What follows belongs to an exercise in optimizing a design on an open flow for small area, a short achievable clock period and few clock cycles; a production flow would make more cautious choices. At most, simulation tests tie the RTL to the original design; equivalence was not proved. Some runs may be left out. An edit can pass the tests and still lose a function that they never use. For runs 1, 8 and 13, only the layout was checked, not whether the RTL still works. Power is estimated from default activity; no workload was simulated.

--- flow/design.v: outline only ---
// module LASER: 3008 lines
module LASER (
    input            CLK,
    input            RST,
    input      [3:0] X,
    input      [3:0] Y,
    output reg [3:0] C1X,
    output reg [3:0] C1Y,
    output reg [3:0] C2X,
    output reg [3:0] C2Y,
    output reg       DONE
);
  // ...
==> flow/flow/run.sh <==
#!/bin/bash
# The standard layout (standard.sh), with one change: the buffer that
# buffer_ports puts on every input and output port is sky130_fd_sc_hd__buf_2.
set -euo pipefail
bash standard.sh BUFFER_PORTS_ARGS="-buffer_cell sky130_fd_sc_hd__buf_2" finish > orfs_make.log 2>&1
==> flow/standard.sh <==
#!/bin/bash
# synth_recipe.tcl (not shown) runs the flow's synth.tcl, then flattens the netlist and writes it again
# the make line also repeats each setting of config.mk as NAME=value (left out here)
make -C /OpenROAD-flow-scripts/flow DESIGN_CONFIG=/design/flow/config.mk WORK_HOME=/design/flow/orfs CLKGATE_MAP_FILE= SYNTH_SCRIPT=/design/flow/synth_recipe.tcl "${@:-finish}"
==> flow/config.mk <==
export PLATFORM = sky130hd
export DESIGN_NAME = LASER
export DESIGN_NICKNAME = LASER
export VERILOG_FILES = /design/flow/design.v
export SDC_FILE = /design/flow/constraint.sdc
export NUM_CORES = 4
export LEC_CHECK = 0
export CAP_MARGIN = 20
export CORE_MARGIN = 2
export CORE_UTILIZATION = 60
export SLEW_MARGIN = 20
==> flow/constraint.sdc <==
create_clock -name core_clock -period 11.0 [get_ports {CLK}]
set_input_delay 2.2000 -clock core_clock [delete_from_list [all_inputs] [get_ports {CLK}]]
set_output_delay 2.2000 -clock core_clock [all_outputs]
set_load 0.01 [all_outputs]
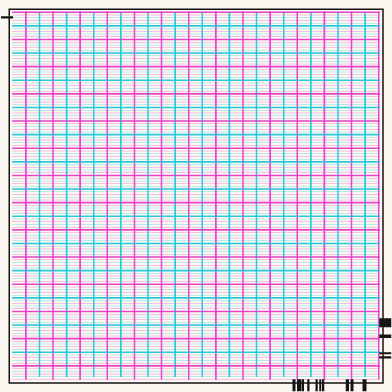
Fig. 1. Floorplan with the power grid (run 1).
Drawn at 1 px/um. Pins as bars on the die edge.
| colour | net |
|---|---|
| magenta | VSS |
| cyan | VDD |
rows: 135
signal pins: 27
met4 straps: 27
Die Ht: 372 um
Core Area: 135000 um2
maximum VDD drop: 251 uV
Die W: 372 um

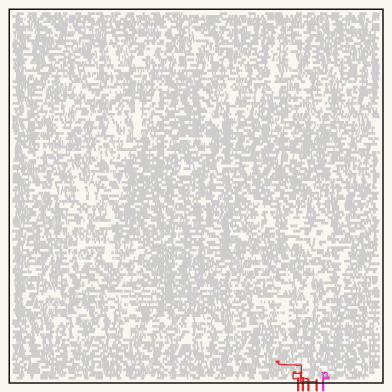
Fig. 2. Port wiring (run 1).
Drawn at 1 px/um.
| colour | port | direction | edge | end cells | buffers | wire |
|---|---|---|---|---|---|---|
| red | Y | input | bottom | 4 | 4 | 110 um |
| magenta | DONE | output | bottom | 1 | 1 | 23.1 um |
Buffers on Ports: 26
I/O Pins: 27

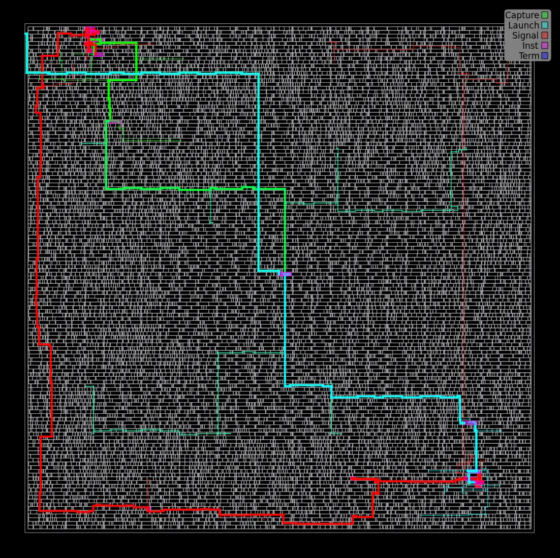
Fig. 3. Critical path on the layout (run 1).
final core utilization: 65.2%
min setup slack post-route: 6.76 ns
post-route minimum period: 4.24 ns
TNS Setup: 0 ns
Post-Layout Cell Count: 10800

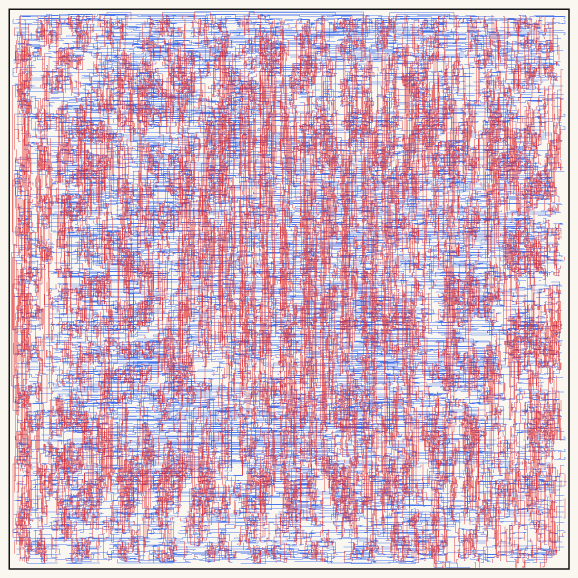
Fig. 4. Signal wires by layer (run 1).
Drawn at 1.5 px/um. Two of the layers only.
| colour | layer | wire length |
|---|---|---|
| blue | met1 | 110 mm |
| red | met2 | 110 mm |
detailed-route via count: 64100
GR Util All Layers: 36.3%
wire per inst: 23.3 um
final WL: 252 mm

==> results.toml, run 1 <==
[outcome]
status = "complete, no violations"

[worst_setup_path]
rrSetupSlack_ns = 6.76
path_cells = "o21ai_1, buf_4, mux2i_4, buf_4, buf_4, ha_1, inv_1, a21o_1, a21oi_1, xnor2_1, a21oi_1, nand2_1, mux2_2, o22ai_1"
critPathMaxStageDelay_ns = 0.86
crit_buf_inv = 4
crit_top_cell = "buf_4"
cp_max_fo = 19
crit_slowest_cell = "mux2i_4"
critical_path_depth = 14
critPathTopFamily = "multiplexers"
r2r_cells = 14
crit_type = "reg2reg"
crit_path_end_kind = "flip-flop"
required_ns = 11.70
arrival_ns = 4.95
cp-start-kind = "flip-flop"

[synthesis]
synthMuxAreaShare_pct = 0.752
syn_area_um2 = 81300
synth_top_family_by_area = "adder cells"
ys_types = 74
synth_area_leaders = "dfxtp_1 27%, ha_1 16%, fa_1 16%"
async_reset_ff_share_pct = 0
ys.flop_type = "dfxtp_1"
synth_seq_area_share_pct = 28.8
post-synth-top-count-cell = "inv_1"
synth_xor_area_share_pct = 3.24
netlist_instances = 8891
synth_common_cells = "1567 x inv_1, 1117 x dfxtp_1, 1037 x ha_1"
synth_adder_area_share_pct = 31.9
synth.top_cell.area_share_pct = 27.5
synth_compound_area_share_pct = 14.8
synth_edf_count = 34
synth-simple-area-share_pct = 12.6
ys_warn_count = 1
synth_seq_cells = 1151
yosysTopAreaCell = "dfxtp_1"
synth_area_per_cell_um2 = 9.15

[pwr]
largestPowerGroup = "combinational cells"
clkPwrFrac_pct = 20.5
powerSeq_uw = 5620
powerClk_uw = 4550
power_switching_uw = 10000
p_comb_uw = 12000
finalPower_uw = 22200
comb_power_share_pct = 54.1
power_density_nw_per_um2 = 252
swShare_pct = 45.2
pwr-share-seq_pct = 25.3
power.leakage_uw = 0.0426
internal_power_uw = 12200

[finish]
area_growth_pct = 8.13
insertedDiodeCount = 2
final_common_cell = "inv_1"
fill_cells = 11200
multi_input_area_share_pct = 58.6
num-multi-input-gates = 6033
largest_cell_class = "multi-input combinational cells"
nFlopsAndLatches = 1151
nets = 10600
sh_seq_area_pct = 26.6
buffer_area_share_pct = 0.421
clkCellAreaFrac_pct = 5.14
inverters = 1568
seq_area_um2 = 23400
drive_above_1_share_pct = 4.36
final.clkbuf_count = 174
nonClockBufferCount = 58
final_area_um2 = 87900
multiInputGateArea_um2 = 51500
layout_common_cells = "1561 x inv_1, 1116 x dfxtp_1, 1037 x ha_1, 648 x fa_1, 617 x nand2_1"

[grt]
grt_pass1_vias = 61900
overflow = 0
grtUsageMet2_pct = 55.8
grt_start_max_net_pins = 44
use_met3_pct = 6.37
top_usage_layer = "met2"
grt_pass1_wl_mm = 376
antenna_found_initial = 25
grt_use_met1_pct = 51.0

[route]
met3_length_mm = 21.9
antenna_left = 0
maxUsedRoutingLayer = "met5"
vias_per_cell = 5.92
drtIter0Drc = 6587
drc_errors = 0
wl_met2_mm = 110
met1_length_mm = 110
firstDrtPassIters = 6

[cts]
cts-buffers-inserted = 133
post_cts_resized = 0
cts_tree = "done"
clk_latency_ns = 0.79
clock_sinks = 1151
clockBufferDepth = 3
cts.htree.levels = 4
post_cts_buffers = 0
clk_pin_slew_ns = 0.06
cts_hold_buf = 0
clockRootBuffer = "clkbuf_16"

[sta]
setup_viol = 0
rsz0062_at_grt = "false"
fin_skew_ns = 0.0356
tightest_slew_ns = 1.03
max_freq_mhz = 236
hold_viol = 0
maxSlewViolCount = 0
holdWs_ns = 0.324
slew_headroom_pct = 29.6
post-route-period-util_pct = 38.6

[min_path]
hold_class = "reg2reg"
min_path_cells = 0

[floorplan]
taps = 1781
initial_core_util_pct = 60.3
num_rows = 135
dieArea_um2 = 139000

[place]
gp_congestion = 1.04
dp_cells = 10600
dpl.hpwl_mm = 207
placed_cell_area_um2 = 83400
preCtsSetupSlack_ns = 6.85

[flow_run]
maxCapViolCount = 0
==> run 2: changes to the inputs <==
--- a/flow/design.v
+++ b/flow/design.v
@@ -12,5 +12,5 @@
   reg [159:0] tx, ty;
   reg [39:0]  tm;
-  reg         inp, inp_d;    
+  reg         inp;           
   reg  [5:0]  icnt;
   reg  [3:0]  yq;            
@@ -19,5 +19,6 @@
   reg  [3:0]  bY, cY, dY, eY, fY;
   reg  [3:0]  mx;            
-  wire [3:0]  ya;            
+  reg  [3:0]  ya;            
+  reg         issue;         
   reg         aS, bS, cS, dS, eS, fS;    
   reg         tail, tfirst, tookd, ended;
@@ -174,5 +175,5 @@
     ca37 <= rclass(ya, ty[151:148]);
     ca38 <= rclass(ya, ty[155:152]);
-    ca39 <= rclass(ya, ty[159:156]);
+    ca39 <= inp ? rclass(4'd0, Y) : rclass(ya, ty[159:156]);
   end
   wire [8:0] lh0 = lohi(ca0, tx[7:4], tm[1]);
@@ -2936,9 +2937,17 @@
   wire       fin  = same | (eqB & (cnt == 2'd2));
   wire       kall = pe & (fin | take);         
-  wire       issue = tail & (tfirst | tookd);
-  assign     ya = issue ? by : yq;
-  wire [3:0] hx = tx[3:0], hy = ty[3:0];
-  wire in00 = ((hx == 4'd0) & (hy <= 4'd4)) | ((hx <= 4'd2) & (hy <= 4'd3)) |
-              ((hx <= 4'd3) & (hy <= 4'd2)) | ((hx <= 4'd4) & (hy == 4'd0));
+  wire       tfirst_n = ~RST & ~issue & aV & (yq == 4'd15) & ~aS;
+  wire       tail_n = RST ? 1'b0 :
+                      pe ? (~fin & take) :
+                      (issue & (ended | pe)) ? 1'b0 :
+                      tfirst_n ? 1'b1 : tail;
+  wire       issue_n = tail_n & (tfirst_n | take);
+  wire [3:0] yq_n = issue ? 4'd0 : aV ? yq + 4'd1 : inp ? 4'd0 : yq;
+  always @(posedge CLK) begin
+    issue <= issue_n;
+    ya <= issue_n ? nby : yq_n;
+  end
+  wire in00 = ((X == 4'd0) & (Y <= 4'd4)) | ((X <= 4'd2) & (Y <= 4'd3)) |
+              ((X <= 4'd3) & (Y <= 4'd2)) | ((X <= 4'd4) & (Y == 4'd0));
   wire [39:0] hitv = {hit39,hit38,hit37,hit36,hit35,hit34,hit33,hit32,hit31,hit30,hit29,hit28,hit27,hit26,hit25,hit24,hit23,hit22,hit21,hit20,hit19,hit18,hit17,hit16,hit15,hit14,hit13,hit12,hit11,hit10,hit9,hit8,hit7,hit6,hit5,hit4,hit3,hit2,hit1,hit0};
   always @(posedge CLK) begin
@@ -2947,5 +2956,5 @@
     if (issue)   tm <= 40'd0;
     else if (bM) tm <= {hitv[37:0], hitv[39:38]};
-    else         tm <= {tm[38:1], inp_d ? in00 : tm[0], tm[39]};
+    else         tm <= {tm[38:0], inp ? in00 : tm[39]};
     bY <= yq; cY <= bY; dY <= cY; eY <= dY; fY <= eY;
     bL <= (yq == 4'd15); cL <= bL; dL <= cL; eL <= dL; fL <= eL;
@@ -2955,9 +2964,8 @@
     if (issue) mx <= bx;
     if (RST) begin
-      inp <= 1'b1; inp_d <= 1'b0; icnt <= 6'd0; DONE <= 1'b0;
+      inp <= 1'b1; icnt <= 6'd0; DONE <= 1'b0;
       aV <= 1'b0; bV <= 1'b0; bM <= 1'b0; cV <= 1'b0; dV <= 1'b0; eV <= 1'b0; fV <= 1'b0;
       tail <= 1'b0; tfirst <= 1'b0; ended <= 1'b0;
     end else begin
-      inp_d <= inp;
       bV <= aV & ~issue & ~kall;
       bM <= issue & ~kall;
@@ -2972,7 +2980,6 @@
         mv <= 1'b0; B <= 6'd0; cnt <= 2'd0; bcnt <= 6'd0;
         yq <= 4'd0; aS <= 1'b0;
-        if (icnt == 6'd39) begin
-          inp <= 1'b0; aV <= 1'b1;
-        end
+        if (icnt == 6'd38) aV <= 1'b1;    
+        if (icnt == 6'd39) inp <= 1'b0;
       end
       if (DONE) begin
--- a/flow/config.mk
+++ b/flow/config.mk
@@ -6,6 +6,7 @@
 export NUM_CORES = 4
 export LEC_CHECK = 0
+export ABC_AREA = 1
 export CAP_MARGIN = 20
 export CORE_MARGIN = 2
-export CORE_UTILIZATION = 60
+export CORE_UTILIZATION = 40
 export SLEW_MARGIN = 20
==> results.toml, run 2 <==
[synthesis]
synth.top_cell.area_share_pct = 26.8
post-synth-top-count-cell = "inv_1"
synth_compound_area_share_pct = 12.1
synth_common_cells = "2738 x inv_1, 1119 x dfxtp_1, 1073 x nand2_1"
synthMuxAreaShare_pct = 0.0240
synth_area_per_cell_um2 = 8.22
synth_adder_area_share_pct = 31.1
syn_area_um2 = 83500
ys_warn_count = 1
synth_edf_count = 34
ys.flop_type = "dfxtp_1"
synth_xor_area_share_pct = 2.92
synth_seq_cells = 1153
synth-simple-area-share_pct = 13.1
synth_top_family_by_area = "adder cells"
ys_types = 63
synth_seq_area_share_pct = 28.0
async_reset_ff_share_pct = 0
synth_area_leaders = "dfxtp_1 27%, ha_1 16%, fa_1 16%"
yosysTopAreaCell = "dfxtp_1"
netlist_instances = 10200

[finish]
nonClockBufferCount = 58
final_common_cell = "inv_1"
fill_cells = 20300
clkCellAreaFrac_pct = 4.90
fin_cells = 13200
nets = 12000
final.clkbuf_count = 169
insertedDiodeCount = 10
layout_common_cells = "2732 x inv_1, 1114 x dfxtp_1, 1073 x nand2_1, 1042 x ha_1, 1035 x nor2_1"
multiInputGateArea_um2 = 49600
buffer_area_share_pct = 0.404
nFlopsAndLatches = 1153
inverters = 2743
area_growth_pct = 9.75
sh_seq_area_pct = 25.6
num-multi-input-gates = 6209
multi_input_area_share_pct = 54.1
largest_cell_class = "multi-input combinational cells"
seq_area_um2 = 23400
drive_above_1_share_pct = 3.23
final_area_um2 = 91700

[cts]
cts-buffers-inserted = 134
post_cts_buffers = 0
clock_sinks = 1153
clk_pin_slew_ns = 0.06
clockRootBuffer = "clkbuf_16"
cts_tree = "done"
cts_hold_buf = 0
clockBufferDepth = 3
clk_latency_ns = 0.82
post_cts_resized = 0
cts.htree.levels = 4

[sta]
max_freq_mhz = 257
rsz0062_at_grt = "false"
holdWs_ns = 0.318
worst_slack_ns = 7.12
post-route-period-util_pct = 35.3
slew_headroom_pct = 32.2
setup_viol = 0
maxSlewViolCount = 0
fin_skew_ns = 0.0320
hold_viol = 0
tightest_slew_ns = 1.02
tns_ns = 0

[worst_setup_path]
critPathTopFamily = "buffers and inverters"
arrival_ns = 4.64
r2r_cells = 12
required_ns = 11.75
crit_path_end_kind = "flip-flop"
crit_top_cell = "nand2_1"
cp-start-kind = "flip-flop"
critPathMaxStageDelay_ns = 0.69
crit_slowest_cell = "buf_4"
crit_type = "reg2reg"
rrSetupSlack_ns = 7.12
cp_max_fo = 36
critical_path_depth = 12
crit_buf_inv = 3
path_cells = "buf_4, buf_4, ha_1, nand3_1, nand2_1, xnor2_1, inv_1, nor2_1, nand2_1, o21ai_0, nor2_1, nand2_1"

[pwr]
power_switching_uw = 7840
internal_power_uw = 10500
power_density_nw_per_um2 = 200
p_comb_uw = 8460
pwr-share-seq_pct = 28.7
powerClk_uw = 4600
largestPowerGroup = "combinational cells"
vdd_drop_max_uv = 213
powerSeq_uw = 5250
comb_power_share_pct = 46.2
clkPwrFrac_pct = 25.1
power.leakage_uw = 0.0478
finalPower_uw = 18300
swShare_pct = 42.8

[grt]
overflow = 0
top_usage_layer = "met2"
grtUsageTotal_pct = 25.5
grt_pass1_wl_mm = 409
antenna_found_initial = 15
grt_use_met1_pct = 33.8
use_met3_pct = 4.23
grt_pass1_vias = 67400
grt_start_max_net_pins = 37
grtUsageMet2_pct = 41.5

[route]
routed_wl_mm = 272
wl_met2_mm = 123
met3_length_mm = 16.1
wl_per_cell_um = 20.6
firstDrtPassIters = 6
met1_length_mm = 121
drc_errors = 0
drtIter0Drc = 5558
antenna_left = 0
vias = 67100
maxUsedRoutingLayer = "met5"
vias_per_cell = 5.08

[floorplan]
core_area_um2 = 207000
taps = 2788
chipHeight_um = 461
dieArea_um2 = 213000
num_rows = 167
initial_core_util_pct = 40.3
ios = 27
die_x_um = 461

[min_path]
hold_class = "reg2reg"
min_path_cells = 0

[flow_run]
maxCapViolCount = 0

[place]
numPortBuffers = 26
dp_cells = 13000
gp_congestion = 0.991
preCtsSetupSlack_ns = 7.02
placed_cell_area_um2 = 87200
dpl.hpwl_mm = 227

[outcome]
status = "complete, no violations"
Testbench counts for the RTL of run 2, summed over its fixed seeds: cycles 6,413.
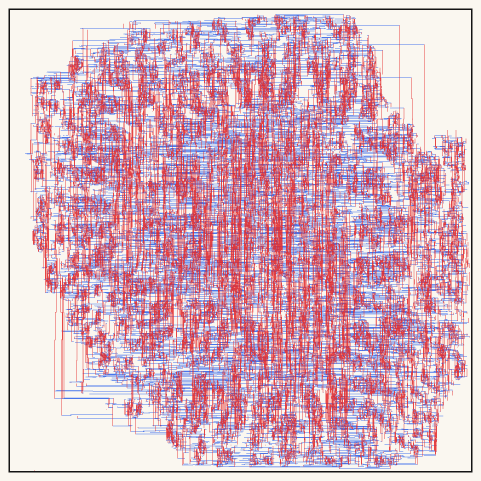
Fig. 5. Signal wires by layer (run 2).
Drawn at 1 px/um. Two of the layers only.
| colour | layer | wire length |
|---|---|---|
| red | met2 | 123 mm |
| blue | met1 | 121 mm |

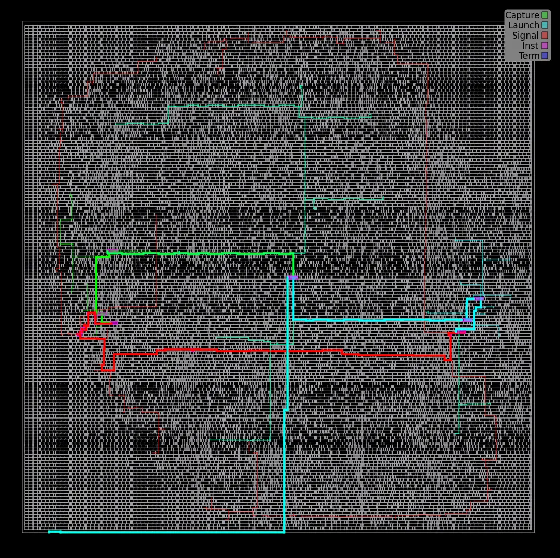
Fig. 6. Critical path on the layout (run 2).
post-route minimum period: 3.88 ns
final core utilization: 44.2%

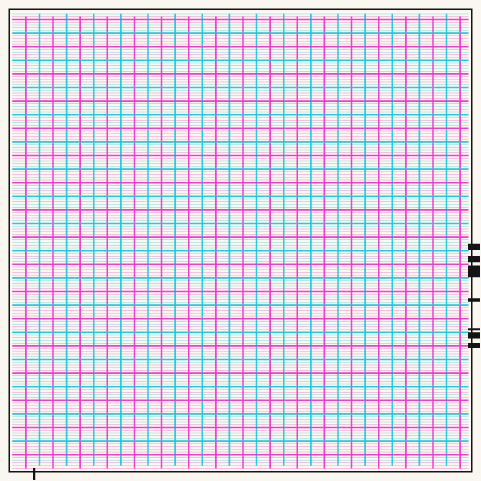
Fig. 7. Floorplan with the power grid (run 2).
Drawn at 1 px/um. Pins as bars on the die edge.
| colour | net |
|---|---|
| magenta | VSS |
| cyan | VDD |
signal pins: 27
met1 rails: 168

==> run 3: changes to the inputs <==
--- a/flow/config.mk
+++ b/flow/config.mk
@@ -6,5 +6,4 @@
 export NUM_CORES = 4
 export LEC_CHECK = 0
-export ABC_AREA = 1
 export CAP_MARGIN = 20
 export CORE_MARGIN = 2
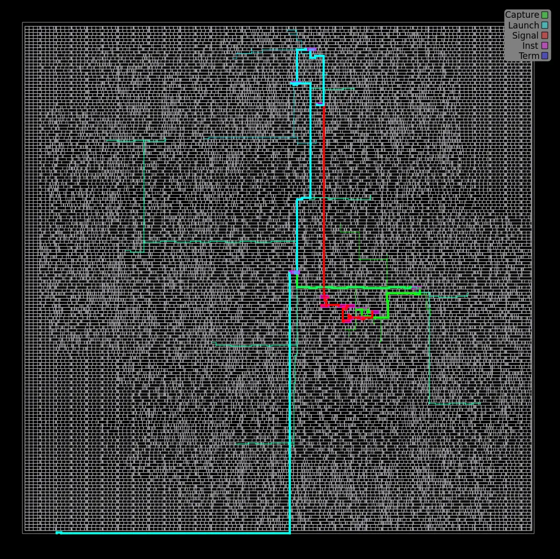
Fig. 8. Critical path on the layout (run 3).
final core utilization: 44.2%
post-route minimum period: 3.92 ns
min setup slack post-route: 7.08 ns
Post-Layout Cell Count: 11800

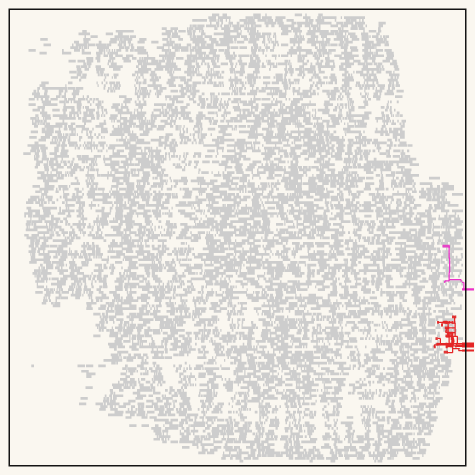
Fig. 9. Port wiring (run 3).
Drawn at 1 px/um.
| colour | port | direction | edge | end cells | buffers | wire |
|---|---|---|---|---|---|---|
| red | Y | input | right | 26 | 4 | 291 um |
| magenta | DONE | output | right | 1 | 1 | 65.0 um |

==> results.toml, run 3 <==
[finish]
layout_common_cells = "1658 x inv_1, 1114 x dfxtp_1, 1041 x ha_1, 654 x nand2_1, 648 x fa_1"
multiInputGateArea_um2 = 51300
clkCellAreaFrac_pct = 5.24
nets = 10800
final.clkbuf_count = 178
inverters = 1665
buffer_area_share_pct = 0.398
area_growth_pct = 9.77
num-multi-input-gates = 6039
nFlopsAndLatches = 1153
nonClockBufferCount = 56
seq_area_um2 = 23400
largest_cell_class = "multi-input combinational cells"
multi_input_area_share_pct = 57.4
final_area_um2 = 89300
drive_above_1_share_pct = 4.17
fill_cells = 19500
final_common_cell = "inv_1"
sh_seq_area_pct = 26.2
insertedDiodeCount = 5

[worst_setup_path]
cp_max_fo = 3
path_cells = "inv_1, fa_1, inv_1, fa_1, fa_1, inv_1, fa_1, fa_1, inv_1, ha_1, and4_1, o21a_1"
critPathTopFamily = "adder cells"
crit_buf_inv = 4
crit_top_cell = "fa_1"
rrSetupSlack_ns = 7.08
required_ns = 11.68
critical_path_depth = 12
r2r_cells = 12
arrival_ns = 4.60
crit_path_end_kind = "flip-flop"
cp-start-kind = "flip-flop"
crit_type = "reg2reg"
crit_slowest_cell = "fa_1"
critPathMaxStageDelay_ns = 0.54

[grt]
overflow = 0
grtUsageMet2_pct = 39.9
grt_use_met1_pct = 33.8
grt_pass1_wl_mm = 389
grt_pass1_vias = 62900
antenna_found_initial = 14
top_usage_layer = "met2"
grt_start_max_net_pins = 46
use_met3_pct = 3.54
grtUsageTotal_pct = 25.0

[pwr]
swShare_pct = 41.3
pwr-share-seq_pct = 28.5
power.leakage_uw = 0.0434
p_comb_uw = 8490
finalPower_uw = 18500
largestPowerGroup = "combinational cells"
clkPwrFrac_pct = 25.6
powerSeq_uw = 5280
internal_power_uw = 10800
power_switching_uw = 7640
power_density_nw_per_um2 = 207
comb_power_share_pct = 45.9
powerClk_uw = 4730
vdd_drop_max_uv = 187

[synthesis]
synth_seq_area_share_pct = 28.8
synth_common_cells = "1663 x inv_1, 1119 x dfxtp_1, 1041 x ha_1"
synth-simple-area-share_pct = 12.0
synth_area_per_cell_um2 = 9.06
synth_compound_area_share_pct = 15.0
synth_seq_cells = 1153
synth_xor_area_share_pct = 3.35
synth_adder_area_share_pct = 31.9
yosysTopAreaCell = "dfxtp_1"
post-synth-top-count-cell = "inv_1"
netlist_instances = 8985
synth.top_cell.area_share_pct = 27.5
syn_area_um2 = 81400
synthMuxAreaShare_pct = 0.704
synth_edf_count = 34
ys_types = 74
synth_top_family_by_area = "adder cells"
ys.flop_type = "dfxtp_1"
async_reset_ff_share_pct = 0
synth_area_leaders = "dfxtp_1 28%, ha_1 16%, fa_1 16%"
ys_warn_count = 1

[route]
drtIter0Drc = 5187
met1_length_mm = 117
wl_per_cell_um = 21.9
drc_errors = 0
maxUsedRoutingLayer = "met5"
vias_per_cell = 5.30
antenna_left = 0
wl_met2_mm = 116
vias = 62800
met3_length_mm = 14.4
routed_wl_mm = 260
firstDrtPassIters = 6

[sta]
tns_ns = 0
max_freq_mhz = 255
hold_viol = 0
setup_viol = 0
slew_headroom_pct = 28.7
fin_skew_ns = 0.0294
post-route-period-util_pct = 35.6
rsz0062_at_grt = "false"
holdWs_ns = 0.325
maxSlewViolCount = 0
tightest_slew_ns = 1.06

[cts]
clock_sinks = 1153
cts_tree = "done"
cts-buffers-inserted = 138
clk_pin_slew_ns = 0.06
cts.htree.levels = 4
clockBufferDepth = 3
post_cts_resized = 0
cts_hold_buf = 0
clk_latency_ns = 0.80
post_cts_buffers = 0
clockRootBuffer = "clkbuf_16"

[floorplan]
ios = 27
num_rows = 165
dieArea_um2 = 207000
core_area_um2 = 202000
initial_core_util_pct = 40.2
chipHeight_um = 455
taps = 2672
die_x_um = 455

[place]
dpl.hpwl_mm = 212
gp_congestion = 0.974
placed_cell_area_um2 = 84600
dp_cells = 11600
numPortBuffers = 26
preCtsSetupSlack_ns = 6.98

[outcome]
status = "complete, no violations"

[min_path]
hold_class = "reg2reg"
min_path_cells = 0

[flow_run]
maxCapViolCount = 0
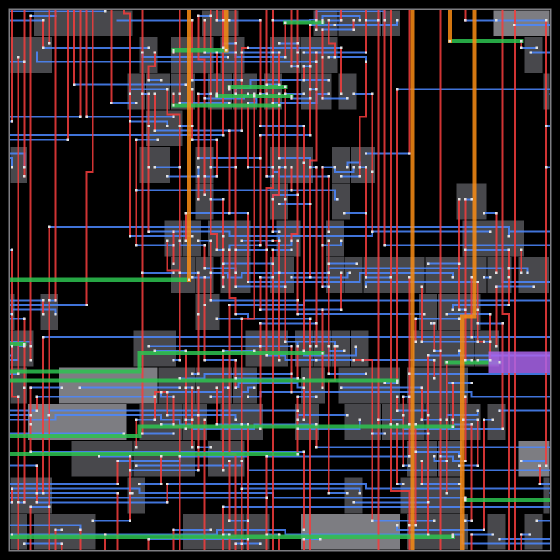
Fig. 10. Close-up of the layout (run 3).
Window x 208 to 248, y 117 to 157 um. Cells in grey, sequential cells in the stronger grey; small squares are vias.
| colour | layer |
|---|---|
| red | met2 |
| orange | met4 |
| green | met3 |
| purple | met5 |
| blue | met1 |
sequential cells in the window: 4
most frequent: ha_1 (13), inv_1 (10), nand2_1 (10)
cells with their middle in the window: 94

==> run 4: changes to the inputs <==
--- a/flow/config.mk
+++ b/flow/config.mk
@@ -9,3 +9,5 @@
 export CORE_MARGIN = 2
 export CORE_UTILIZATION = 40
+export CTS_CLUSTER_DIAMETER = 100
+export CTS_CLUSTER_SIZE = 24
 export SLEW_MARGIN = 20
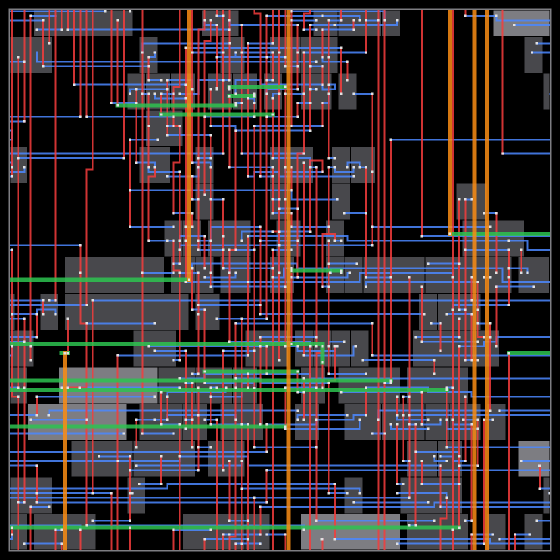
Fig. 11. Close-up of the layout (run 4).
Window x 208 to 248, y 117 to 157 um. Cells in grey, sequential cells in the stronger grey; small squares are vias.
| colour | layer |
|---|---|
| blue | met1 |
| orange | met4 |
| red | met2 |
| green | met3 |
sequential cells in the window: 4
most frequent: ha_1 (13), inv_1 (10), nand2_1 (10)
cells with their middle in the window: 95

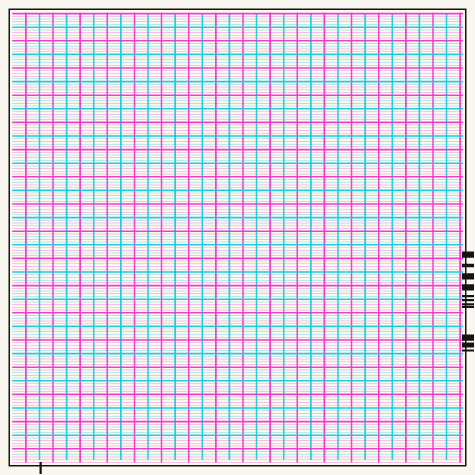
Fig. 12. Floorplan with the power grid (run 4).
Drawn at 1 px/um. Pins as bars on the die edge.
| colour | net |
|---|---|
| cyan | VDD |
| magenta | VSS |
signal pins: 27
met5 straps: 33
met4 straps: 33

==> results.toml, run 4 <==
[outcome]
status = "complete, no violations"

[sta]
tightest_slew_ns = 1.10
setup_viol = 0
post-route-period-util_pct = 35.2
fin_skew_ns = 0.0466
maxSlewViolCount = 0

[synthesis]
post-synth-top-count-cell = "inv_1"
synth_edf_count = 34
yosysTopAreaCell = "dfxtp_1"
synth_area_per_cell_um2 = 9.06
synth_top_family_by_area = "adder cells"
synth_adder_area_share_pct = 31.9
synth_seq_area_share_pct = 28.8
synth_common_cells = "1663 x inv_1, 1119 x dfxtp_1, 1041 x ha_1"
synth_area_leaders = "dfxtp_1 28%, ha_1 16%, fa_1 16%"
synthMuxAreaShare_pct = 0.704
async_reset_ff_share_pct = 0
ys_types = 74
ys.flop_type = "dfxtp_1"

[worst_setup_path]
r2r_cells = 12
crit_slowest_cell = "fa_1"
crit_type = "reg2reg"
cp_max_fo = 3
cp-start-kind = "flip-flop"
rrSetupSlack_ns = 7.13
required_ns = 11.64
critPathTopFamily = "adder cells"
crit_buf_inv = 4

[cts]
cts_tree = "done"
clk_latency_ns = 0.74
clock_sinks = 1153
cts_hold_buf = 0
cts.htree.levels = 3

[finish]
nonClockBufferCount = 56
nets = 10700
fin_util_pct = 42.9
insertedDiodeCount = 8
fill_cells = 19700
layout_common_cells = "1658 x inv_1, 1114 x dfxtp_1, 1041 x ha_1, 654 x nand2_1, 648 x fa_1"
clkCellAreaFrac_pct = 2.56
drive_above_1_share_pct = 2.77
area_growth_pct = 6.74
largest_cell_class = "multi-input combinational cells"

[floorplan]
ios = 27
core_area_um2 = 202000
chipHeight_um = 455
dieArea_um2 = 207000
initial_core_util_pct = 40.2
num_rows = 165

[place]
numPortBuffers = 26
gp_congestion = 0.974

[grt]
antenna_found_initial = 15
grtUsageMet2_pct = 39.7
use_met3_pct = 2.82
grt_pass1_vias = 62100
grt_pass1_wl_mm = 386

[route]
wl_per_cell_um = 22.0
met1_length_mm = 116
vias_per_cell = 5.31
drtIter0Drc = 4898
antenna_left = 0
drc_errors = 0
vias = 62200

[pwr]
finalPower_uw = 16700
powerClk_uw = 2940
largestPowerGroup = "combinational cells"
pwr-share-seq_pct = 31.5
clkPwrFrac_pct = 17.6
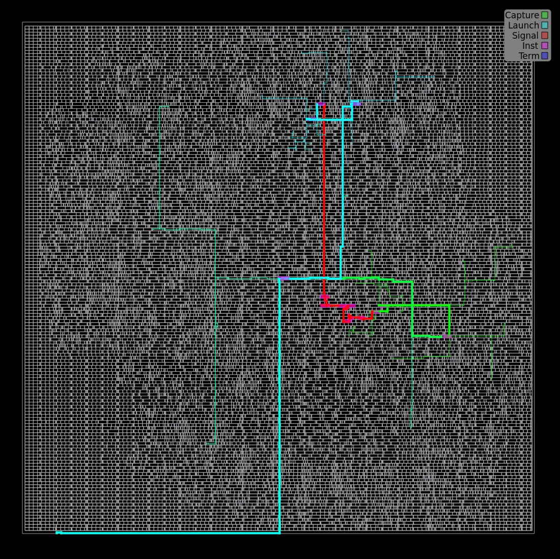
Fig. 13. Critical path on the layout (run 4).
post-route minimum period: 3.87 ns
min setup slack post-route: 7.13 ns

Fig. 14: run 4, port wiring
Drawn at 1 px/um.
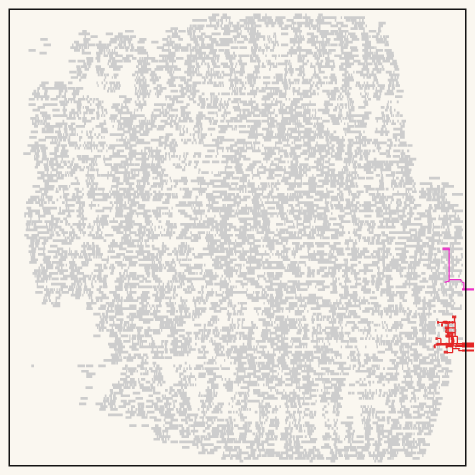

==> run 5: changes to the inputs <==
--- a/flow/design.v
+++ b/flow/design.v
@@ -22,5 +22,5 @@
   reg         issue;         
   reg         aS, bS, cS, dS, eS, fS;    
-  reg         tail, tfirst, tookd, ended;
+  reg         tail, tfirst, tookd, ended, kall;
   reg         mv;            
   reg  [5:0]  B;
@@ -50,49 +50,4 @@
     end
   endfunction
-  function [15:0] therm(input [2:0] c, input [3:0] px);
-    reg w2, w3, w4; integer x;
-    begin
-      w2 = c[1] | c[0]; w3 = c[1]; w4 = c[1] & c[0];
-      for (x = 0; x < 16; x = x + 1)
-        therm[x] = c[2]
-          & ((px <= x) | (w2 & (px <= x + 2)) | (w3 & (px <= x + 3)) | (w4 & (px <= x + 4)))
-          & ((px >= x) | (w2 & (px + 2 >= x)) | (w3 & (px + 3 >= x)) | (w4 & (px + 4 >= x)));
-    end
-  endfunction
-  function [15:0] rings(input [2:0] c, input [3:0] px);
-    reg w2, w3, w4; reg [23:0] oh; integer x;
-    begin
-      w2 = c[1] | c[0]; w3 = c[1]; w4 = c[1] & c[0];
-      oh = 24'd0; oh[px + 4] = 1'b1;
-      for (x = 0; x < 16; x = x + 1)
-        rings[x] = c[2] & (oh[x+4] | (w2 & (oh[x+3] | oh[x+5] | oh[x+2] | oh[x+6]))
-                       | (w3 & (oh[x+1] | oh[x+7])) | (w4 & (oh[x] | oh[x+8])));
-    end
-  endfunction
-  function [3:0] rclass4(input [3:0] y, input [3:0] p);
-    reg [4:0] d;
-    begin
-      d = {1'b0, y} - {1'b0, p};
-      rclass4[3] = (d <= 5'd4) | (d >= 5'd28);
-      rclass4[2] = (d <= 5'd3) | (d >= 5'd29);
-      rclass4[1] = (d <= 5'd2) | (d >= 5'd30);
-      rclass4[0] = (d == 5'd0);
-    end
-  endfunction
-  function [15:0] rings2(input [3:0] g, input [3:0] px, input full);
-    reg [3:0] ph, pl; reg [23:0] oh; reg G0, G2, G3, G4; integer k, x;
-    begin
-      for (k = 0; k < 4; k = k + 1) begin
-        ph[k] = full | (px[3:2] == k);
-        pl[k] = full | (px[1:0] == k);
-      end
-      oh = 24'd0;
-      for (k = 0; k < 16; k = k + 1) oh[k + 4] = ph[k / 4] & pl[k % 4];
-      G0 = full | g[3]; G2 = full | g[2]; G3 = full | g[1]; G4 = full | g[0];
-      for (x = 0; x < 16; x = x + 1)
-        rings2[x] = (G0 & oh[x+4]) | (G2 & (oh[x+3] | oh[x+5] | oh[x+2] | oh[x+6]))
-                  | (G3 & (oh[x+1] | oh[x+7])) | (G4 & (oh[x] | oh[x+8]));
-    end
-  endfunction
   reg [2:0] ca0;
   reg [2:0] ca1;
@@ -2933,8 +2888,9 @@
   wire [3:0] ox = mv ? C2X : C1X;
   wire [3:0] oy = mv ? C2Y : C1Y;
-  wire       same = (nbx == ox) && (nby == oy);
-  wire       eqB  = (nbc == B);
-  wire       fin  = same | (eqB & (cnt == 2'd2));
-  wire       kall = pe & (fin | take);         
+  wire       eqBt = (fc == B), eqBb = (bcnt == B);
+  wire       fint = ((fi == ox) && (fY == oy)) | (eqBt & (cnt == 2'd2));
+  wire       finb = ((bx == ox) && (by == oy)) | (eqBb & (cnt == 2'd2));
+  wire       eqB  = take ? eqBt : eqBb;
+  wire       fin  = take ? fint : finb;
   wire       tfirst_n = ~RST & ~issue & aV & (yq == 4'd15) & ~aS;
   wire       tail_n = RST ? 1'b0 :
@@ -2966,8 +2922,9 @@
       inp <= 1'b1; icnt <= 6'd0; DONE <= 1'b0;
       aV <= 1'b0; bV <= 1'b0; bM <= 1'b0; cV <= 1'b0; dV <= 1'b0; eV <= 1'b0; fV <= 1'b0;
-      tail <= 1'b0; tfirst <= 1'b0; ended <= 1'b0;
+      tail <= 1'b0; tfirst <= 1'b0; ended <= 1'b0; kall <= 1'b0;
     end else begin
+      kall <= pe & (fin | take);
       bV <= aV & ~issue & ~kall;
-      bM <= issue & ~kall;
+      bM <= issue;
       cV <= bV & ~(issue & bS) & ~kall;
       dV <= cV & ~(issue & cS) & ~kall;
@@ -2986,4 +2943,5 @@
         DONE <= 1'b0; inp <= 1'b1; icnt <= 6'd0;
       end
+      if (kall) aV <= 1'b0;
       if (issue) begin
         aV <= 1'b1; yq <= 4'd0; aS <= ~(ended | pe);
@@ -3004,7 +2962,7 @@
         mv <= ~mv;
         if (fin) begin
-          DONE <= 1'b1; tail <= 1'b0; ended <= 1'b0; aV <= 1'b0;
+          DONE <= 1'b1; tail <= 1'b0; ended <= 1'b0;
         end else if (take) begin
-          tail <= 1'b1; ended <= 1'b1; aV <= 1'b0;
+          tail <= 1'b1; ended <= 1'b1;
         end else begin
           tail <= 1'b0; ended <= 1'b0;
--- a/flow/config.mk
+++ b/flow/config.mk
@@ -9,5 +9,3 @@
 export CORE_MARGIN = 2
 export CORE_UTILIZATION = 40
-export CTS_CLUSTER_DIAMETER = 100
-export CTS_CLUSTER_SIZE = 24
 export SLEW_MARGIN = 20
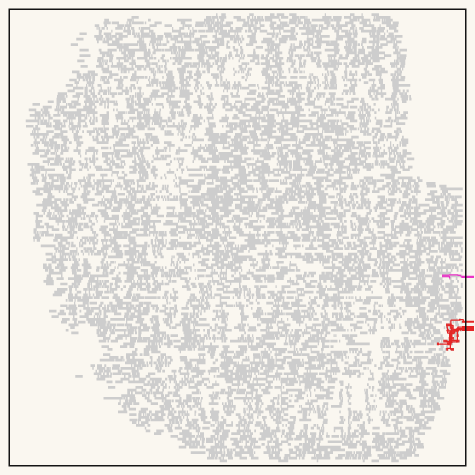
Fig. 15. Port wiring (run 5).
Drawn at 1 px/um.
| colour | port | direction | edge | end cells | buffers | wire |
|---|---|---|---|---|---|---|
| red | Y | input | right | 19 | 4 | 201 um |
| magenta | DONE | output | right | 1 | 1 | 17.8 um |

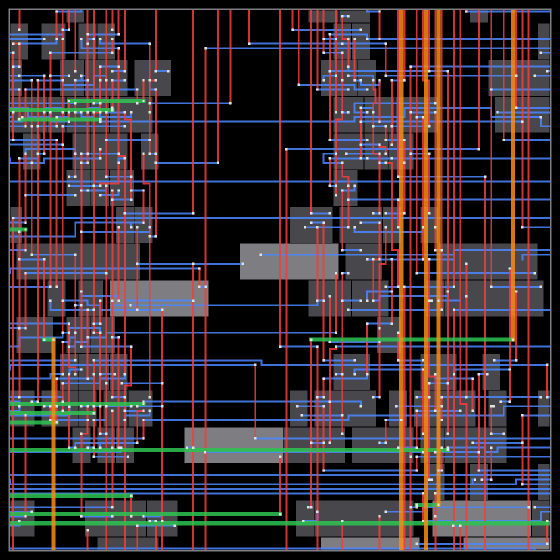
Fig. 16. Close-up of the layout (run 5).
Window x 207 to 247, y 116 to 156 um. Cells in grey, sequential cells in the stronger grey; small squares are vias.
| colour | layer |
|---|---|
| green | met3 |
| red | met2 |
| blue | met1 |
| orange | met4 |
most frequent: nand2_1 (15), inv_1 (10), ha_1 (8)
sequential cells in the window: 4
cells with their middle in the window: 86

==> results.toml, run 5 <==
[worst_setup_path]
crit_top_cell = "fa_1"
cp-start-kind = "flip-flop"
cp_max_fo = 3
crit_buf_inv = 0
r2r_cells = 8
rrSetupSlack_ns = 7.31
required_ns = 11.72
critical_path_depth = 8
path_cells = "fa_1, fa_1, fa_1, fa_1, fa_1, ha_1, a31oi_1, xnor2_1"
crit_path_end_kind = "flip-flop"
crit_type = "reg2reg"
arrival_ns = 4.41
crit_slowest_cell = "fa_1"
critPathTopFamily = "adder cells"
critPathMaxStageDelay_ns = 0.69

[sta]
tightest_slew_ns = 1.02
tns_ns = 0
max_freq_mhz = 271
rsz0062_at_grt = "false"
maxSlewViolCount = 0
post-route-period-util_pct = 33.6
setup_viol = 0
hold_viol = 0
fin_skew_ns = 0.0348
holdWs_ns = 0.326
slew_headroom_pct = 32.0
worst_slack_ns = 7.31
fin_crit_ns = 3.69

[grt]
overflow = 0
antenna_found_initial = 10
grt_pass1_wl_mm = 389
grt_start_max_net_pins = 47
grt_pass1_vias = 62300
grt_use_met1_pct = 34.7
use_met3_pct = 3.47
grtUsageMet2_pct = 39.4
grtUsageTotal_pct = 25.1
top_usage_layer = "met2"

[synthesis]
synth_seq_cells = 1154
synth.top_cell.area_share_pct = 27.6
synthMuxAreaShare_pct = 0.892
synth_adder_area_share_pct = 32.0
synth_xor_area_share_pct = 3.28
ys.flop_type = "dfxtp_1"
ys_warn_count = 1
post-synth-top-count-cell = "inv_1"
synth_compound_area_share_pct = 15.0
netlist_instances = 8884
async_reset_ff_share_pct = 0
synth_common_cells = "1594 x inv_1, 1120 x dfxtp_1, 1041 x ha_1"
synth_seq_area_share_pct = 28.8
synth_area_per_cell_um2 = 9.15
yosysTopAreaCell = "dfxtp_1"
syn_area_um2 = 81300
synth_top_family_by_area = "adder cells"
synth_edf_count = 34
ys_types = 83
synth_area_leaders = "dfxtp_1 28%, ha_1 16%, fa_1 16%"
synth-simple-area-share_pct = 12.0

[floorplan]
die_x_um = 455
chipHeight_um = 455
core_area_um2 = 202000
initial_core_util_pct = 40.2
num_rows = 165
taps = 2672
dieArea_um2 = 207000
ios = 27

[pwr]
internal_power_uw = 10700
largestPowerGroup = "combinational cells"
finalPower_uw = 18100
clkPwrFrac_pct = 26.5
powerClk_uw = 4780
vdd_drop_max_uv = 157
comb_power_share_pct = 44.3
powerSeq_uw = 5280
p_comb_uw = 8010
swShare_pct = 40.6
power_density_nw_per_um2 = 202
power_switching_uw = 7340
pwr-share-seq_pct = 29.2
power.leakage_uw = 0.0435

[place]
placed_cell_area_um2 = 84500
numPortBuffers = 26
dpl.hpwl_mm = 213
preCtsSetupSlack_ns = 7.00
dp_cells = 11500
gp_congestion = 0.975

[cts]
cts-buffers-inserted = 136
post_cts_resized = 0
cts.htree.levels = 4
clockRootBuffer = "clkbuf_16"
clk_pin_slew_ns = 0.06
clockBufferDepth = 3
cts_tree = "done"
clk_latency_ns = 0.82
cts_hold_buf = 0
clock_sinks = 1154
post_cts_buffers = 0

[finish]
inverters = 1594
multi_input_area_share_pct = 57.6
insertedDiodeCount = 6
sh_seq_area_pct = 26.3
final_common_cell = "inv_1"
nonClockBufferCount = 51
nets = 10700
drive_above_1_share_pct = 3.86
buffer_area_share_pct = 0.364
largest_cell_class = "multi-input combinational cells"
seq_area_um2 = 23500
area_growth_pct = 9.79
multiInputGateArea_um2 = 51400
clkCellAreaFrac_pct = 5.31
fill_cells = 19400
layout_common_cells = "1589 x inv_1, 1115 x dfxtp_1, 1041 x ha_1, 651 x nand2_1, 648 x fa_1"
final.clkbuf_count = 185
final_area_um2 = 89300
nFlopsAndLatches = 1154
num-multi-input-gates = 6014

[outcome]
status = "complete, no violations"

[route]
wl_met2_mm = 115
antenna_left = 0
firstDrtPassIters = 8
wl_per_cell_um = 22.2
routed_wl_mm = 261
vias_per_cell = 5.32
met3_length_mm = 14.4
maxUsedRoutingLayer = "met4"
vias = 62400
drc_errors = 0
met1_length_mm = 119
drtIter0Drc = 5179

[flow_run]
maxCapViolCount = 0

[min_path]
min_path_cells = 0
hold_class = "reg2reg"
Testbench counts for the RTL of run 5, summed over its fixed seeds: cycles 6,413.
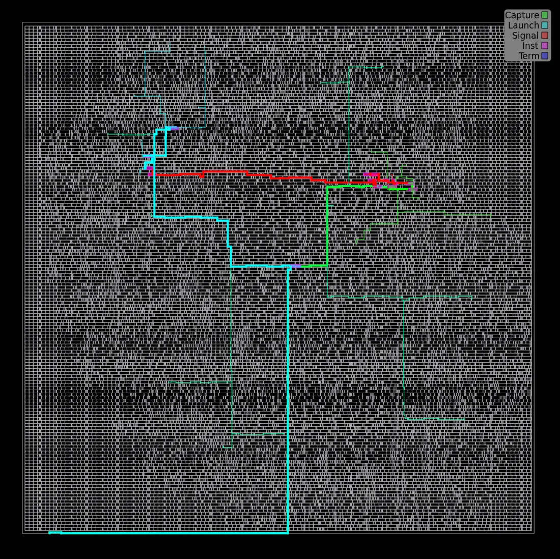
Fig. 17. Critical path on the layout (run 5).
Post-Layout Cell Count: 11700
final core utilization: 44.2%

==> run 6: changes to the inputs <==
--- a/flow/config.mk
+++ b/flow/config.mk
@@ -9,3 +9,5 @@
 export CORE_MARGIN = 2
 export CORE_UTILIZATION = 40
+export CTS_CLUSTER_DIAMETER = 100
+export CTS_CLUSTER_SIZE = 28
 export SLEW_MARGIN = 20
==> results.toml, run 6 <==
[finish]
seq_area_um2 = 23500
insertedDiodeCount = 1
final.clkbuf_count = 67
buffer_area_share_pct = 0.375
final_area_um2 = 86600
multiInputGateArea_um2 = 51400
nonClockBufferCount = 51
fill_cells = 19600
nFlopsAndLatches = 1154
layout_common_cells = "1589 x inv_1, 1115 x dfxtp_1, 1041 x ha_1, 651 x nand2_1, 648 x fa_1"
final_common_cell = "inv_1"
drive_above_1_share_pct = 2.46
largest_cell_class = "multi-input combinational cells"
multi_input_area_share_pct = 59.3
area_growth_pct = 6.55

[cts]
post_cts_resized = 0
cts_hold_buf = 0
cts-buffers-inserted = 60
clockBufferDepth = 3
clk_latency_ns = 0.79
post_cts_buffers = 0
cts_tree = "done"
clk_pin_slew_ns = 0.11
clock_sinks = 1154

[floorplan]
die_x_um = 455
chipHeight_um = 455
ios = 27
dieArea_um2 = 207000

[worst_setup_path]
critPathMaxStageDelay_ns = 0.68
crit_path_end_kind = "flip-flop"
cp-start-kind = "flip-flop"
crit_buf_inv = 0
critPathTopFamily = "adder cells"
arrival_ns = 4.41
crit_slowest_cell = "fa_1"
critical_path_depth = 8

[grt]
top_usage_layer = "met2"
antenna_found_initial = 15
grt_pass1_wl_mm = 385
overflow = 0
grtUsageTotal_pct = 24.8
grtUsageMet2_pct = 39.3
grt_start_max_net_pins = 47

[route]
routed_wl_mm = 259
drtIter0Drc = 5196
firstDrtPassIters = 8
wl_per_cell_um = 22.3
drc_errors = 0
maxUsedRoutingLayer = "met5"
antenna_left = 0
met3_length_mm = 14.5

[place]
preCtsSetupSlack_ns = 7.00
dpl.hpwl_mm = 213
gp_congestion = 0.975
dp_cells = 11500
placed_cell_area_um2 = 84500

[sta]
tightest_slew_ns = 1.03
hold_viol = 0
setup_viol = 0
rsz0062_at_grt = "false"
fin_skew_ns = 0.0494
worst_slack_ns = 7.28
slew_headroom_pct = 31.4

[synthesis]
netlist_instances = 8884
async_reset_ff_share_pct = 0
synth_common_cells = "1594 x inv_1, 1120 x dfxtp_1, 1041 x ha_1"
synth_xor_area_share_pct = 3.28
synth_area_leaders = "dfxtp_1 28%, ha_1 16%, fa_1 16%"
syn_area_um2 = 81300
synth_seq_area_share_pct = 28.8
ys_warn_count = 1
yosysTopAreaCell = "dfxtp_1"
synth.top_cell.area_share_pct = 27.6
ys.flop_type = "dfxtp_1"
synth_adder_area_share_pct = 32.0
post-synth-top-count-cell = "inv_1"
synth_seq_cells = 1154
ys_types = 83

[pwr]
internal_power_uw = 9050
finalPower_uw = 16000
powerSeq_uw = 5270
powerClk_uw = 2800
power_switching_uw = 7000

[flow_run]
maxCapViolCount = 0

[min_path]
hold_class = "reg2reg"
min_path_cells = 0

[outcome]
status = "complete, no violations"
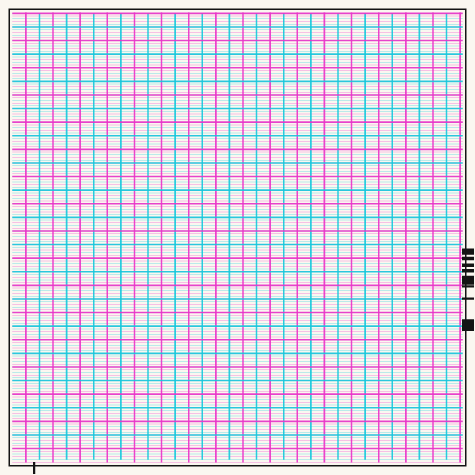
Fig. 18. Floorplan with the power grid (run 6).
Drawn at 1 px/um. Pins as bars on the die edge.
| colour | net |
|---|---|
| cyan | VDD |
| magenta | VSS |
rows: 165
met5 straps: 33
met1 rails: 166
signal pins: 27
met4 straps: 33

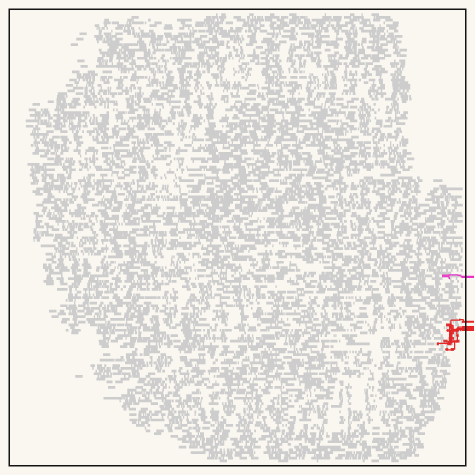
Fig. 19. Port wiring (run 6).
Drawn at 1 px/um.
| colour | port | direction | edge | end cells | buffers | wire |
|---|---|---|---|---|---|---|
| magenta | DONE | output | right | 1 | 1 | 18.2 um |
| red | Y | input | right | 19 | 4 | 206 um |

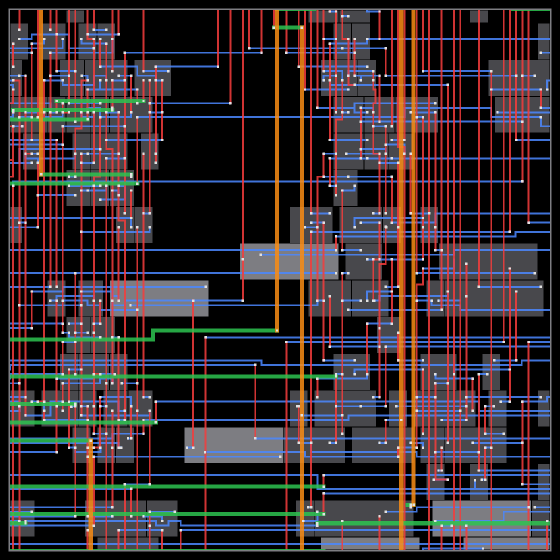
Fig. 20. Close-up of the layout (run 6).
Window x 207 to 247, y 116 to 156 um. Cells in grey, sequential cells in the stronger grey; small squares are vias.
| colour | layer |
|---|---|
| blue | met1 |
| green | met3 |
| red | met2 |
| orange | met4 |
sequential cells in the window: 4
cells with their middle in the window: 84
most frequent: nand2_1 (15), inv_1 (10), ha_1 (8)

==> run 7: changes to the inputs <==
--- a/flow/config.mk
+++ b/flow/config.mk
@@ -10,4 +10,4 @@
 export CORE_UTILIZATION = 40
 export CTS_CLUSTER_DIAMETER = 100
-export CTS_CLUSTER_SIZE = 28
+export CTS_CLUSTER_SIZE = 24
 export SLEW_MARGIN = 20
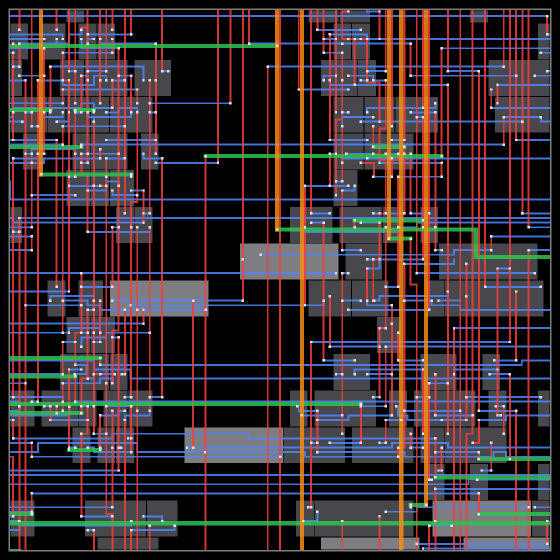
Fig. 21. Close-up of the layout (run 7).
Window x 207 to 247, y 116 to 156 um. Cells in grey, sequential cells in the stronger grey; small squares are vias.
| colour | layer |
|---|---|
| orange | met4 |
| red | met2 |
| blue | met1 |
| green | met3 |
cells with their middle in the window: 84
sequential cells in the window: 4
most frequent: nand2_1 (15), inv_1 (10), ha_1 (8)

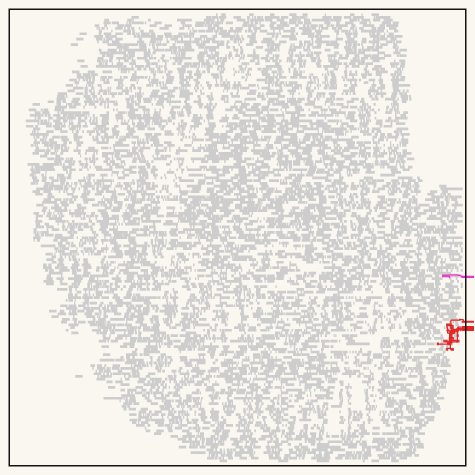
Fig. 22. Port wiring (run 7).
Drawn at 1 px/um.
| colour | port | direction | edge | end cells | buffers | wire |
|---|---|---|---|---|---|---|
| magenta | DONE | output | right | 1 | 1 | 17.5 um |
| red | Y | input | right | 19 | 4 | 201 um |

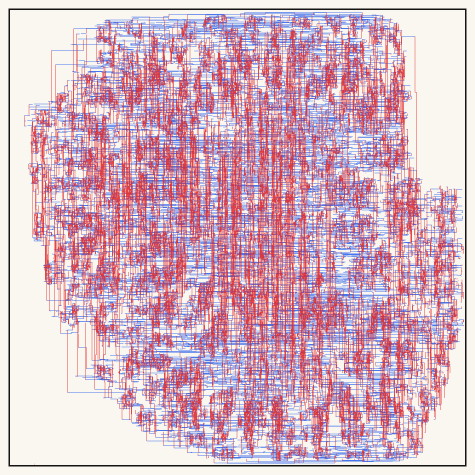
Fig. 23. Signal wires by layer (run 7).
Drawn at 1 px/um. Two of the layers only.
| colour | layer | wire length |
|---|---|---|
| blue | met1 | 119 mm |
| red | met2 | 115 mm |

==> results.toml, run 7 <==
[outcome]
status = "complete, no violations"

[route]
firstDrtPassIters = 9
met1_length_mm = 119
drc_errors = 0
antenna_left = 0
routed_wl_mm = 259
maxUsedRoutingLayer = "met5"
met3_length_mm = 14.0
wl_per_cell_um = 22.3
drtIter0Drc = 5227

[grt]
grtUsageMet2_pct = 39.3
grt_start_max_net_pins = 47
use_met3_pct = 2.91
antenna_found_initial = 13
grtUsageTotal_pct = 24.9
grt_use_met1_pct = 34.7
grt_pass1_wl_mm = 386
overflow = 0
top_usage_layer = "met2"

[synthesis]
synth_seq_area_share_pct = 28.8
ys.flop_type = "dfxtp_1"
ys_warn_count = 1
post-synth-top-count-cell = "inv_1"
synth_compound_area_share_pct = 15.0
netlist_instances = 8884
synth_xor_area_share_pct = 3.28
syn_area_um2 = 81300
synth_seq_cells = 1154
async_reset_ff_share_pct = 0
ys_types = 83
synth_area_leaders = "dfxtp_1 28%, ha_1 16%, fa_1 16%"
synth.top_cell.area_share_pct = 27.6
yosysTopAreaCell = "dfxtp_1"
synth_adder_area_share_pct = 32.0

[sta]
hold_viol = 0
worst_slack_ns = 7.31
fin_skew_ns = 0.0388
max_freq_mhz = 271
slew_headroom_pct = 31.7
tightest_slew_ns = 1.02
rsz0062_at_grt = "false"
setup_viol = 0

[floorplan]
die_x_um = 455
chipHeight_um = 455
initial_core_util_pct = 40.2
dieArea_um2 = 207000
ios = 27

[finish]
nFlopsAndLatches = 1154
layout_common_cells = "1589 x inv_1, 1115 x dfxtp_1, 1041 x ha_1, 651 x nand2_1, 648 x fa_1"
final_common_cell = "inv_1"
multiInputGateArea_um2 = 51400
insertedDiodeCount = 4
fin_cells = 11600
fill_cells = 19600
area_growth_pct = 6.85
nonClockBufferCount = 51
largest_cell_class = "multi-input combinational cells"
drive_above_1_share_pct = 2.55
buffer_area_share_pct = 0.374
multi_input_area_share_pct = 59.2
final_area_um2 = 86900
final.clkbuf_count = 84
seq_area_um2 = 23500

[worst_setup_path]
critPathMaxStageDelay_ns = 0.69
cp-start-kind = "flip-flop"
arrival_ns = 4.35
crit_slowest_cell = "fa_1"
critPathTopFamily = "adder cells"
rrSetupSlack_ns = 7.31
critical_path_depth = 8

[pwr]
power_switching_uw = 7030
internal_power_uw = 9280
finalPower_uw = 16300
powerClk_uw = 3040
powerSeq_uw = 5270

[cts]
clk_pin_slew_ns = 0.09
clockBufferDepth = 3
cts_hold_buf = 0
post_cts_buffers = 0
post_cts_resized = 0
clk_latency_ns = 0.74
cts_tree = "done"
cts-buffers-inserted = 69
clock_sinks = 1154

[place]
preCtsSetupSlack_ns = 7.00
gp_congestion = 0.975
placed_cell_area_um2 = 84500
dp_cells = 11500
dpl.hpwl_mm = 213

[min_path]
min_path_cells = 0
hold_class = "reg2reg"

[flow_run]
maxCapViolCount = 0
--- run 8: outline of the changes from run 7 ---
flow/design.v: 2973 -> 3062 lines; modules unchanged: 0
  LASER: edited, 2973 -> 3062 lines
==> results.toml, run 8 <==
[outcome]
status = "complete, no violations"

[grt]
grt_start_max_net_pins = 71
top_usage_layer = "met2"
overflow = 0
antenna_found_initial = 13
grt_use_met1_pct = 34.0
use_met3_pct = 2.96
grt_pass1_wl_mm = 379

[synthesis]
ys.flop_type = "dfxtp_1"
synth_compound_area_share_pct = 16.5
async_reset_ff_share_pct = 0
syn_area_um2 = 80000
ys_types = 96
netlist_instances = 8997
synth_seq_area_share_pct = 29.3
post-synth-top-count-cell = "inv_1"
synth_seq_cells = 1154
synth.top_cell.area_share_pct = 28.0
synth_area_leaders = "dfxtp_1 28%, fa_1 16%, ha_1 11%"
synth_xor_area_share_pct = 3.69
ys_warn_count = 1

[cts]
clk_pin_slew_ns = 0.10
cts_hold_buf = 0
clk_latency_ns = 0.75
clockBufferDepth = 3
post_cts_resized = 0
cts_tree = "done"
cts-buffers-inserted = 66

[finish]
seq_area_um2 = 23500
buffer_area_share_pct = 0.442
nonClockBufferCount = 57
multi_input_area_share_pct = 58.2
fill_cells = 19400
multiInputGateArea_um2 = 49400
area_growth_pct = 6.03
largest_cell_class = "multi-input combinational cells"
layout_common_cells = "1634 x inv_1, 1115 x dfxtp_1, 722 x ha_1, 665 x nand2_1, 648 x fa_1"
nFlopsAndLatches = 1154
final_area_um2 = 84800
drive_above_1_share_pct = 2.50

[place]
gp_congestion = 0.988
preCtsSetupSlack_ns = 6.98
placed_cell_area_um2 = 82700
dpl.hpwl_mm = 207

[floorplan]
ios = 27
initial_core_util_pct = 40.2
dieArea_um2 = 204000

[sta]
max_freq_mhz = 264
tightest_slew_ns = 1.06
hold_viol = 0
rsz0062_at_grt = "false"
fin_skew_ns = 0.0571

[pwr]
internal_power_uw = 8510
powerClk_uw = 2830
power_switching_uw = 6340
powerSeq_uw = 5170

[route]
met3_length_mm = 14.7
firstDrtPassIters = 7
met1_length_mm = 114
drtIter0Drc = 5898

[worst_setup_path]
critical_path_depth = 10
arrival_ns = 4.44
critPathMaxStageDelay_ns = 0.56
rrSetupSlack_ns = 7.22
cp-start-kind = "flip-flop"

[min_path]
min_path_cells = 0
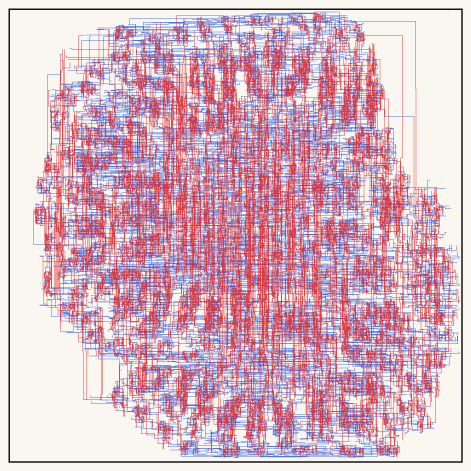
Fig. 24. Signal wires by layer (run 8).
Drawn at 1 px/um. Two of the layers only.
| colour | layer | wire length |
|---|---|---|
| blue | met1 | 114 mm |
| red | met2 | 112 mm |
final WL: 252 mm
GR Util All Layers: 24.5%
wire per inst: 21.8 um
detailed-route via count: 62100

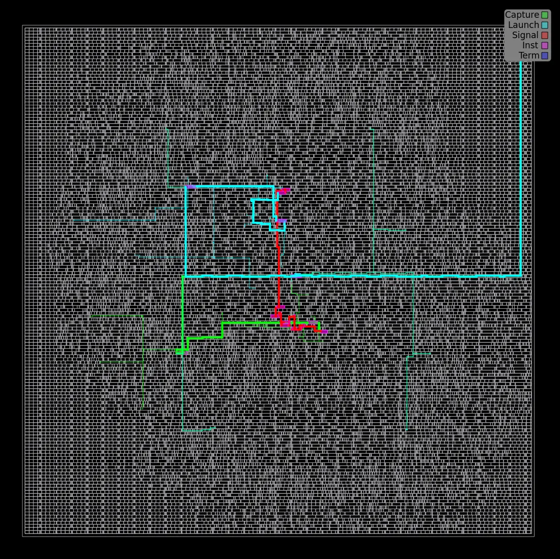
Fig. 25. Critical path on the layout (run 8).
post-route minimum period: 3.78 ns
Post-Layout Cell Count: 11600

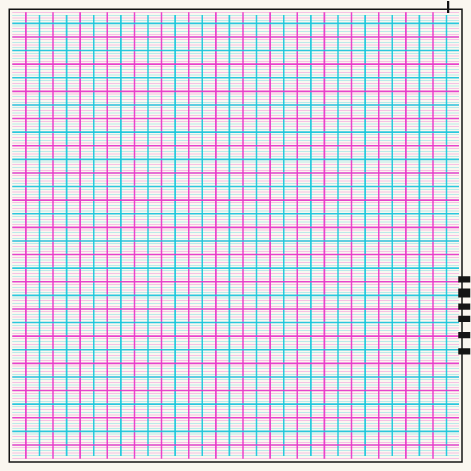
Fig. 26. Floorplan with the power grid (run 8).
Drawn at 1 px/um. Pins as bars on the die edge.
| colour | net |
|---|---|
| cyan | VDD |
| magenta | VSS |
met1 rails: 165
met4 straps: 32
maximum VDD drop: 154 uV
Die W: 451 um
Die Ht: 451 um
Core Area: 199000 um2

==> run 9: changes to the inputs <==
--- a/flow/design.v
+++ b/flow/design.v
@@ -2898,10 +2898,19 @@
     cn15 <= sum15[5:0];
   end
-  wire d_0_ge10 = (cn1 >= cn0);
-  wire d_0_ge20 = (cn2 >= cn0);
-  wire d_0_ge21 = (cn2 >= cn1);
-  wire d_0_ge30 = (cn3 >= cn0);
-  wire d_0_ge31 = (cn3 >= cn1);
-  wire d_0_ge32 = (cn3 >= cn2);
+  function leq6(input [5:0] a, input [5:0] b);
+    reg c; integer k;
+    begin
+      c = 1'b1;
+      for (k = 0; k < 6; k = k + 1)
+        c = (b[k] & ~a[k]) | (b[k] & c) | (~a[k] & c);
+      leq6 = c;
+    end
+  endfunction
+  wire d_0_ge10 = leq6(cn0, cn1);
+  wire d_0_ge20 = leq6(cn0, cn2);
+  wire d_0_ge21 = leq6(cn1, cn2);
+  wire d_0_ge30 = leq6(cn0, cn3);
+  wire d_0_ge31 = leq6(cn1, cn3);
+  wire d_0_ge32 = leq6(cn2, cn3);
   wire d_0_s0 = ~d_0_ge10 & ~d_0_ge20 & ~d_0_ge30;
   wire d_0_s1 = d_0_ge10 & ~d_0_ge21 & ~d_0_ge31;
@@ -2910,10 +2919,10 @@
   wire [5:0] cd_0 = ({6{d_0_s0}} & cn0) | ({6{d_0_s1}} & cn1) | ({6{d_0_s2}} & cn2) | ({6{d_0_s3}} & cn3);
   wire [3:0] id_0 = ({4{d_0_s0}} & 4'd0) | ({4{d_0_s1}} & 4'd1) | ({4{d_0_s2}} & 4'd2) | ({4{d_0_s3}} & 4'd3);
-  wire d_1_ge10 = (cn5 >= cn4);
-  wire d_1_ge20 = (cn6 >= cn4);
-  wire d_1_ge21 = (cn6 >= cn5);
-  wire d_1_ge30 = (cn7 >= cn4);
-  wire d_1_ge31 = (cn7 >= cn5);
-  wire d_1_ge32 = (cn7 >= cn6);
+  wire d_1_ge10 = leq6(cn4, cn5);
+  wire d_1_ge20 = leq6(cn4, cn6);
+  wire d_1_ge21 = leq6(cn5, cn6);
+  wire d_1_ge30 = leq6(cn4, cn7);
+  wire d_1_ge31 = leq6(cn5, cn7);
+  wire d_1_ge32 = leq6(cn6, cn7);
   wire d_1_s0 = ~d_1_ge10 & ~d_1_ge20 & ~d_1_ge30;
   wire d_1_s1 = d_1_ge10 & ~d_1_ge21 & ~d_1_ge31;
@@ -2922,10 +2931,10 @@
   wire [5:0] cd_1 = ({6{d_1_s0}} & cn4) | ({6{d_1_s1}} & cn5) | ({6{d_1_s2}} & cn6) | ({6{d_1_s3}} & cn7);
   wire [3:0] id_1 = ({4{d_1_s0}} & 4'd4) | ({4{d_1_s1}} & 4'd5) | ({4{d_1_s2}} & 4'd6) | ({4{d_1_s3}} & 4'd7);
-  wire d_2_ge10 = (cn9 >= cn8);
-  wire d_2_ge20 = (cn10 >= cn8);
-  wire d_2_ge21 = (cn10 >= cn9);
-  wire d_2_ge30 = (cn11 >= cn8);
-  wire d_2_ge31 = (cn11 >= cn9);
-  wire d_2_ge32 = (cn11 >= cn10);
+  wire d_2_ge10 = leq6(cn8, cn9);
+  wire d_2_ge20 = leq6(cn8, cn10);
+  wire d_2_ge21 = leq6(cn9, cn10);
+  wire d_2_ge30 = leq6(cn8, cn11);
+  wire d_2_ge31 = leq6(cn9, cn11);
+  wire d_2_ge32 = leq6(cn10, cn11);
   wire d_2_s0 = ~d_2_ge10 & ~d_2_ge20 & ~d_2_ge30;
   wire d_2_s1 = d_2_ge10 & ~d_2_ge21 & ~d_2_ge31;
@@ -2934,10 +2943,10 @@
   wire [5:0] cd_2 = ({6{d_2_s0}} & cn8) | ({6{d_2_s1}} & cn9) | ({6{d_2_s2}} & cn10) | ({6{d_2_s3}} & cn11);
   wire [3:0] id_2 = ({4{d_2_s0}} & 4'd8) | ({4{d_2_s1}} & 4'd9) | ({4{d_2_s2}} & 4'd10) | ({4{d_2_s3}} & 4'd11);
-  wire d_3_ge10 = (cn13 >= cn12);
-  wire d_3_ge20 = (cn14 >= cn12);
-  wire d_3_ge21 = (cn14 >= cn13);
-  wire d_3_ge30 = (cn15 >= cn12);
-  wire d_3_ge31 = (cn15 >= cn13);
-  wire d_3_ge32 = (cn15 >= cn14);
+  wire d_3_ge10 = leq6(cn12, cn13);
+  wire d_3_ge20 = leq6(cn12, cn14);
+  wire d_3_ge21 = leq6(cn13, cn14);
+  wire d_3_ge30 = leq6(cn12, cn15);
+  wire d_3_ge31 = leq6(cn13, cn15);
+  wire d_3_ge32 = leq6(cn14, cn15);
   wire d_3_s0 = ~d_3_ge10 & ~d_3_ge20 & ~d_3_ge30;
   wire d_3_s1 = d_3_ge10 & ~d_3_ge21 & ~d_3_ge31;
@@ -2953,10 +2962,10 @@
     gc3 <= cd_3; gi3 <= id_3;
   end
-  wire e_0_ge10 = (gc1 >= gc0);
-  wire e_0_ge20 = (gc2 >= gc0);
-  wire e_0_ge21 = (gc2 >= gc1);
-  wire e_0_ge30 = (gc3 >= gc0);
-  wire e_0_ge31 = (gc3 >= gc1);
-  wire e_0_ge32 = (gc3 >= gc2);
+  wire e_0_ge10 = leq6(gc0, gc1);
+  wire e_0_ge20 = leq6(gc0, gc2);
+  wire e_0_ge21 = leq6(gc1, gc2);
+  wire e_0_ge30 = leq6(gc0, gc3);
+  wire e_0_ge31 = leq6(gc1, gc3);
+  wire e_0_ge32 = leq6(gc2, gc3);
   wire e_0_s0 = ~e_0_ge10 & ~e_0_ge20 & ~e_0_ge30;
   wire e_0_s1 = e_0_ge10 & ~e_0_ge21 & ~e_0_ge31;
--- a/flow/config.mk
+++ b/flow/config.mk
@@ -8,5 +8,5 @@
 export CAP_MARGIN = 20
 export CORE_MARGIN = 2
-export CORE_UTILIZATION = 40
+export CORE_UTILIZATION = 55
 export CTS_CLUSTER_DIAMETER = 100
 export CTS_CLUSTER_SIZE = 24
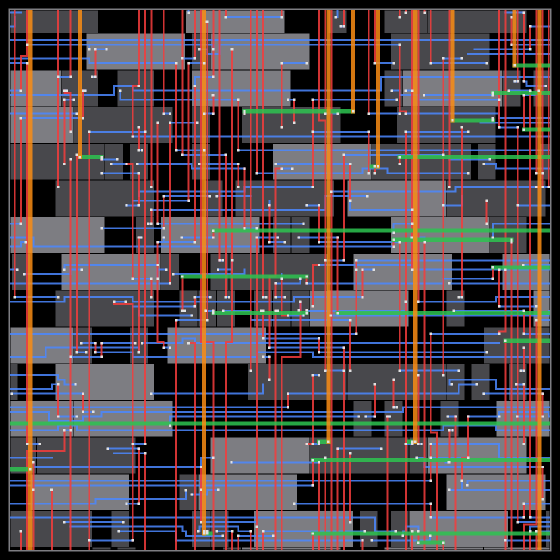
Fig. 27. Close-up of the layout (run 9).
Window x 171 to 211, y 95 to 135 um. Cells in grey, sequential cells in the stronger grey; small squares are vias.
| colour | layer |
|---|---|
| blue | met1 |
| red | met2 |
| orange | met4 |
| green | met3 |
sequential cells in the window: 28
most frequent: inv_1 (41), dfxtp_1 (28), fa_1 (19)
cells with their middle in the window: 91

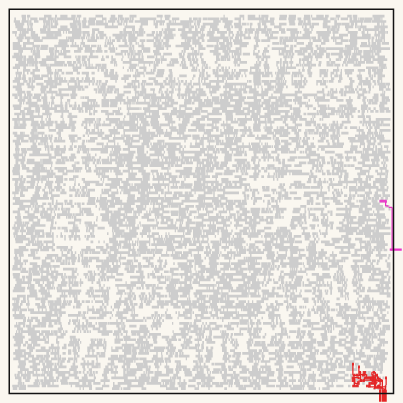
Fig. 28. Port wiring (run 9).
Drawn at 1 px/um.
| colour | port | direction | edge | end cells | buffers | wire |
|---|---|---|---|---|---|---|
| red | Y | input | bottom | 30 | 4 | 290 um |
| magenta | DONE | output | right | 1 | 1 | 54.3 um |

==> results.toml, run 9 <==
[sta]
fin_crit_ns = 3.78
max_freq_mhz = 264
hold_viol = 0
maxSlewViolCount = 0
slew_headroom_pct = 17.8
post-route-period-util_pct = 34.4
fin_skew_ns = 0.0332
rsz0062_at_grt = "false"
setup_viol = 0
holdWs_ns = 0.332
tns_ns = 0
tightest_slew_ns = 1.23

[pwr]
vdd_drop_max_uv = 356
swShare_pct = 48.4
powerSeq_uw = 6050
largestPowerGroup = "combinational cells"
power_switching_uw = 10600
clkPwrFrac_pct = 11.5
comb_power_share_pct = 60.8
finalPower_uw = 21800
internal_power_uw = 11300
powerClk_uw = 2510

[grt]
grt_start_max_net_pins = 81
overflow = 0
grtUsageMet2_pct = 50.2
use_met3_pct = 5.28
grt_pass1_wl_mm = 369
antenna_found_initial = 17
grt_use_met1_pct = 46.4
top_usage_layer = "met2"
grtUsageTotal_pct = 33.1
grt_pass1_vias = 59900

[worst_setup_path]
crit_slowest_cell = "fa_1"
required_ns = 11.64
crit_top_cell = "fa_1"
critPathTopFamily = "adder cells"
rrSetupSlack_ns = 7.22
cp-start-kind = "flip-flop"
path_cells = "inv_1, fa_1, inv_1, fa_1, fa_1, inv_1, fa_1, fa_1, inv_1, ha_1, a31oi_1, xor2_1"
r2r_cells = 12
arrival_ns = 4.42
critical_path_depth = 12
critPathMaxStageDelay_ns = 0.57
cp_max_fo = 3
crit_type = "reg2reg"

[finish]
layout_common_cells = "1648 x inv_1, 1115 x dfxtp_1, 648 x fa_1, 600 x nand2_1, 542 x ha_1"
inverters = 1653
final_common_cell = "inv_1"
num-multi-input-gates = 5840
largest_cell_class = "multi-input combinational cells"
sh_seq_area_pct = 28.4
final.clkbuf_count = 68
multiInputGateArea_um2 = 48300
nets = 9963
multi_input_area_share_pct = 58.6
drive_above_1_share_pct = 2.56
fin_cells = 10700
seq_area_um2 = 23500
buffer_area_share_pct = 0.446
area_growth_pct = 4.50
final_area_um2 = 82500
nFlopsAndLatches = 1154
fill_cells = 12900
nonClockBufferCount = 56

[synthesis]
async_reset_ff_share_pct = 0
ys_types = 102
post-synth-top-count-cell = "inv_1"
synth.top_cell.area_share_pct = 28.4
synth_edf_count = 34
synth_adder_area_share_pct = 26.5
ys.flop_type = "dfxtp_1"
syn_area_um2 = 78900
ys_warn_count = 1
synth_area_per_cell_um2 = 8.90
synth_common_cells = "1650 x inv_1, 1120 x dfxtp_1, 648 x fa_1"
synth_xor_area_share_pct = 3.75
synth_area_leaders = "dfxtp_1 28%, fa_1 16%, ha_1 8.6%"
synth_compound_area_share_pct = 17.5
synthMuxAreaShare_pct = 1.20
netlist_instances = 8871
synth_seq_area_share_pct = 29.7
yosysTopAreaCell = "dfxtp_1"
synth_seq_cells = 1154

[cts]
clock_sinks = 1154
clk_pin_slew_ns = 0.10
cts_hold_buf = 0
clockRootBuffer = "clkbuf_16"
cts-buffers-inserted = 58
clockBufferDepth = 3
cts.htree.levels = 2
post_cts_buffers = 0
clk_latency_ns = 0.73
post_cts_resized = 0
cts_tree = "done"

[floorplan]
die_x_um = 383
core_area_um2 = 142000
num_rows = 138
initial_core_util_pct = 55.6
ios = 27
chipHeight_um = 383
dieArea_um2 = 147000

[outcome]
status = "complete, no violations"

[place]
placed_cell_area_um2 = 80700
preCtsSetupSlack_ns = 6.99
gp_congestion = 0.999
dpl.hpwl_mm = 198

[min_path]
hold_class = "reg2reg"
min_path_cells = 0

[route]
maxUsedRoutingLayer = "met5"
vias_per_cell = 5.78
routed_wl_mm = 244
wl_per_cell_um = 22.8
met3_length_mm = 18.9
firstDrtPassIters = 6
wl_met2_mm = 104
drtIter0Drc = 5841
met1_length_mm = 108
vias = 61800
antenna_left = 0

[flow_run]
maxCapViolCount = 0
Testbench counts for the RTL of run 9, summed over its fixed seeds: cycles 6,413.
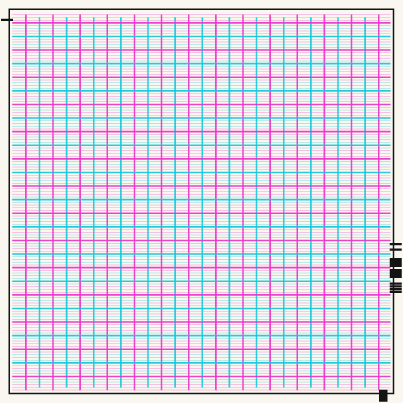
Fig. 29. Floorplan with the power grid (run 9).
Drawn at 1 px/um. Pins as bars on the die edge.
| colour | net |
|---|---|
| cyan | VDD |
| magenta | VSS |
met1 rails: 139
signal pins: 27
met4 straps: 27
met5 straps: 27
rows: 138

==> run 10: changes to the inputs <==
--- a/flow/config.mk
+++ b/flow/config.mk
@@ -8,5 +8,5 @@
 export CAP_MARGIN = 20
 export CORE_MARGIN = 2
-export CORE_UTILIZATION = 55
+export CORE_UTILIZATION = 40
 export CTS_CLUSTER_DIAMETER = 100
 export CTS_CLUSTER_SIZE = 24
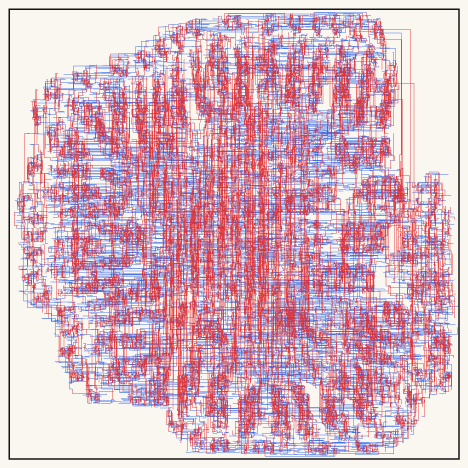
Fig. 30. Signal wires by layer (run 10).
Drawn at 1 px/um. Two of the layers only.
| colour | layer | wire length |
|---|---|---|
| red | met2 | 113 mm |
| blue | met1 | 115 mm |

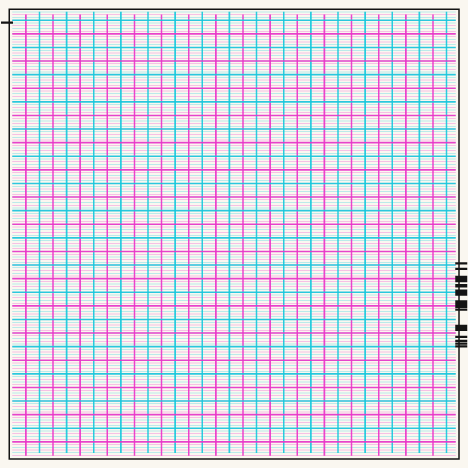
Fig. 31. Floorplan with the power grid (run 10).
Drawn at 1 px/um. Pins as bars on the die edge.
| colour | net |
|---|---|
| cyan | VDD |
| magenta | VSS |
met4 straps: 32
signal pins: 27
rows: 163
met1 rails: 164
met5 straps: 32
maximum VDD drop: 287 uV
Core Area: 197000 um2
Die Ht: 448 um

==> results.toml, run 10 <==
[min_path]
hold_class = "reg2reg"
min_path_cells = 0

[finish]
final.clkbuf_count = 79
layout_common_cells = "1647 x inv_1, 1115 x dfxtp_1, 648 x fa_1, 600 x nand2_1, 542 x ha_1"
sh_seq_area_pct = 28.0
buffer_area_share_pct = 0.445
final_area_um2 = 83900
final_common_cell = "inv_1"
nFlopsAndLatches = 1154
seq_area_um2 = 23500
nonClockBufferCount = 55
fin_util_pct = 42.7
multiInputGateArea_um2 = 48300
num-multi-input-gates = 5840
fill_cells = 19500
largest_cell_class = "multi-input combinational cells"
inverters = 1653
drive_above_1_share_pct = 2.85
clkCellAreaFrac_pct = 2.64
nets = 9972
multi_input_area_share_pct = 57.6
area_growth_pct = 6.28

[sta]
tns_ns = 0
rsz0062_at_grt = "false"
fin_crit_ns = 3.80
setup_viol = 0
fin_skew_ns = 0.0435
maxSlewViolCount = 0
post-route-period-util_pct = 34.6
tightest_slew_ns = 1.32
hold_viol = 0
max_freq_mhz = 263

[cts]
clk_latency_ns = 0.73
clock_sinks = 1154
clk_pin_slew_ns = 0.10
post_cts_resized = 0
post_cts_buffers = 0
clockBufferDepth = 3
clockRootBuffer = "clkbuf_16"
cts.htree.levels = 3
cts_hold_buf = 0
cts_tree = "done"
cts-buffers-inserted = 68

[route]
maxUsedRoutingLayer = "met5"
drtIter0Drc = 5627
routed_wl_mm = 251
vias_per_cell = 5.41
met1_length_mm = 115
vias = 62000
wl_per_cell_um = 21.9
firstDrtPassIters = 6
wl_met2_mm = 113
antenna_left = 0
met3_length_mm = 15.5

[synthesis]
synth-simple-area-share_pct = 12.3
synth_common_cells = "1650 x inv_1, 1120 x dfxtp_1, 648 x fa_1"
yosysTopAreaCell = "dfxtp_1"
synth_xor_area_share_pct = 3.75
synth_area_leaders = "dfxtp_1 28%, fa_1 16%, ha_1 8.6%"
synth_edf_count = 34
ys_warn_count = 1
syn_area_um2 = 78900
synth_seq_area_share_pct = 29.7
async_reset_ff_share_pct = 0
ys.flop_type = "dfxtp_1"
ys_types = 102
synth_compound_area_share_pct = 17.5
synth_area_per_cell_um2 = 8.90
post-synth-top-count-cell = "inv_1"
netlist_instances = 8871
synthMuxAreaShare_pct = 1.20
synth_adder_area_share_pct = 26.5
synth.top_cell.area_share_pct = 28.4
synth_seq_cells = 1154

[worst_setup_path]
path_cells = "fa_1, fa_1, fa_1, inv_1, fa_1, inv_1, fa_1, ha_1, a41o_1, and2_1"
required_ns = 11.64
crit_top_cell = "fa_1"
arrival_ns = 4.44
r2r_cells = 10
crit_buf_inv = 2
cp-start-kind = "flip-flop"
crit_slowest_cell = "dfxtp_1"
critical_path_depth = 10
critPathMaxStageDelay_ns = 0.56
critPathTopFamily = "adder cells"
rrSetupSlack_ns = 7.20

[grt]
overflow = 0
antenna_found_initial = 20
grt_pass1_vias = 60300
grtUsageTotal_pct = 24.8
grtUsageMet2_pct = 39.6
use_met3_pct = 3.25
top_usage_layer = "met2"
grt_use_met1_pct = 34.6
grt_start_max_net_pins = 81
grt_pass1_wl_mm = 376

[pwr]
largestPowerGroup = "combinational cells"
powerClk_uw = 2910
internal_power_uw = 11500
clkPwrFrac_pct = 13.0
powerSeq_uw = 6020
power_switching_uw = 10800
comb_power_share_pct = 59.9
swShare_pct = 48.4
p_comb_uw = 13400
finalPower_uw = 22300

[floorplan]
ios = 27
die_x_um = 448
dieArea_um2 = 201000
initial_core_util_pct = 40.1

[place]
placed_cell_area_um2 = 81600
gp_congestion = 1.00
preCtsSetupSlack_ns = 6.90
dpl.hpwl_mm = 206

[outcome]
status = "complete, no violations"

[flow_run]
maxCapViolCount = 0
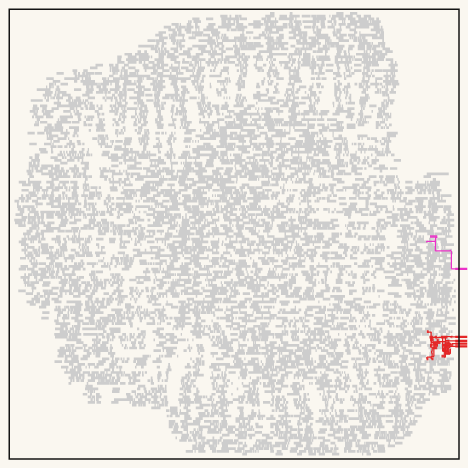
Fig. 32. Port wiring (run 10).
Drawn at 1 px/um.
| colour | port | direction | edge | end cells | buffers | wire |
|---|---|---|---|---|---|---|
| red | Y | input | right | 30 | 4 | 266 um |
| magenta | DONE | output | right | 1 | 1 | 65.5 um |

--- run 11: outline of the changes from run 10 ---
flow/design.v: 3071 -> 3294 lines; modules unchanged: 0
  LASER: edited, 3071 -> 3294 lines
--- a/flow/config.mk
+++ b/flow/config.mk
@@ -8,5 +8,5 @@
 export CAP_MARGIN = 20
 export CORE_MARGIN = 2
-export CORE_UTILIZATION = 40
+export CORE_UTILIZATION = 55
 export CTS_CLUSTER_DIAMETER = 100
 export CTS_CLUSTER_SIZE = 24
==> results.toml, run 11 <==
[worst_setup_path]
crit_slowest_cell = "a21boi_1"
crit_buf_inv = 1
critPathTopFamily = "adder cells"
r2r_cells = 11
crit_top_cell = "maj3_1"
path_cells = "ha_1, ha_1, inv_1, maj3_1, maj3_1, maj3_1, maj3_1, o21ai_1, a21boi_1, a22oi_1, o221ai_1"
cp-start-kind = "flip-flop"
arrival_ns = 4.36
required_ns = 11.60

[route]
met1_length_mm = 102
antenna_left = 0
drtIter0Drc = 5357
wl_met2_mm = 103
met3_length_mm = 16.1
wl_per_cell_um = 22.7
vias = 58700
firstDrtPassIters = 9
vias_per_cell = 5.79

[finish]
largest_cell_class = "multi-input combinational cells"
buffer_area_share_pct = 0.404
layout_common_cells = "1398 x inv_1, 1131 x dfxtp_1, 648 x fa_1, 623 x nor2_1, 602 x nand2_1"
final.clkbuf_count = 70
seq_area_um2 = 23800
fill_cells = 12200
nonClockBufferCount = 50
final_area_um2 = 80000
final_common_cell = "inv_1"
inverters = 1404
area_growth_pct = 4.57
nets = 9526

[sta]
maxSlewViolCount = 0
post-route-period-util_pct = 34.1
tightest_slew_ns = 1.09
hold_viol = 0
fin_skew_ns = 0.0259
max_freq_mhz = 267
setup_viol = 0
rsz0062_at_grt = "false"

[pwr]
p_comb_uw = 7520
finalPower_uw = 15600
powerClk_uw = 2540
largestPowerGroup = "combinational cells"
comb_power_share_pct = 48.3
power_switching_uw = 6610
internal_power_uw = 8940

[cts]
clk_pin_slew_ns = 0.09
cts_hold_buf = 0
cts.htree.levels = 2
clockRootBuffer = "clkbuf_16"
clk_latency_ns = 0.72
post_cts_buffers = 0
cts-buffers-inserted = 58
clockBufferDepth = 3

[grt]
top_usage_layer = "met2"
use_met3_pct = 4.78
grt_use_met1_pct = 45.0
grt_pass1_vias = 57200
grtUsageTotal_pct = 32.3
overflow = 0

[outcome]
status = "complete, no violations"

[synthesis]
synth_compound_area_share_pct = 16.6
synth-simple-area-share_pct = 11.2
synth_area_per_cell_um2 = 9.07
syn_area_um2 = 76500
ys_types = 85
synth_xor_area_share_pct = 4.33
ys_warn_count = 1
synth.top_cell.area_share_pct = 29.7

[floorplan]
dieArea_um2 = 142000
core_area_um2 = 138000

[place]
preCtsSetupSlack_ns = 7.04
gp_congestion = 1.04

[min_path]
min_path_cells = 0
Testbench counts for the RTL of run 11, summed over its fixed seeds: cycles 6,413.
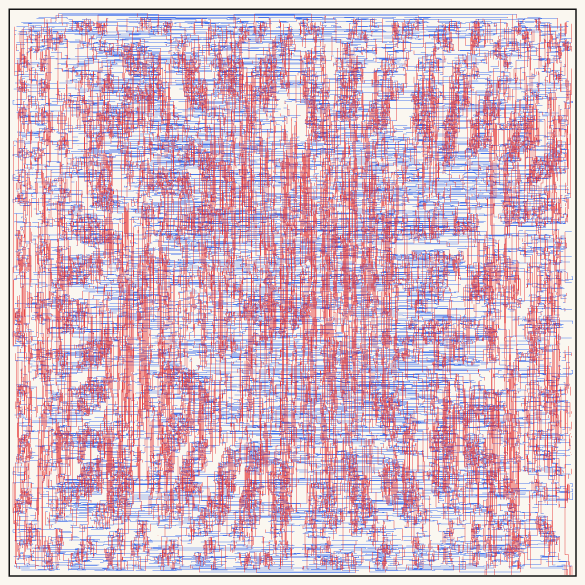
Fig. 33. Signal wires by layer (run 11).
Drawn at 1.5 px/um. Two of the layers only.
| colour | layer | wire length |
|---|---|---|
| blue | met1 | 102 mm |
| red | met2 | 103 mm |

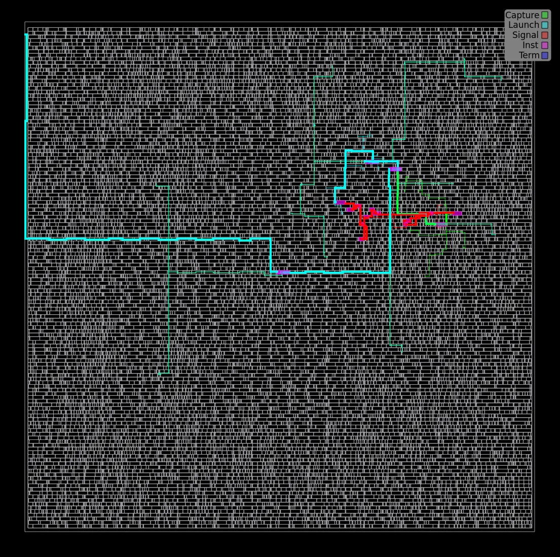
Fig. 34. Critical path on the layout (run 11).
min setup slack post-route: 7.25 ns
Post-Layout Cell Count: 10100

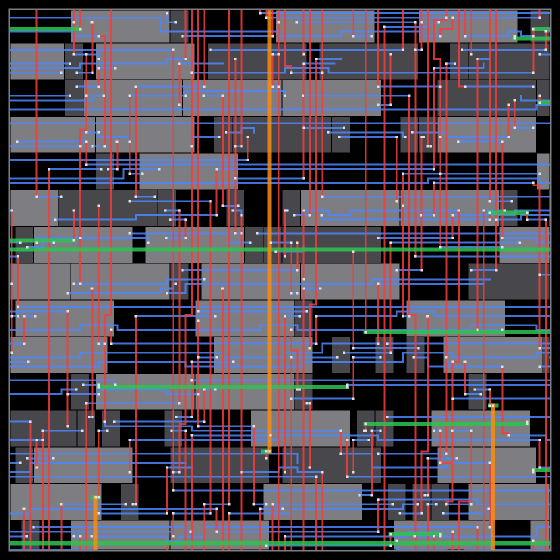
Fig. 35. Close-up of the layout (run 11).
Window x 168 to 208, y 93 to 133 um. Cells in grey, sequential cells in the stronger grey; small squares are vias.
| colour | layer |
|---|---|
| blue | met1 |
| green | met3 |
| orange | met4 |
| red | met2 |
cells with their middle in the window: 85
sequential cells in the window: 39
most frequent: dfxtp_1 (39), inv_1 (35), fa_1 (10)

==> run 12: changes to the inputs <==
--- a/flow/config.mk
+++ b/flow/config.mk
@@ -8,5 +8,5 @@
 export CAP_MARGIN = 20
 export CORE_MARGIN = 2
-export CORE_UTILIZATION = 55
+export CORE_UTILIZATION = 40
 export CTS_CLUSTER_DIAMETER = 100
 export CTS_CLUSTER_SIZE = 24
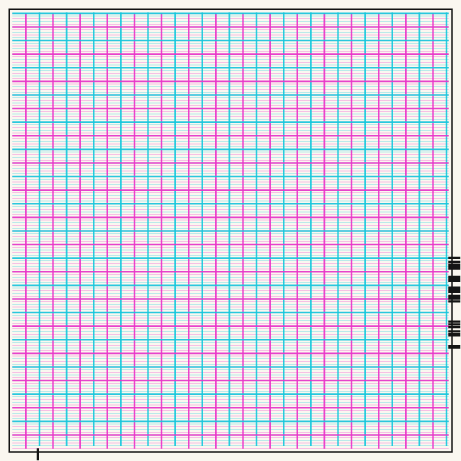
Fig. 36. Floorplan with the power grid (run 12).
Drawn at 1 px/um. Pins as bars on the die edge.
| colour | net |
|---|---|
| magenta | VSS |
| cyan | VDD |
rows: 160
met1 rails: 161
met5 straps: 32
signal pins: 27

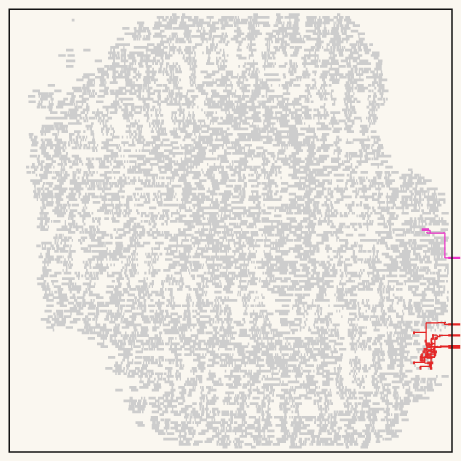
Fig. 37. Port wiring (run 12).
Drawn at 1 px/um.
| colour | port | direction | edge | end cells | buffers | wire |
|---|---|---|---|---|---|---|
| red | Y | input | right | 29 | 4 | 315 um |
| magenta | DONE | output | right | 1 | 1 | 53.7 um |

==> results.toml, run 12 <==
[outcome]
status = "complete, no violations"

[route]
wl_met2_mm = 101
vias_per_cell = 5.40
drtIter0Drc = 4973
vias = 58700
met1_length_mm = 108
firstDrtPassIters = 7
maxUsedRoutingLayer = "met5"
antenna_left = 0
wl_per_cell_um = 21.7
routed_wl_mm = 236
drc_errors = 0
met3_length_mm = 14.7

[grt]
grt_pass1_wl_mm = 356
grt_use_met1_pct = 33.8
use_met3_pct = 3.32
grtUsageMet2_pct = 37.0
overflow = 0
grt_start_max_net_pins = 87
top_usage_layer = "met2"
grtUsageTotal_pct = 24.0
grt_pass1_vias = 57500
antenna_found_initial = 9

[pwr]
finalPower_uw = 15700
p_comb_uw = 7580
powerSeq_uw = 5480
comb_power_share_pct = 48.3
swShare_pct = 42.4
pwr-share-seq_pct = 34.9
powerClk_uw = 2630
clkPwrFrac_pct = 16.7
power_switching_uw = 6650
internal_power_uw = 9040
largestPowerGroup = "combinational cells"

[synthesis]
async_reset_ff_share_pct = 0
ys_warn_count = 1
synthMuxAreaShare_pct = 0.862
synth_seq_area_share_pct = 31.1
synth_seq_cells = 1170
synth_area_leaders = "dfxtp_1 30%, fa_1 17%, ha_1 8.9%"
syn_area_um2 = 76500
synth_common_cells = "1400 x inv_1, 1136 x dfxtp_1, 648 x fa_1"
ys_types = 85
synth_edf_count = 34
synth_xor_area_share_pct = 4.33
synth_compound_area_share_pct = 16.6
ys.flop_type = "dfxtp_1"
synth_area_per_cell_um2 = 9.07
post-synth-top-count-cell = "inv_1"
synth_adder_area_share_pct = 28.0
synth.top_cell.area_share_pct = 29.7
synth-simple-area-share_pct = 11.2
synth_top_family_by_area = "adder cells"

[sta]
hold_viol = 0
tightest_slew_ns = 1.01
rsz0062_at_grt = "false"
max_freq_mhz = 279
fin_crit_ns = 3.59
fin_skew_ns = 0.0508
setup_viol = 0
holdWs_ns = 0.332
maxSlewViolCount = 0
post-route-period-util_pct = 32.6
worst_slack_ns = 7.41
tns_ns = 0

[finish]
fill_cells = 18400
clkCellAreaFrac_pct = 2.28
final.clkbuf_count = 71
largest_cell_class = "multi-input combinational cells"
num-multi-input-gates = 5640
layout_common_cells = "1399 x inv_1, 1131 x dfxtp_1, 648 x fa_1, 623 x nor2_1, 602 x nand2_1"
final_common_cell = "inv_1"
fin_cells = 10900
nets = 9529
drive_above_1_share_pct = 2.50
nonClockBufferCount = 52
buffer_area_share_pct = 0.448
insertedDiodeCount = 6
seq_area_um2 = 23800
final_area_um2 = 81000
sh_seq_area_pct = 29.3
inverters = 1404
area_growth_pct = 5.93
multiInputGateArea_um2 = 46600

[cts]
post_cts_buffers = 0
clockBufferDepth = 3
cts.htree.levels = 2
clockRootBuffer = "clkbuf_16"
cts_tree = "done"
clk_latency_ns = 0.76
cts-buffers-inserted = 59
clk_pin_slew_ns = 0.11
cts_hold_buf = 0

[floorplan]
chipHeight_um = 441
die_x_um = 441
taps = 2511
core_area_um2 = 190000
initial_core_util_pct = 40.3
dieArea_um2 = 195000

[worst_setup_path]
critical_path_depth = 11
critPathTopFamily = "adder cells"
cp_max_fo = 7
r2r_cells = 11
crit_buf_inv = 1
required_ns = 11.65
crit_path_end_kind = "flip-flop"
path_cells = "ha_1, ha_1, inv_1, maj3_1, maj3_1, maj3_1, maj3_1, o21ai_1, a21boi_1, a22oi_1, o221ai_1"
rrSetupSlack_ns = 7.41
crit_top_cell = "maj3_1"
cp-start-kind = "flip-flop"
crit_slowest_cell = "a21boi_1"
arrival_ns = 4.24
critPathMaxStageDelay_ns = 0.53

[place]
gp_congestion = 1.01
numPortBuffers = 26
dp_cells = 10800
preCtsSetupSlack_ns = 6.95

[min_path]
hold_class = "reg2reg"
min_path_cells = 0

[flow_run]
maxCapViolCount = 0
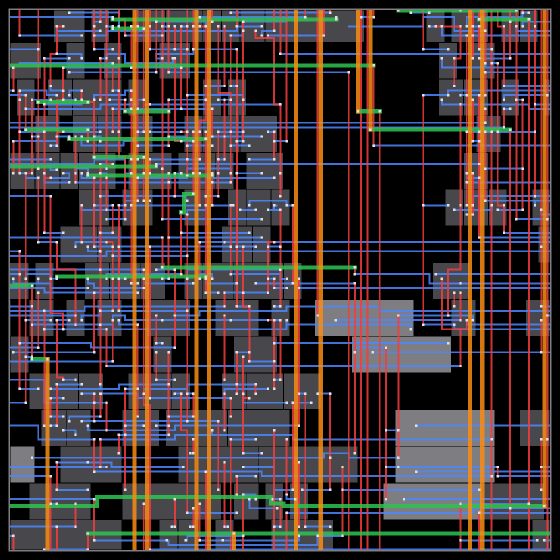
Fig. 38. Close-up of the layout (run 12).
Window x 201 to 241, y 112 to 152 um. Cells in grey, sequential cells in the stronger grey; small squares are vias.
| colour | layer |
|---|---|
| red | met2 |
| orange | met4 |
| blue | met1 |
| green | met3 |
sequential cells in the window: 5
cells with their middle in the window: 112
most frequent: nor2_1 (20), nand2_1 (12)

Fig. 39: run 12, critical path on the layout
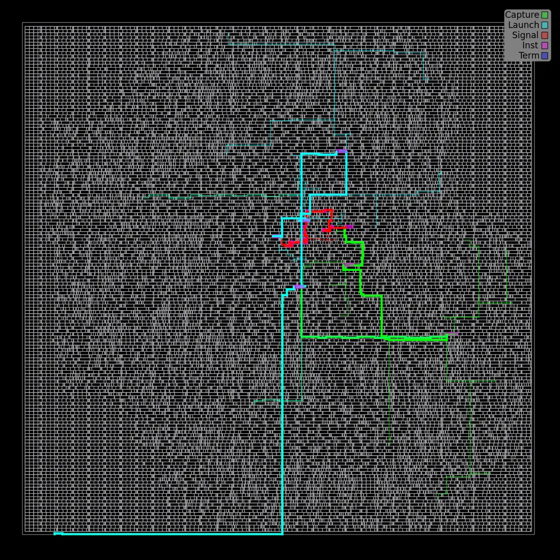

==> run 13: changes to the inputs <==
--- a/flow/design.v
+++ b/flow/design.v
@@ -24,4 +24,5 @@
   reg         tail, tfirst, tookd, ended, kall;
   reg         mv;            
+  reg  [3:0]  s1x, s1y, s2x, s2y;    
   reg  [5:0]  B;
   reg  [1:0]  cnt;
@@ -3207,6 +3208,6 @@
   wire [3:0] nby = take ? fY : by;
   wire       pe  = cur & fL;                   
-  wire [3:0] ox = mv ? C2X : C1X;
-  wire [3:0] oy = mv ? C2Y : C1Y;
+  wire [3:0] ox = mv ? s2x : s1x;
+  wire [3:0] oy = mv ? s2y : s1y;
   wire       eqBt = (fc == B), eqBb = (bcnt == B);
   wire       fint = ((fi == ox) && (fY == oy)) | (eqBt & (cnt == 2'd2));
@@ -3227,4 +3228,10 @@
   wire in00 = ((X == 4'd0) & (Y <= 4'd4)) | ((X <= 4'd2) & (Y <= 4'd3)) |
               ((X <= 4'd3) & (Y <= 4'd2)) | ((X <= 4'd4) & (Y == 4'd0));
+  always @(posedge CLK) begin
+    C1X <= (pe & ~mv) ? nbx : inp ? 4'd0 : s1x;
+    C1Y <= (pe & ~mv) ? nby : inp ? 4'd0 : s1y;
+    C2X <= (pe &  mv) ? nbx : inp ? 4'd0 : s2x;
+    C2Y <= (pe &  mv) ? nby : inp ? 4'd0 : s2y;
+  end
   wire [39:0] hitv = {hit39,hit38,hit37,hit36,hit35,hit34,hit33,hit32,hit31,hit30,hit29,hit28,hit27,hit26,hit25,hit24,hit23,hit22,hit21,hit20,hit19,hit18,hit17,hit16,hit15,hit14,hit13,hit12,hit11,hit10,hit9,hit8,hit7,hit6,hit5,hit4,hit3,hit2,hit1,hit0};
   always @(posedge CLK) begin
@@ -3255,5 +3262,5 @@
       if (inp) begin
         icnt <= icnt + 6'd1;
-        C1X <= 4'd0; C1Y <= 4'd0; C2X <= 4'd0; C2Y <= 4'd0;
+        s1x <= 4'd0; s1y <= 4'd0; s2x <= 4'd0; s2y <= 4'd0;
         mv <= 1'b0; B <= 6'd0; cnt <= 2'd0; bcnt <= 6'd0;
         yq <= 4'd0; aS <= 1'b0;
@@ -3277,6 +3284,6 @@
       if (pe) begin
         aS <= 1'b0;
-        if (mv) begin C2X <= nbx; C2Y <= nby; end
-        else    begin C1X <= nbx; C1Y <= nby; end
+        if (mv) begin s2x <= nbx; s2y <= nby; end
+        else    begin s1x <= nbx; s1y <= nby; end
         B <= nbc; cnt <= eqB ? cnt + 2'd1 : 2'd0;
         bcnt <= 6'd0;
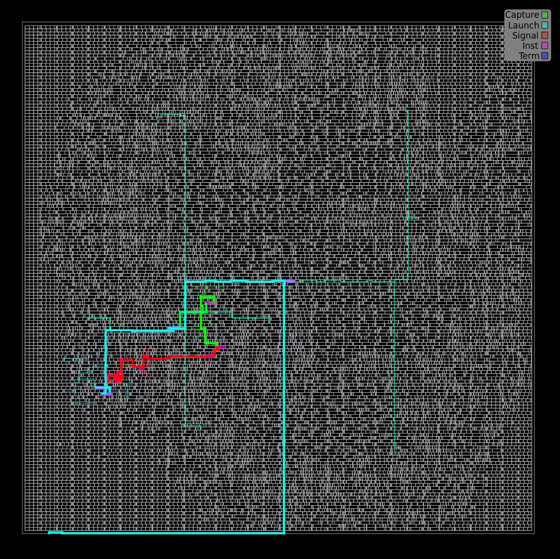
Fig. 40. Critical path on the layout (run 13).
min setup slack post-route: 7.33 ns
final core utilization: 42.7%

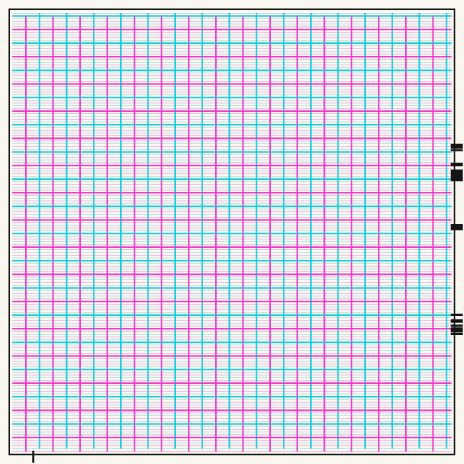
Fig. 41. Floorplan with the power grid (run 13).
Drawn at 1 px/um. Pins as bars on the die edge.
| colour | net |
|---|---|
| magenta | VSS |
| cyan | VDD |
met1 rails: 162
met5 straps: 32
signal pins: 27
met4 straps: 32
rows: 161
maximum VDD drop: 143 uV
Die W: 444 um
Core Area: 192000 um2
Die Ht: 444 um

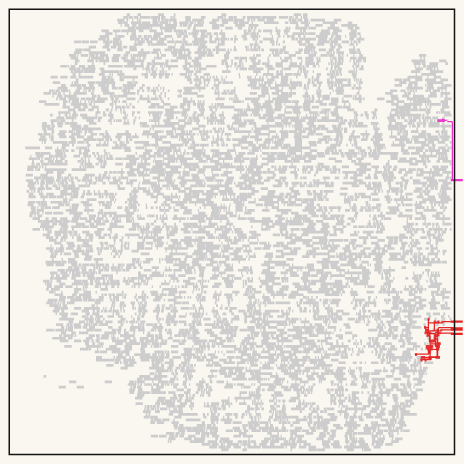
Fig. 42. Port wiring (run 13).
Drawn at 1 px/um.
| colour | port | direction | edge | end cells | buffers | wire |
|---|---|---|---|---|---|---|
| magenta | DONE | output | right | 1 | 1 | 70.6 um |
| red | Y | input | right | 30 | 4 | 351 um |

==> results.toml, run 13 <==
[floorplan]
initial_core_util_pct = 40.2
taps = 2526
dieArea_um2 = 197000

[synthesis]
async_reset_ff_share_pct = 0
ys_types = 101
synth_seq_area_share_pct = 31.1
post-synth-top-count-cell = "inv_1"
synth_seq_cells = 1186
ys_warn_count = 1
ys.flop_type = "dfxtp_1"
synth_area_per_cell_um2 = 9.14
synth_common_cells = "1362 x inv_1, 1152 x dfxtp_1, 648 x fa_1"
synth_area_leaders = "dfxtp_1 30%, fa_1 17%, ha_1 8.8%"
synth_xor_area_share_pct = 4.20
synthMuxAreaShare_pct = 0.875
synth_top_family_by_area = "adder cells"
synth-simple-area-share_pct = 11.3

[route]
wl_met2_mm = 107
wl_per_cell_um = 22.6
maxUsedRoutingLayer = "met5"
met1_length_mm = 116
vias_per_cell = 5.47
vias = 59900
antenna_left = 0
routed_wl_mm = 248

[finish]
inverters = 1363
fill_cells = 18600
layout_common_cells = "1361 x inv_1, 1147 x dfxtp_1, 648 x fa_1, 634 x nand2_1, 544 x ha_1"
final.clkbuf_count = 76
final_common_cell = "inv_1"
multiInputGateArea_um2 = 47400
sh_seq_area_pct = 29.3
largest_cell_class = "multi-input combinational cells"
drive_above_1_share_pct = 2.83
final_area_um2 = 82200
seq_area_um2 = 24100
nets = 9592
insertedDiodeCount = 3

[sta]
tns_ns = 0
maxSlewViolCount = 0
rsz0062_at_grt = "false"
fin_skew_ns = 0.0509
tightest_slew_ns = 0.993
holdWs_ns = 0.330
setup_viol = 0
hold_viol = 0
post-route-period-util_pct = 33.3
fin_crit_ns = 3.67

[grt]
use_met3_pct = 3.50
grt_pass1_vias = 59000
overflow = 0
top_usage_layer = "met2"

[pwr]
comb_power_share_pct = 49.7
internal_power_uw = 9370
finalPower_uw = 16600
clkPwrFrac_pct = 16.7
pwr-share-seq_pct = 33.6
powerSeq_uw = 5590
swShare_pct = 43.7

[worst_setup_path]
path_cells = "inv_1, ha_1, ha_1, nor2b_1, o21a_1, o21ai_0, and2_1, nor2_1, a211oi_1, o311ai_0, fa_1, inv_1"
rrSetupSlack_ns = 7.33
critPathMaxStageDelay_ns = 0.61
crit_slowest_cell = "fa_1"
required_ns = 11.60
crit_buf_inv = 2

[cts]
cts_tree = "done"
clockRootBuffer = "clkbuf_16"
clk_pin_slew_ns = 0.09
post_cts_buffers = 0
cts.htree.levels = 3
cts-buffers-inserted = 66
clockBufferDepth = 3

[outcome]
status = "complete, no violations"

[place]
preCtsSetupSlack_ns = 7.02
numPortBuffers = 26

[flow_run]
maxCapViolCount = 0

==> layout pictures side by side <==
Signal wires by layer.
(a)
Drawn at 1 px/um. Two of the layers only.
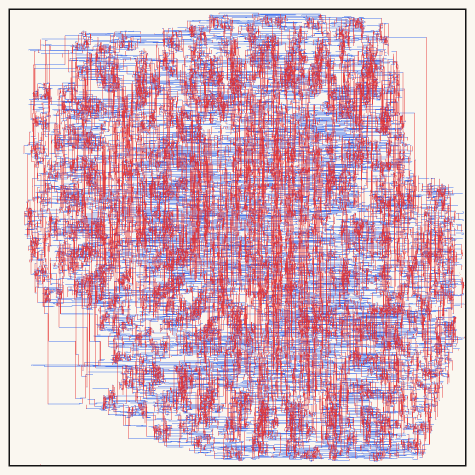
(b)
Drawn at 1 px/um. Two of the layers only.
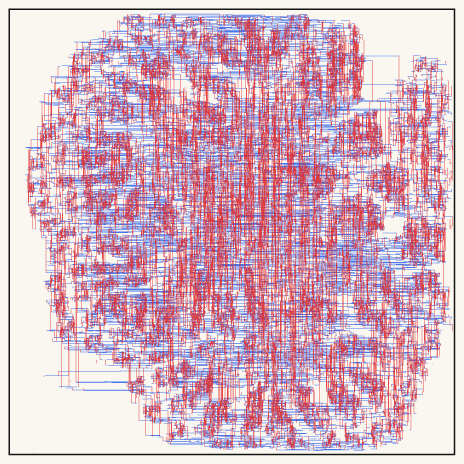
(c)
Drawn at 1.5 px/um. Two of the layers only.
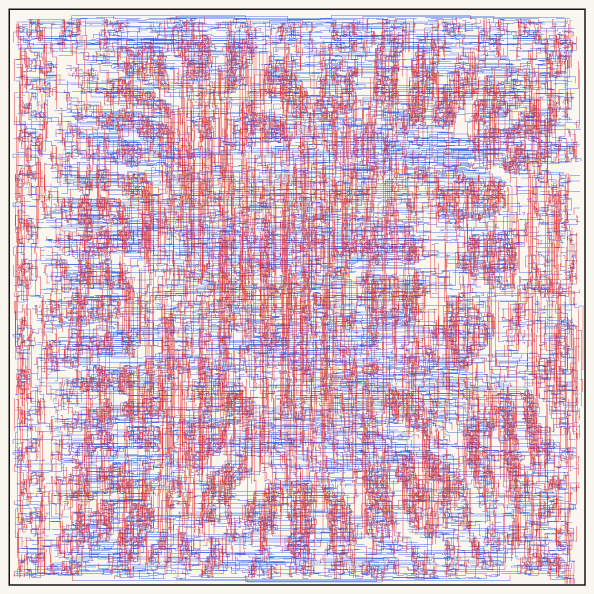
Run 13 is (b).
Run 3 is (a).
Run 9 is (c).
Of these, smallest die: (c)

Key to (a):
| colour | layer | wire length |
|---|---|---|
| red | met2 | 116 mm |
| blue | met1 | 117 mm |

## port drivers added, routing unchanged
Ports are ideal in the flow. The routed layouts listed here were re-timed in OpenROAD.
Step 1 (the two cells are an assumption about what drives the block):
set clk [get_ports {CLK}]
set_driving_cell -lib_cell sky130_fd_sc_hd__clkbuf_16 $clk
set_driving_cell -lib_cell sky130_fd_sc_hd__buf_2 [delete_from_list [all_inputs] $clk]
Step 2, shift: input delay + t, output delay - t, t = (earliest + latest rising clock arrival at the registers) / 2. This alone moves slack from input paths to output paths.
a / b / c = ideal / step 1 / step 2; a / b = the first two.
run | shift t [ns] | setup WS [ns] | clock arrival spread, ns | worst register clock-pin slew, ns | worst slew at a driven data input, ns
run 1 | 0.867 | 6.757 / 6.757 / 6.757 | 0.038 / 0.037 | 0.07 / 0.07 | 0.05
run 2 | 0.885 | 7.116 / 7.116 / 7.116 | 0.033 / 0.033 | 0.07 / 0.07 | 0.03
run 3 | 0.871 | 7.084 / 7.084 / 6.935 | 0.033 / 0.033 | 0.07 / 0.07 | 0.04
run 4 | 0.803 | 7.130 / 7.130 / 6.979 | 0.053 / 0.053 | 0.10 / 0.10 | 0.04
run 5 | 0.884 | 7.307 / 7.307 / 6.969 | 0.036 / 0.036 | 0.07 / 0.07 | 0.04
run 6 | 0.853 | 7.278 / 7.278 / 7.017 | 0.060 / 0.061 | 0.12 / 0.12 | 0.04
run 7 | 0.804 | 7.307 / 7.307 / 7.011 | 0.041 / 0.041 | 0.10 / 0.10 | 0.04
run 8 | 0.804 | 7.217 / 7.217 / 7.002 | 0.058 / 0.057 | 0.11 / 0.11 | 0.03
run 9 | 0.793 | 7.219 / 7.219 / 6.966 | 0.037 / 0.036 | 0.11 / 0.11 | 0.04
run 10 | 0.800 | 7.196 / 7.196 / 6.883 | 0.057 / 0.056 | 0.10 / 0.10 | 0.03
run 11 | 0.790 | 7.248 / 7.248 / 7.016 | 0.032 / 0.032 | 0.10 / 0.10 | 0.04
run 12 | 0.816 | 7.410 / 7.358 / 6.945 | 0.059 / 0.059 | 0.11 / 0.11 | 0.03
run 13 | 0.774 | 7.334 / 7.334 / 6.984 | 0.061 / 0.061 | 0.11 / 0.11 | 0.06
After both steps every run listed still meets setup and hold. For run 12, which loses most, drivers alone change the setup slack by -0.052 ns; drivers and shift together by -0.465 ns.
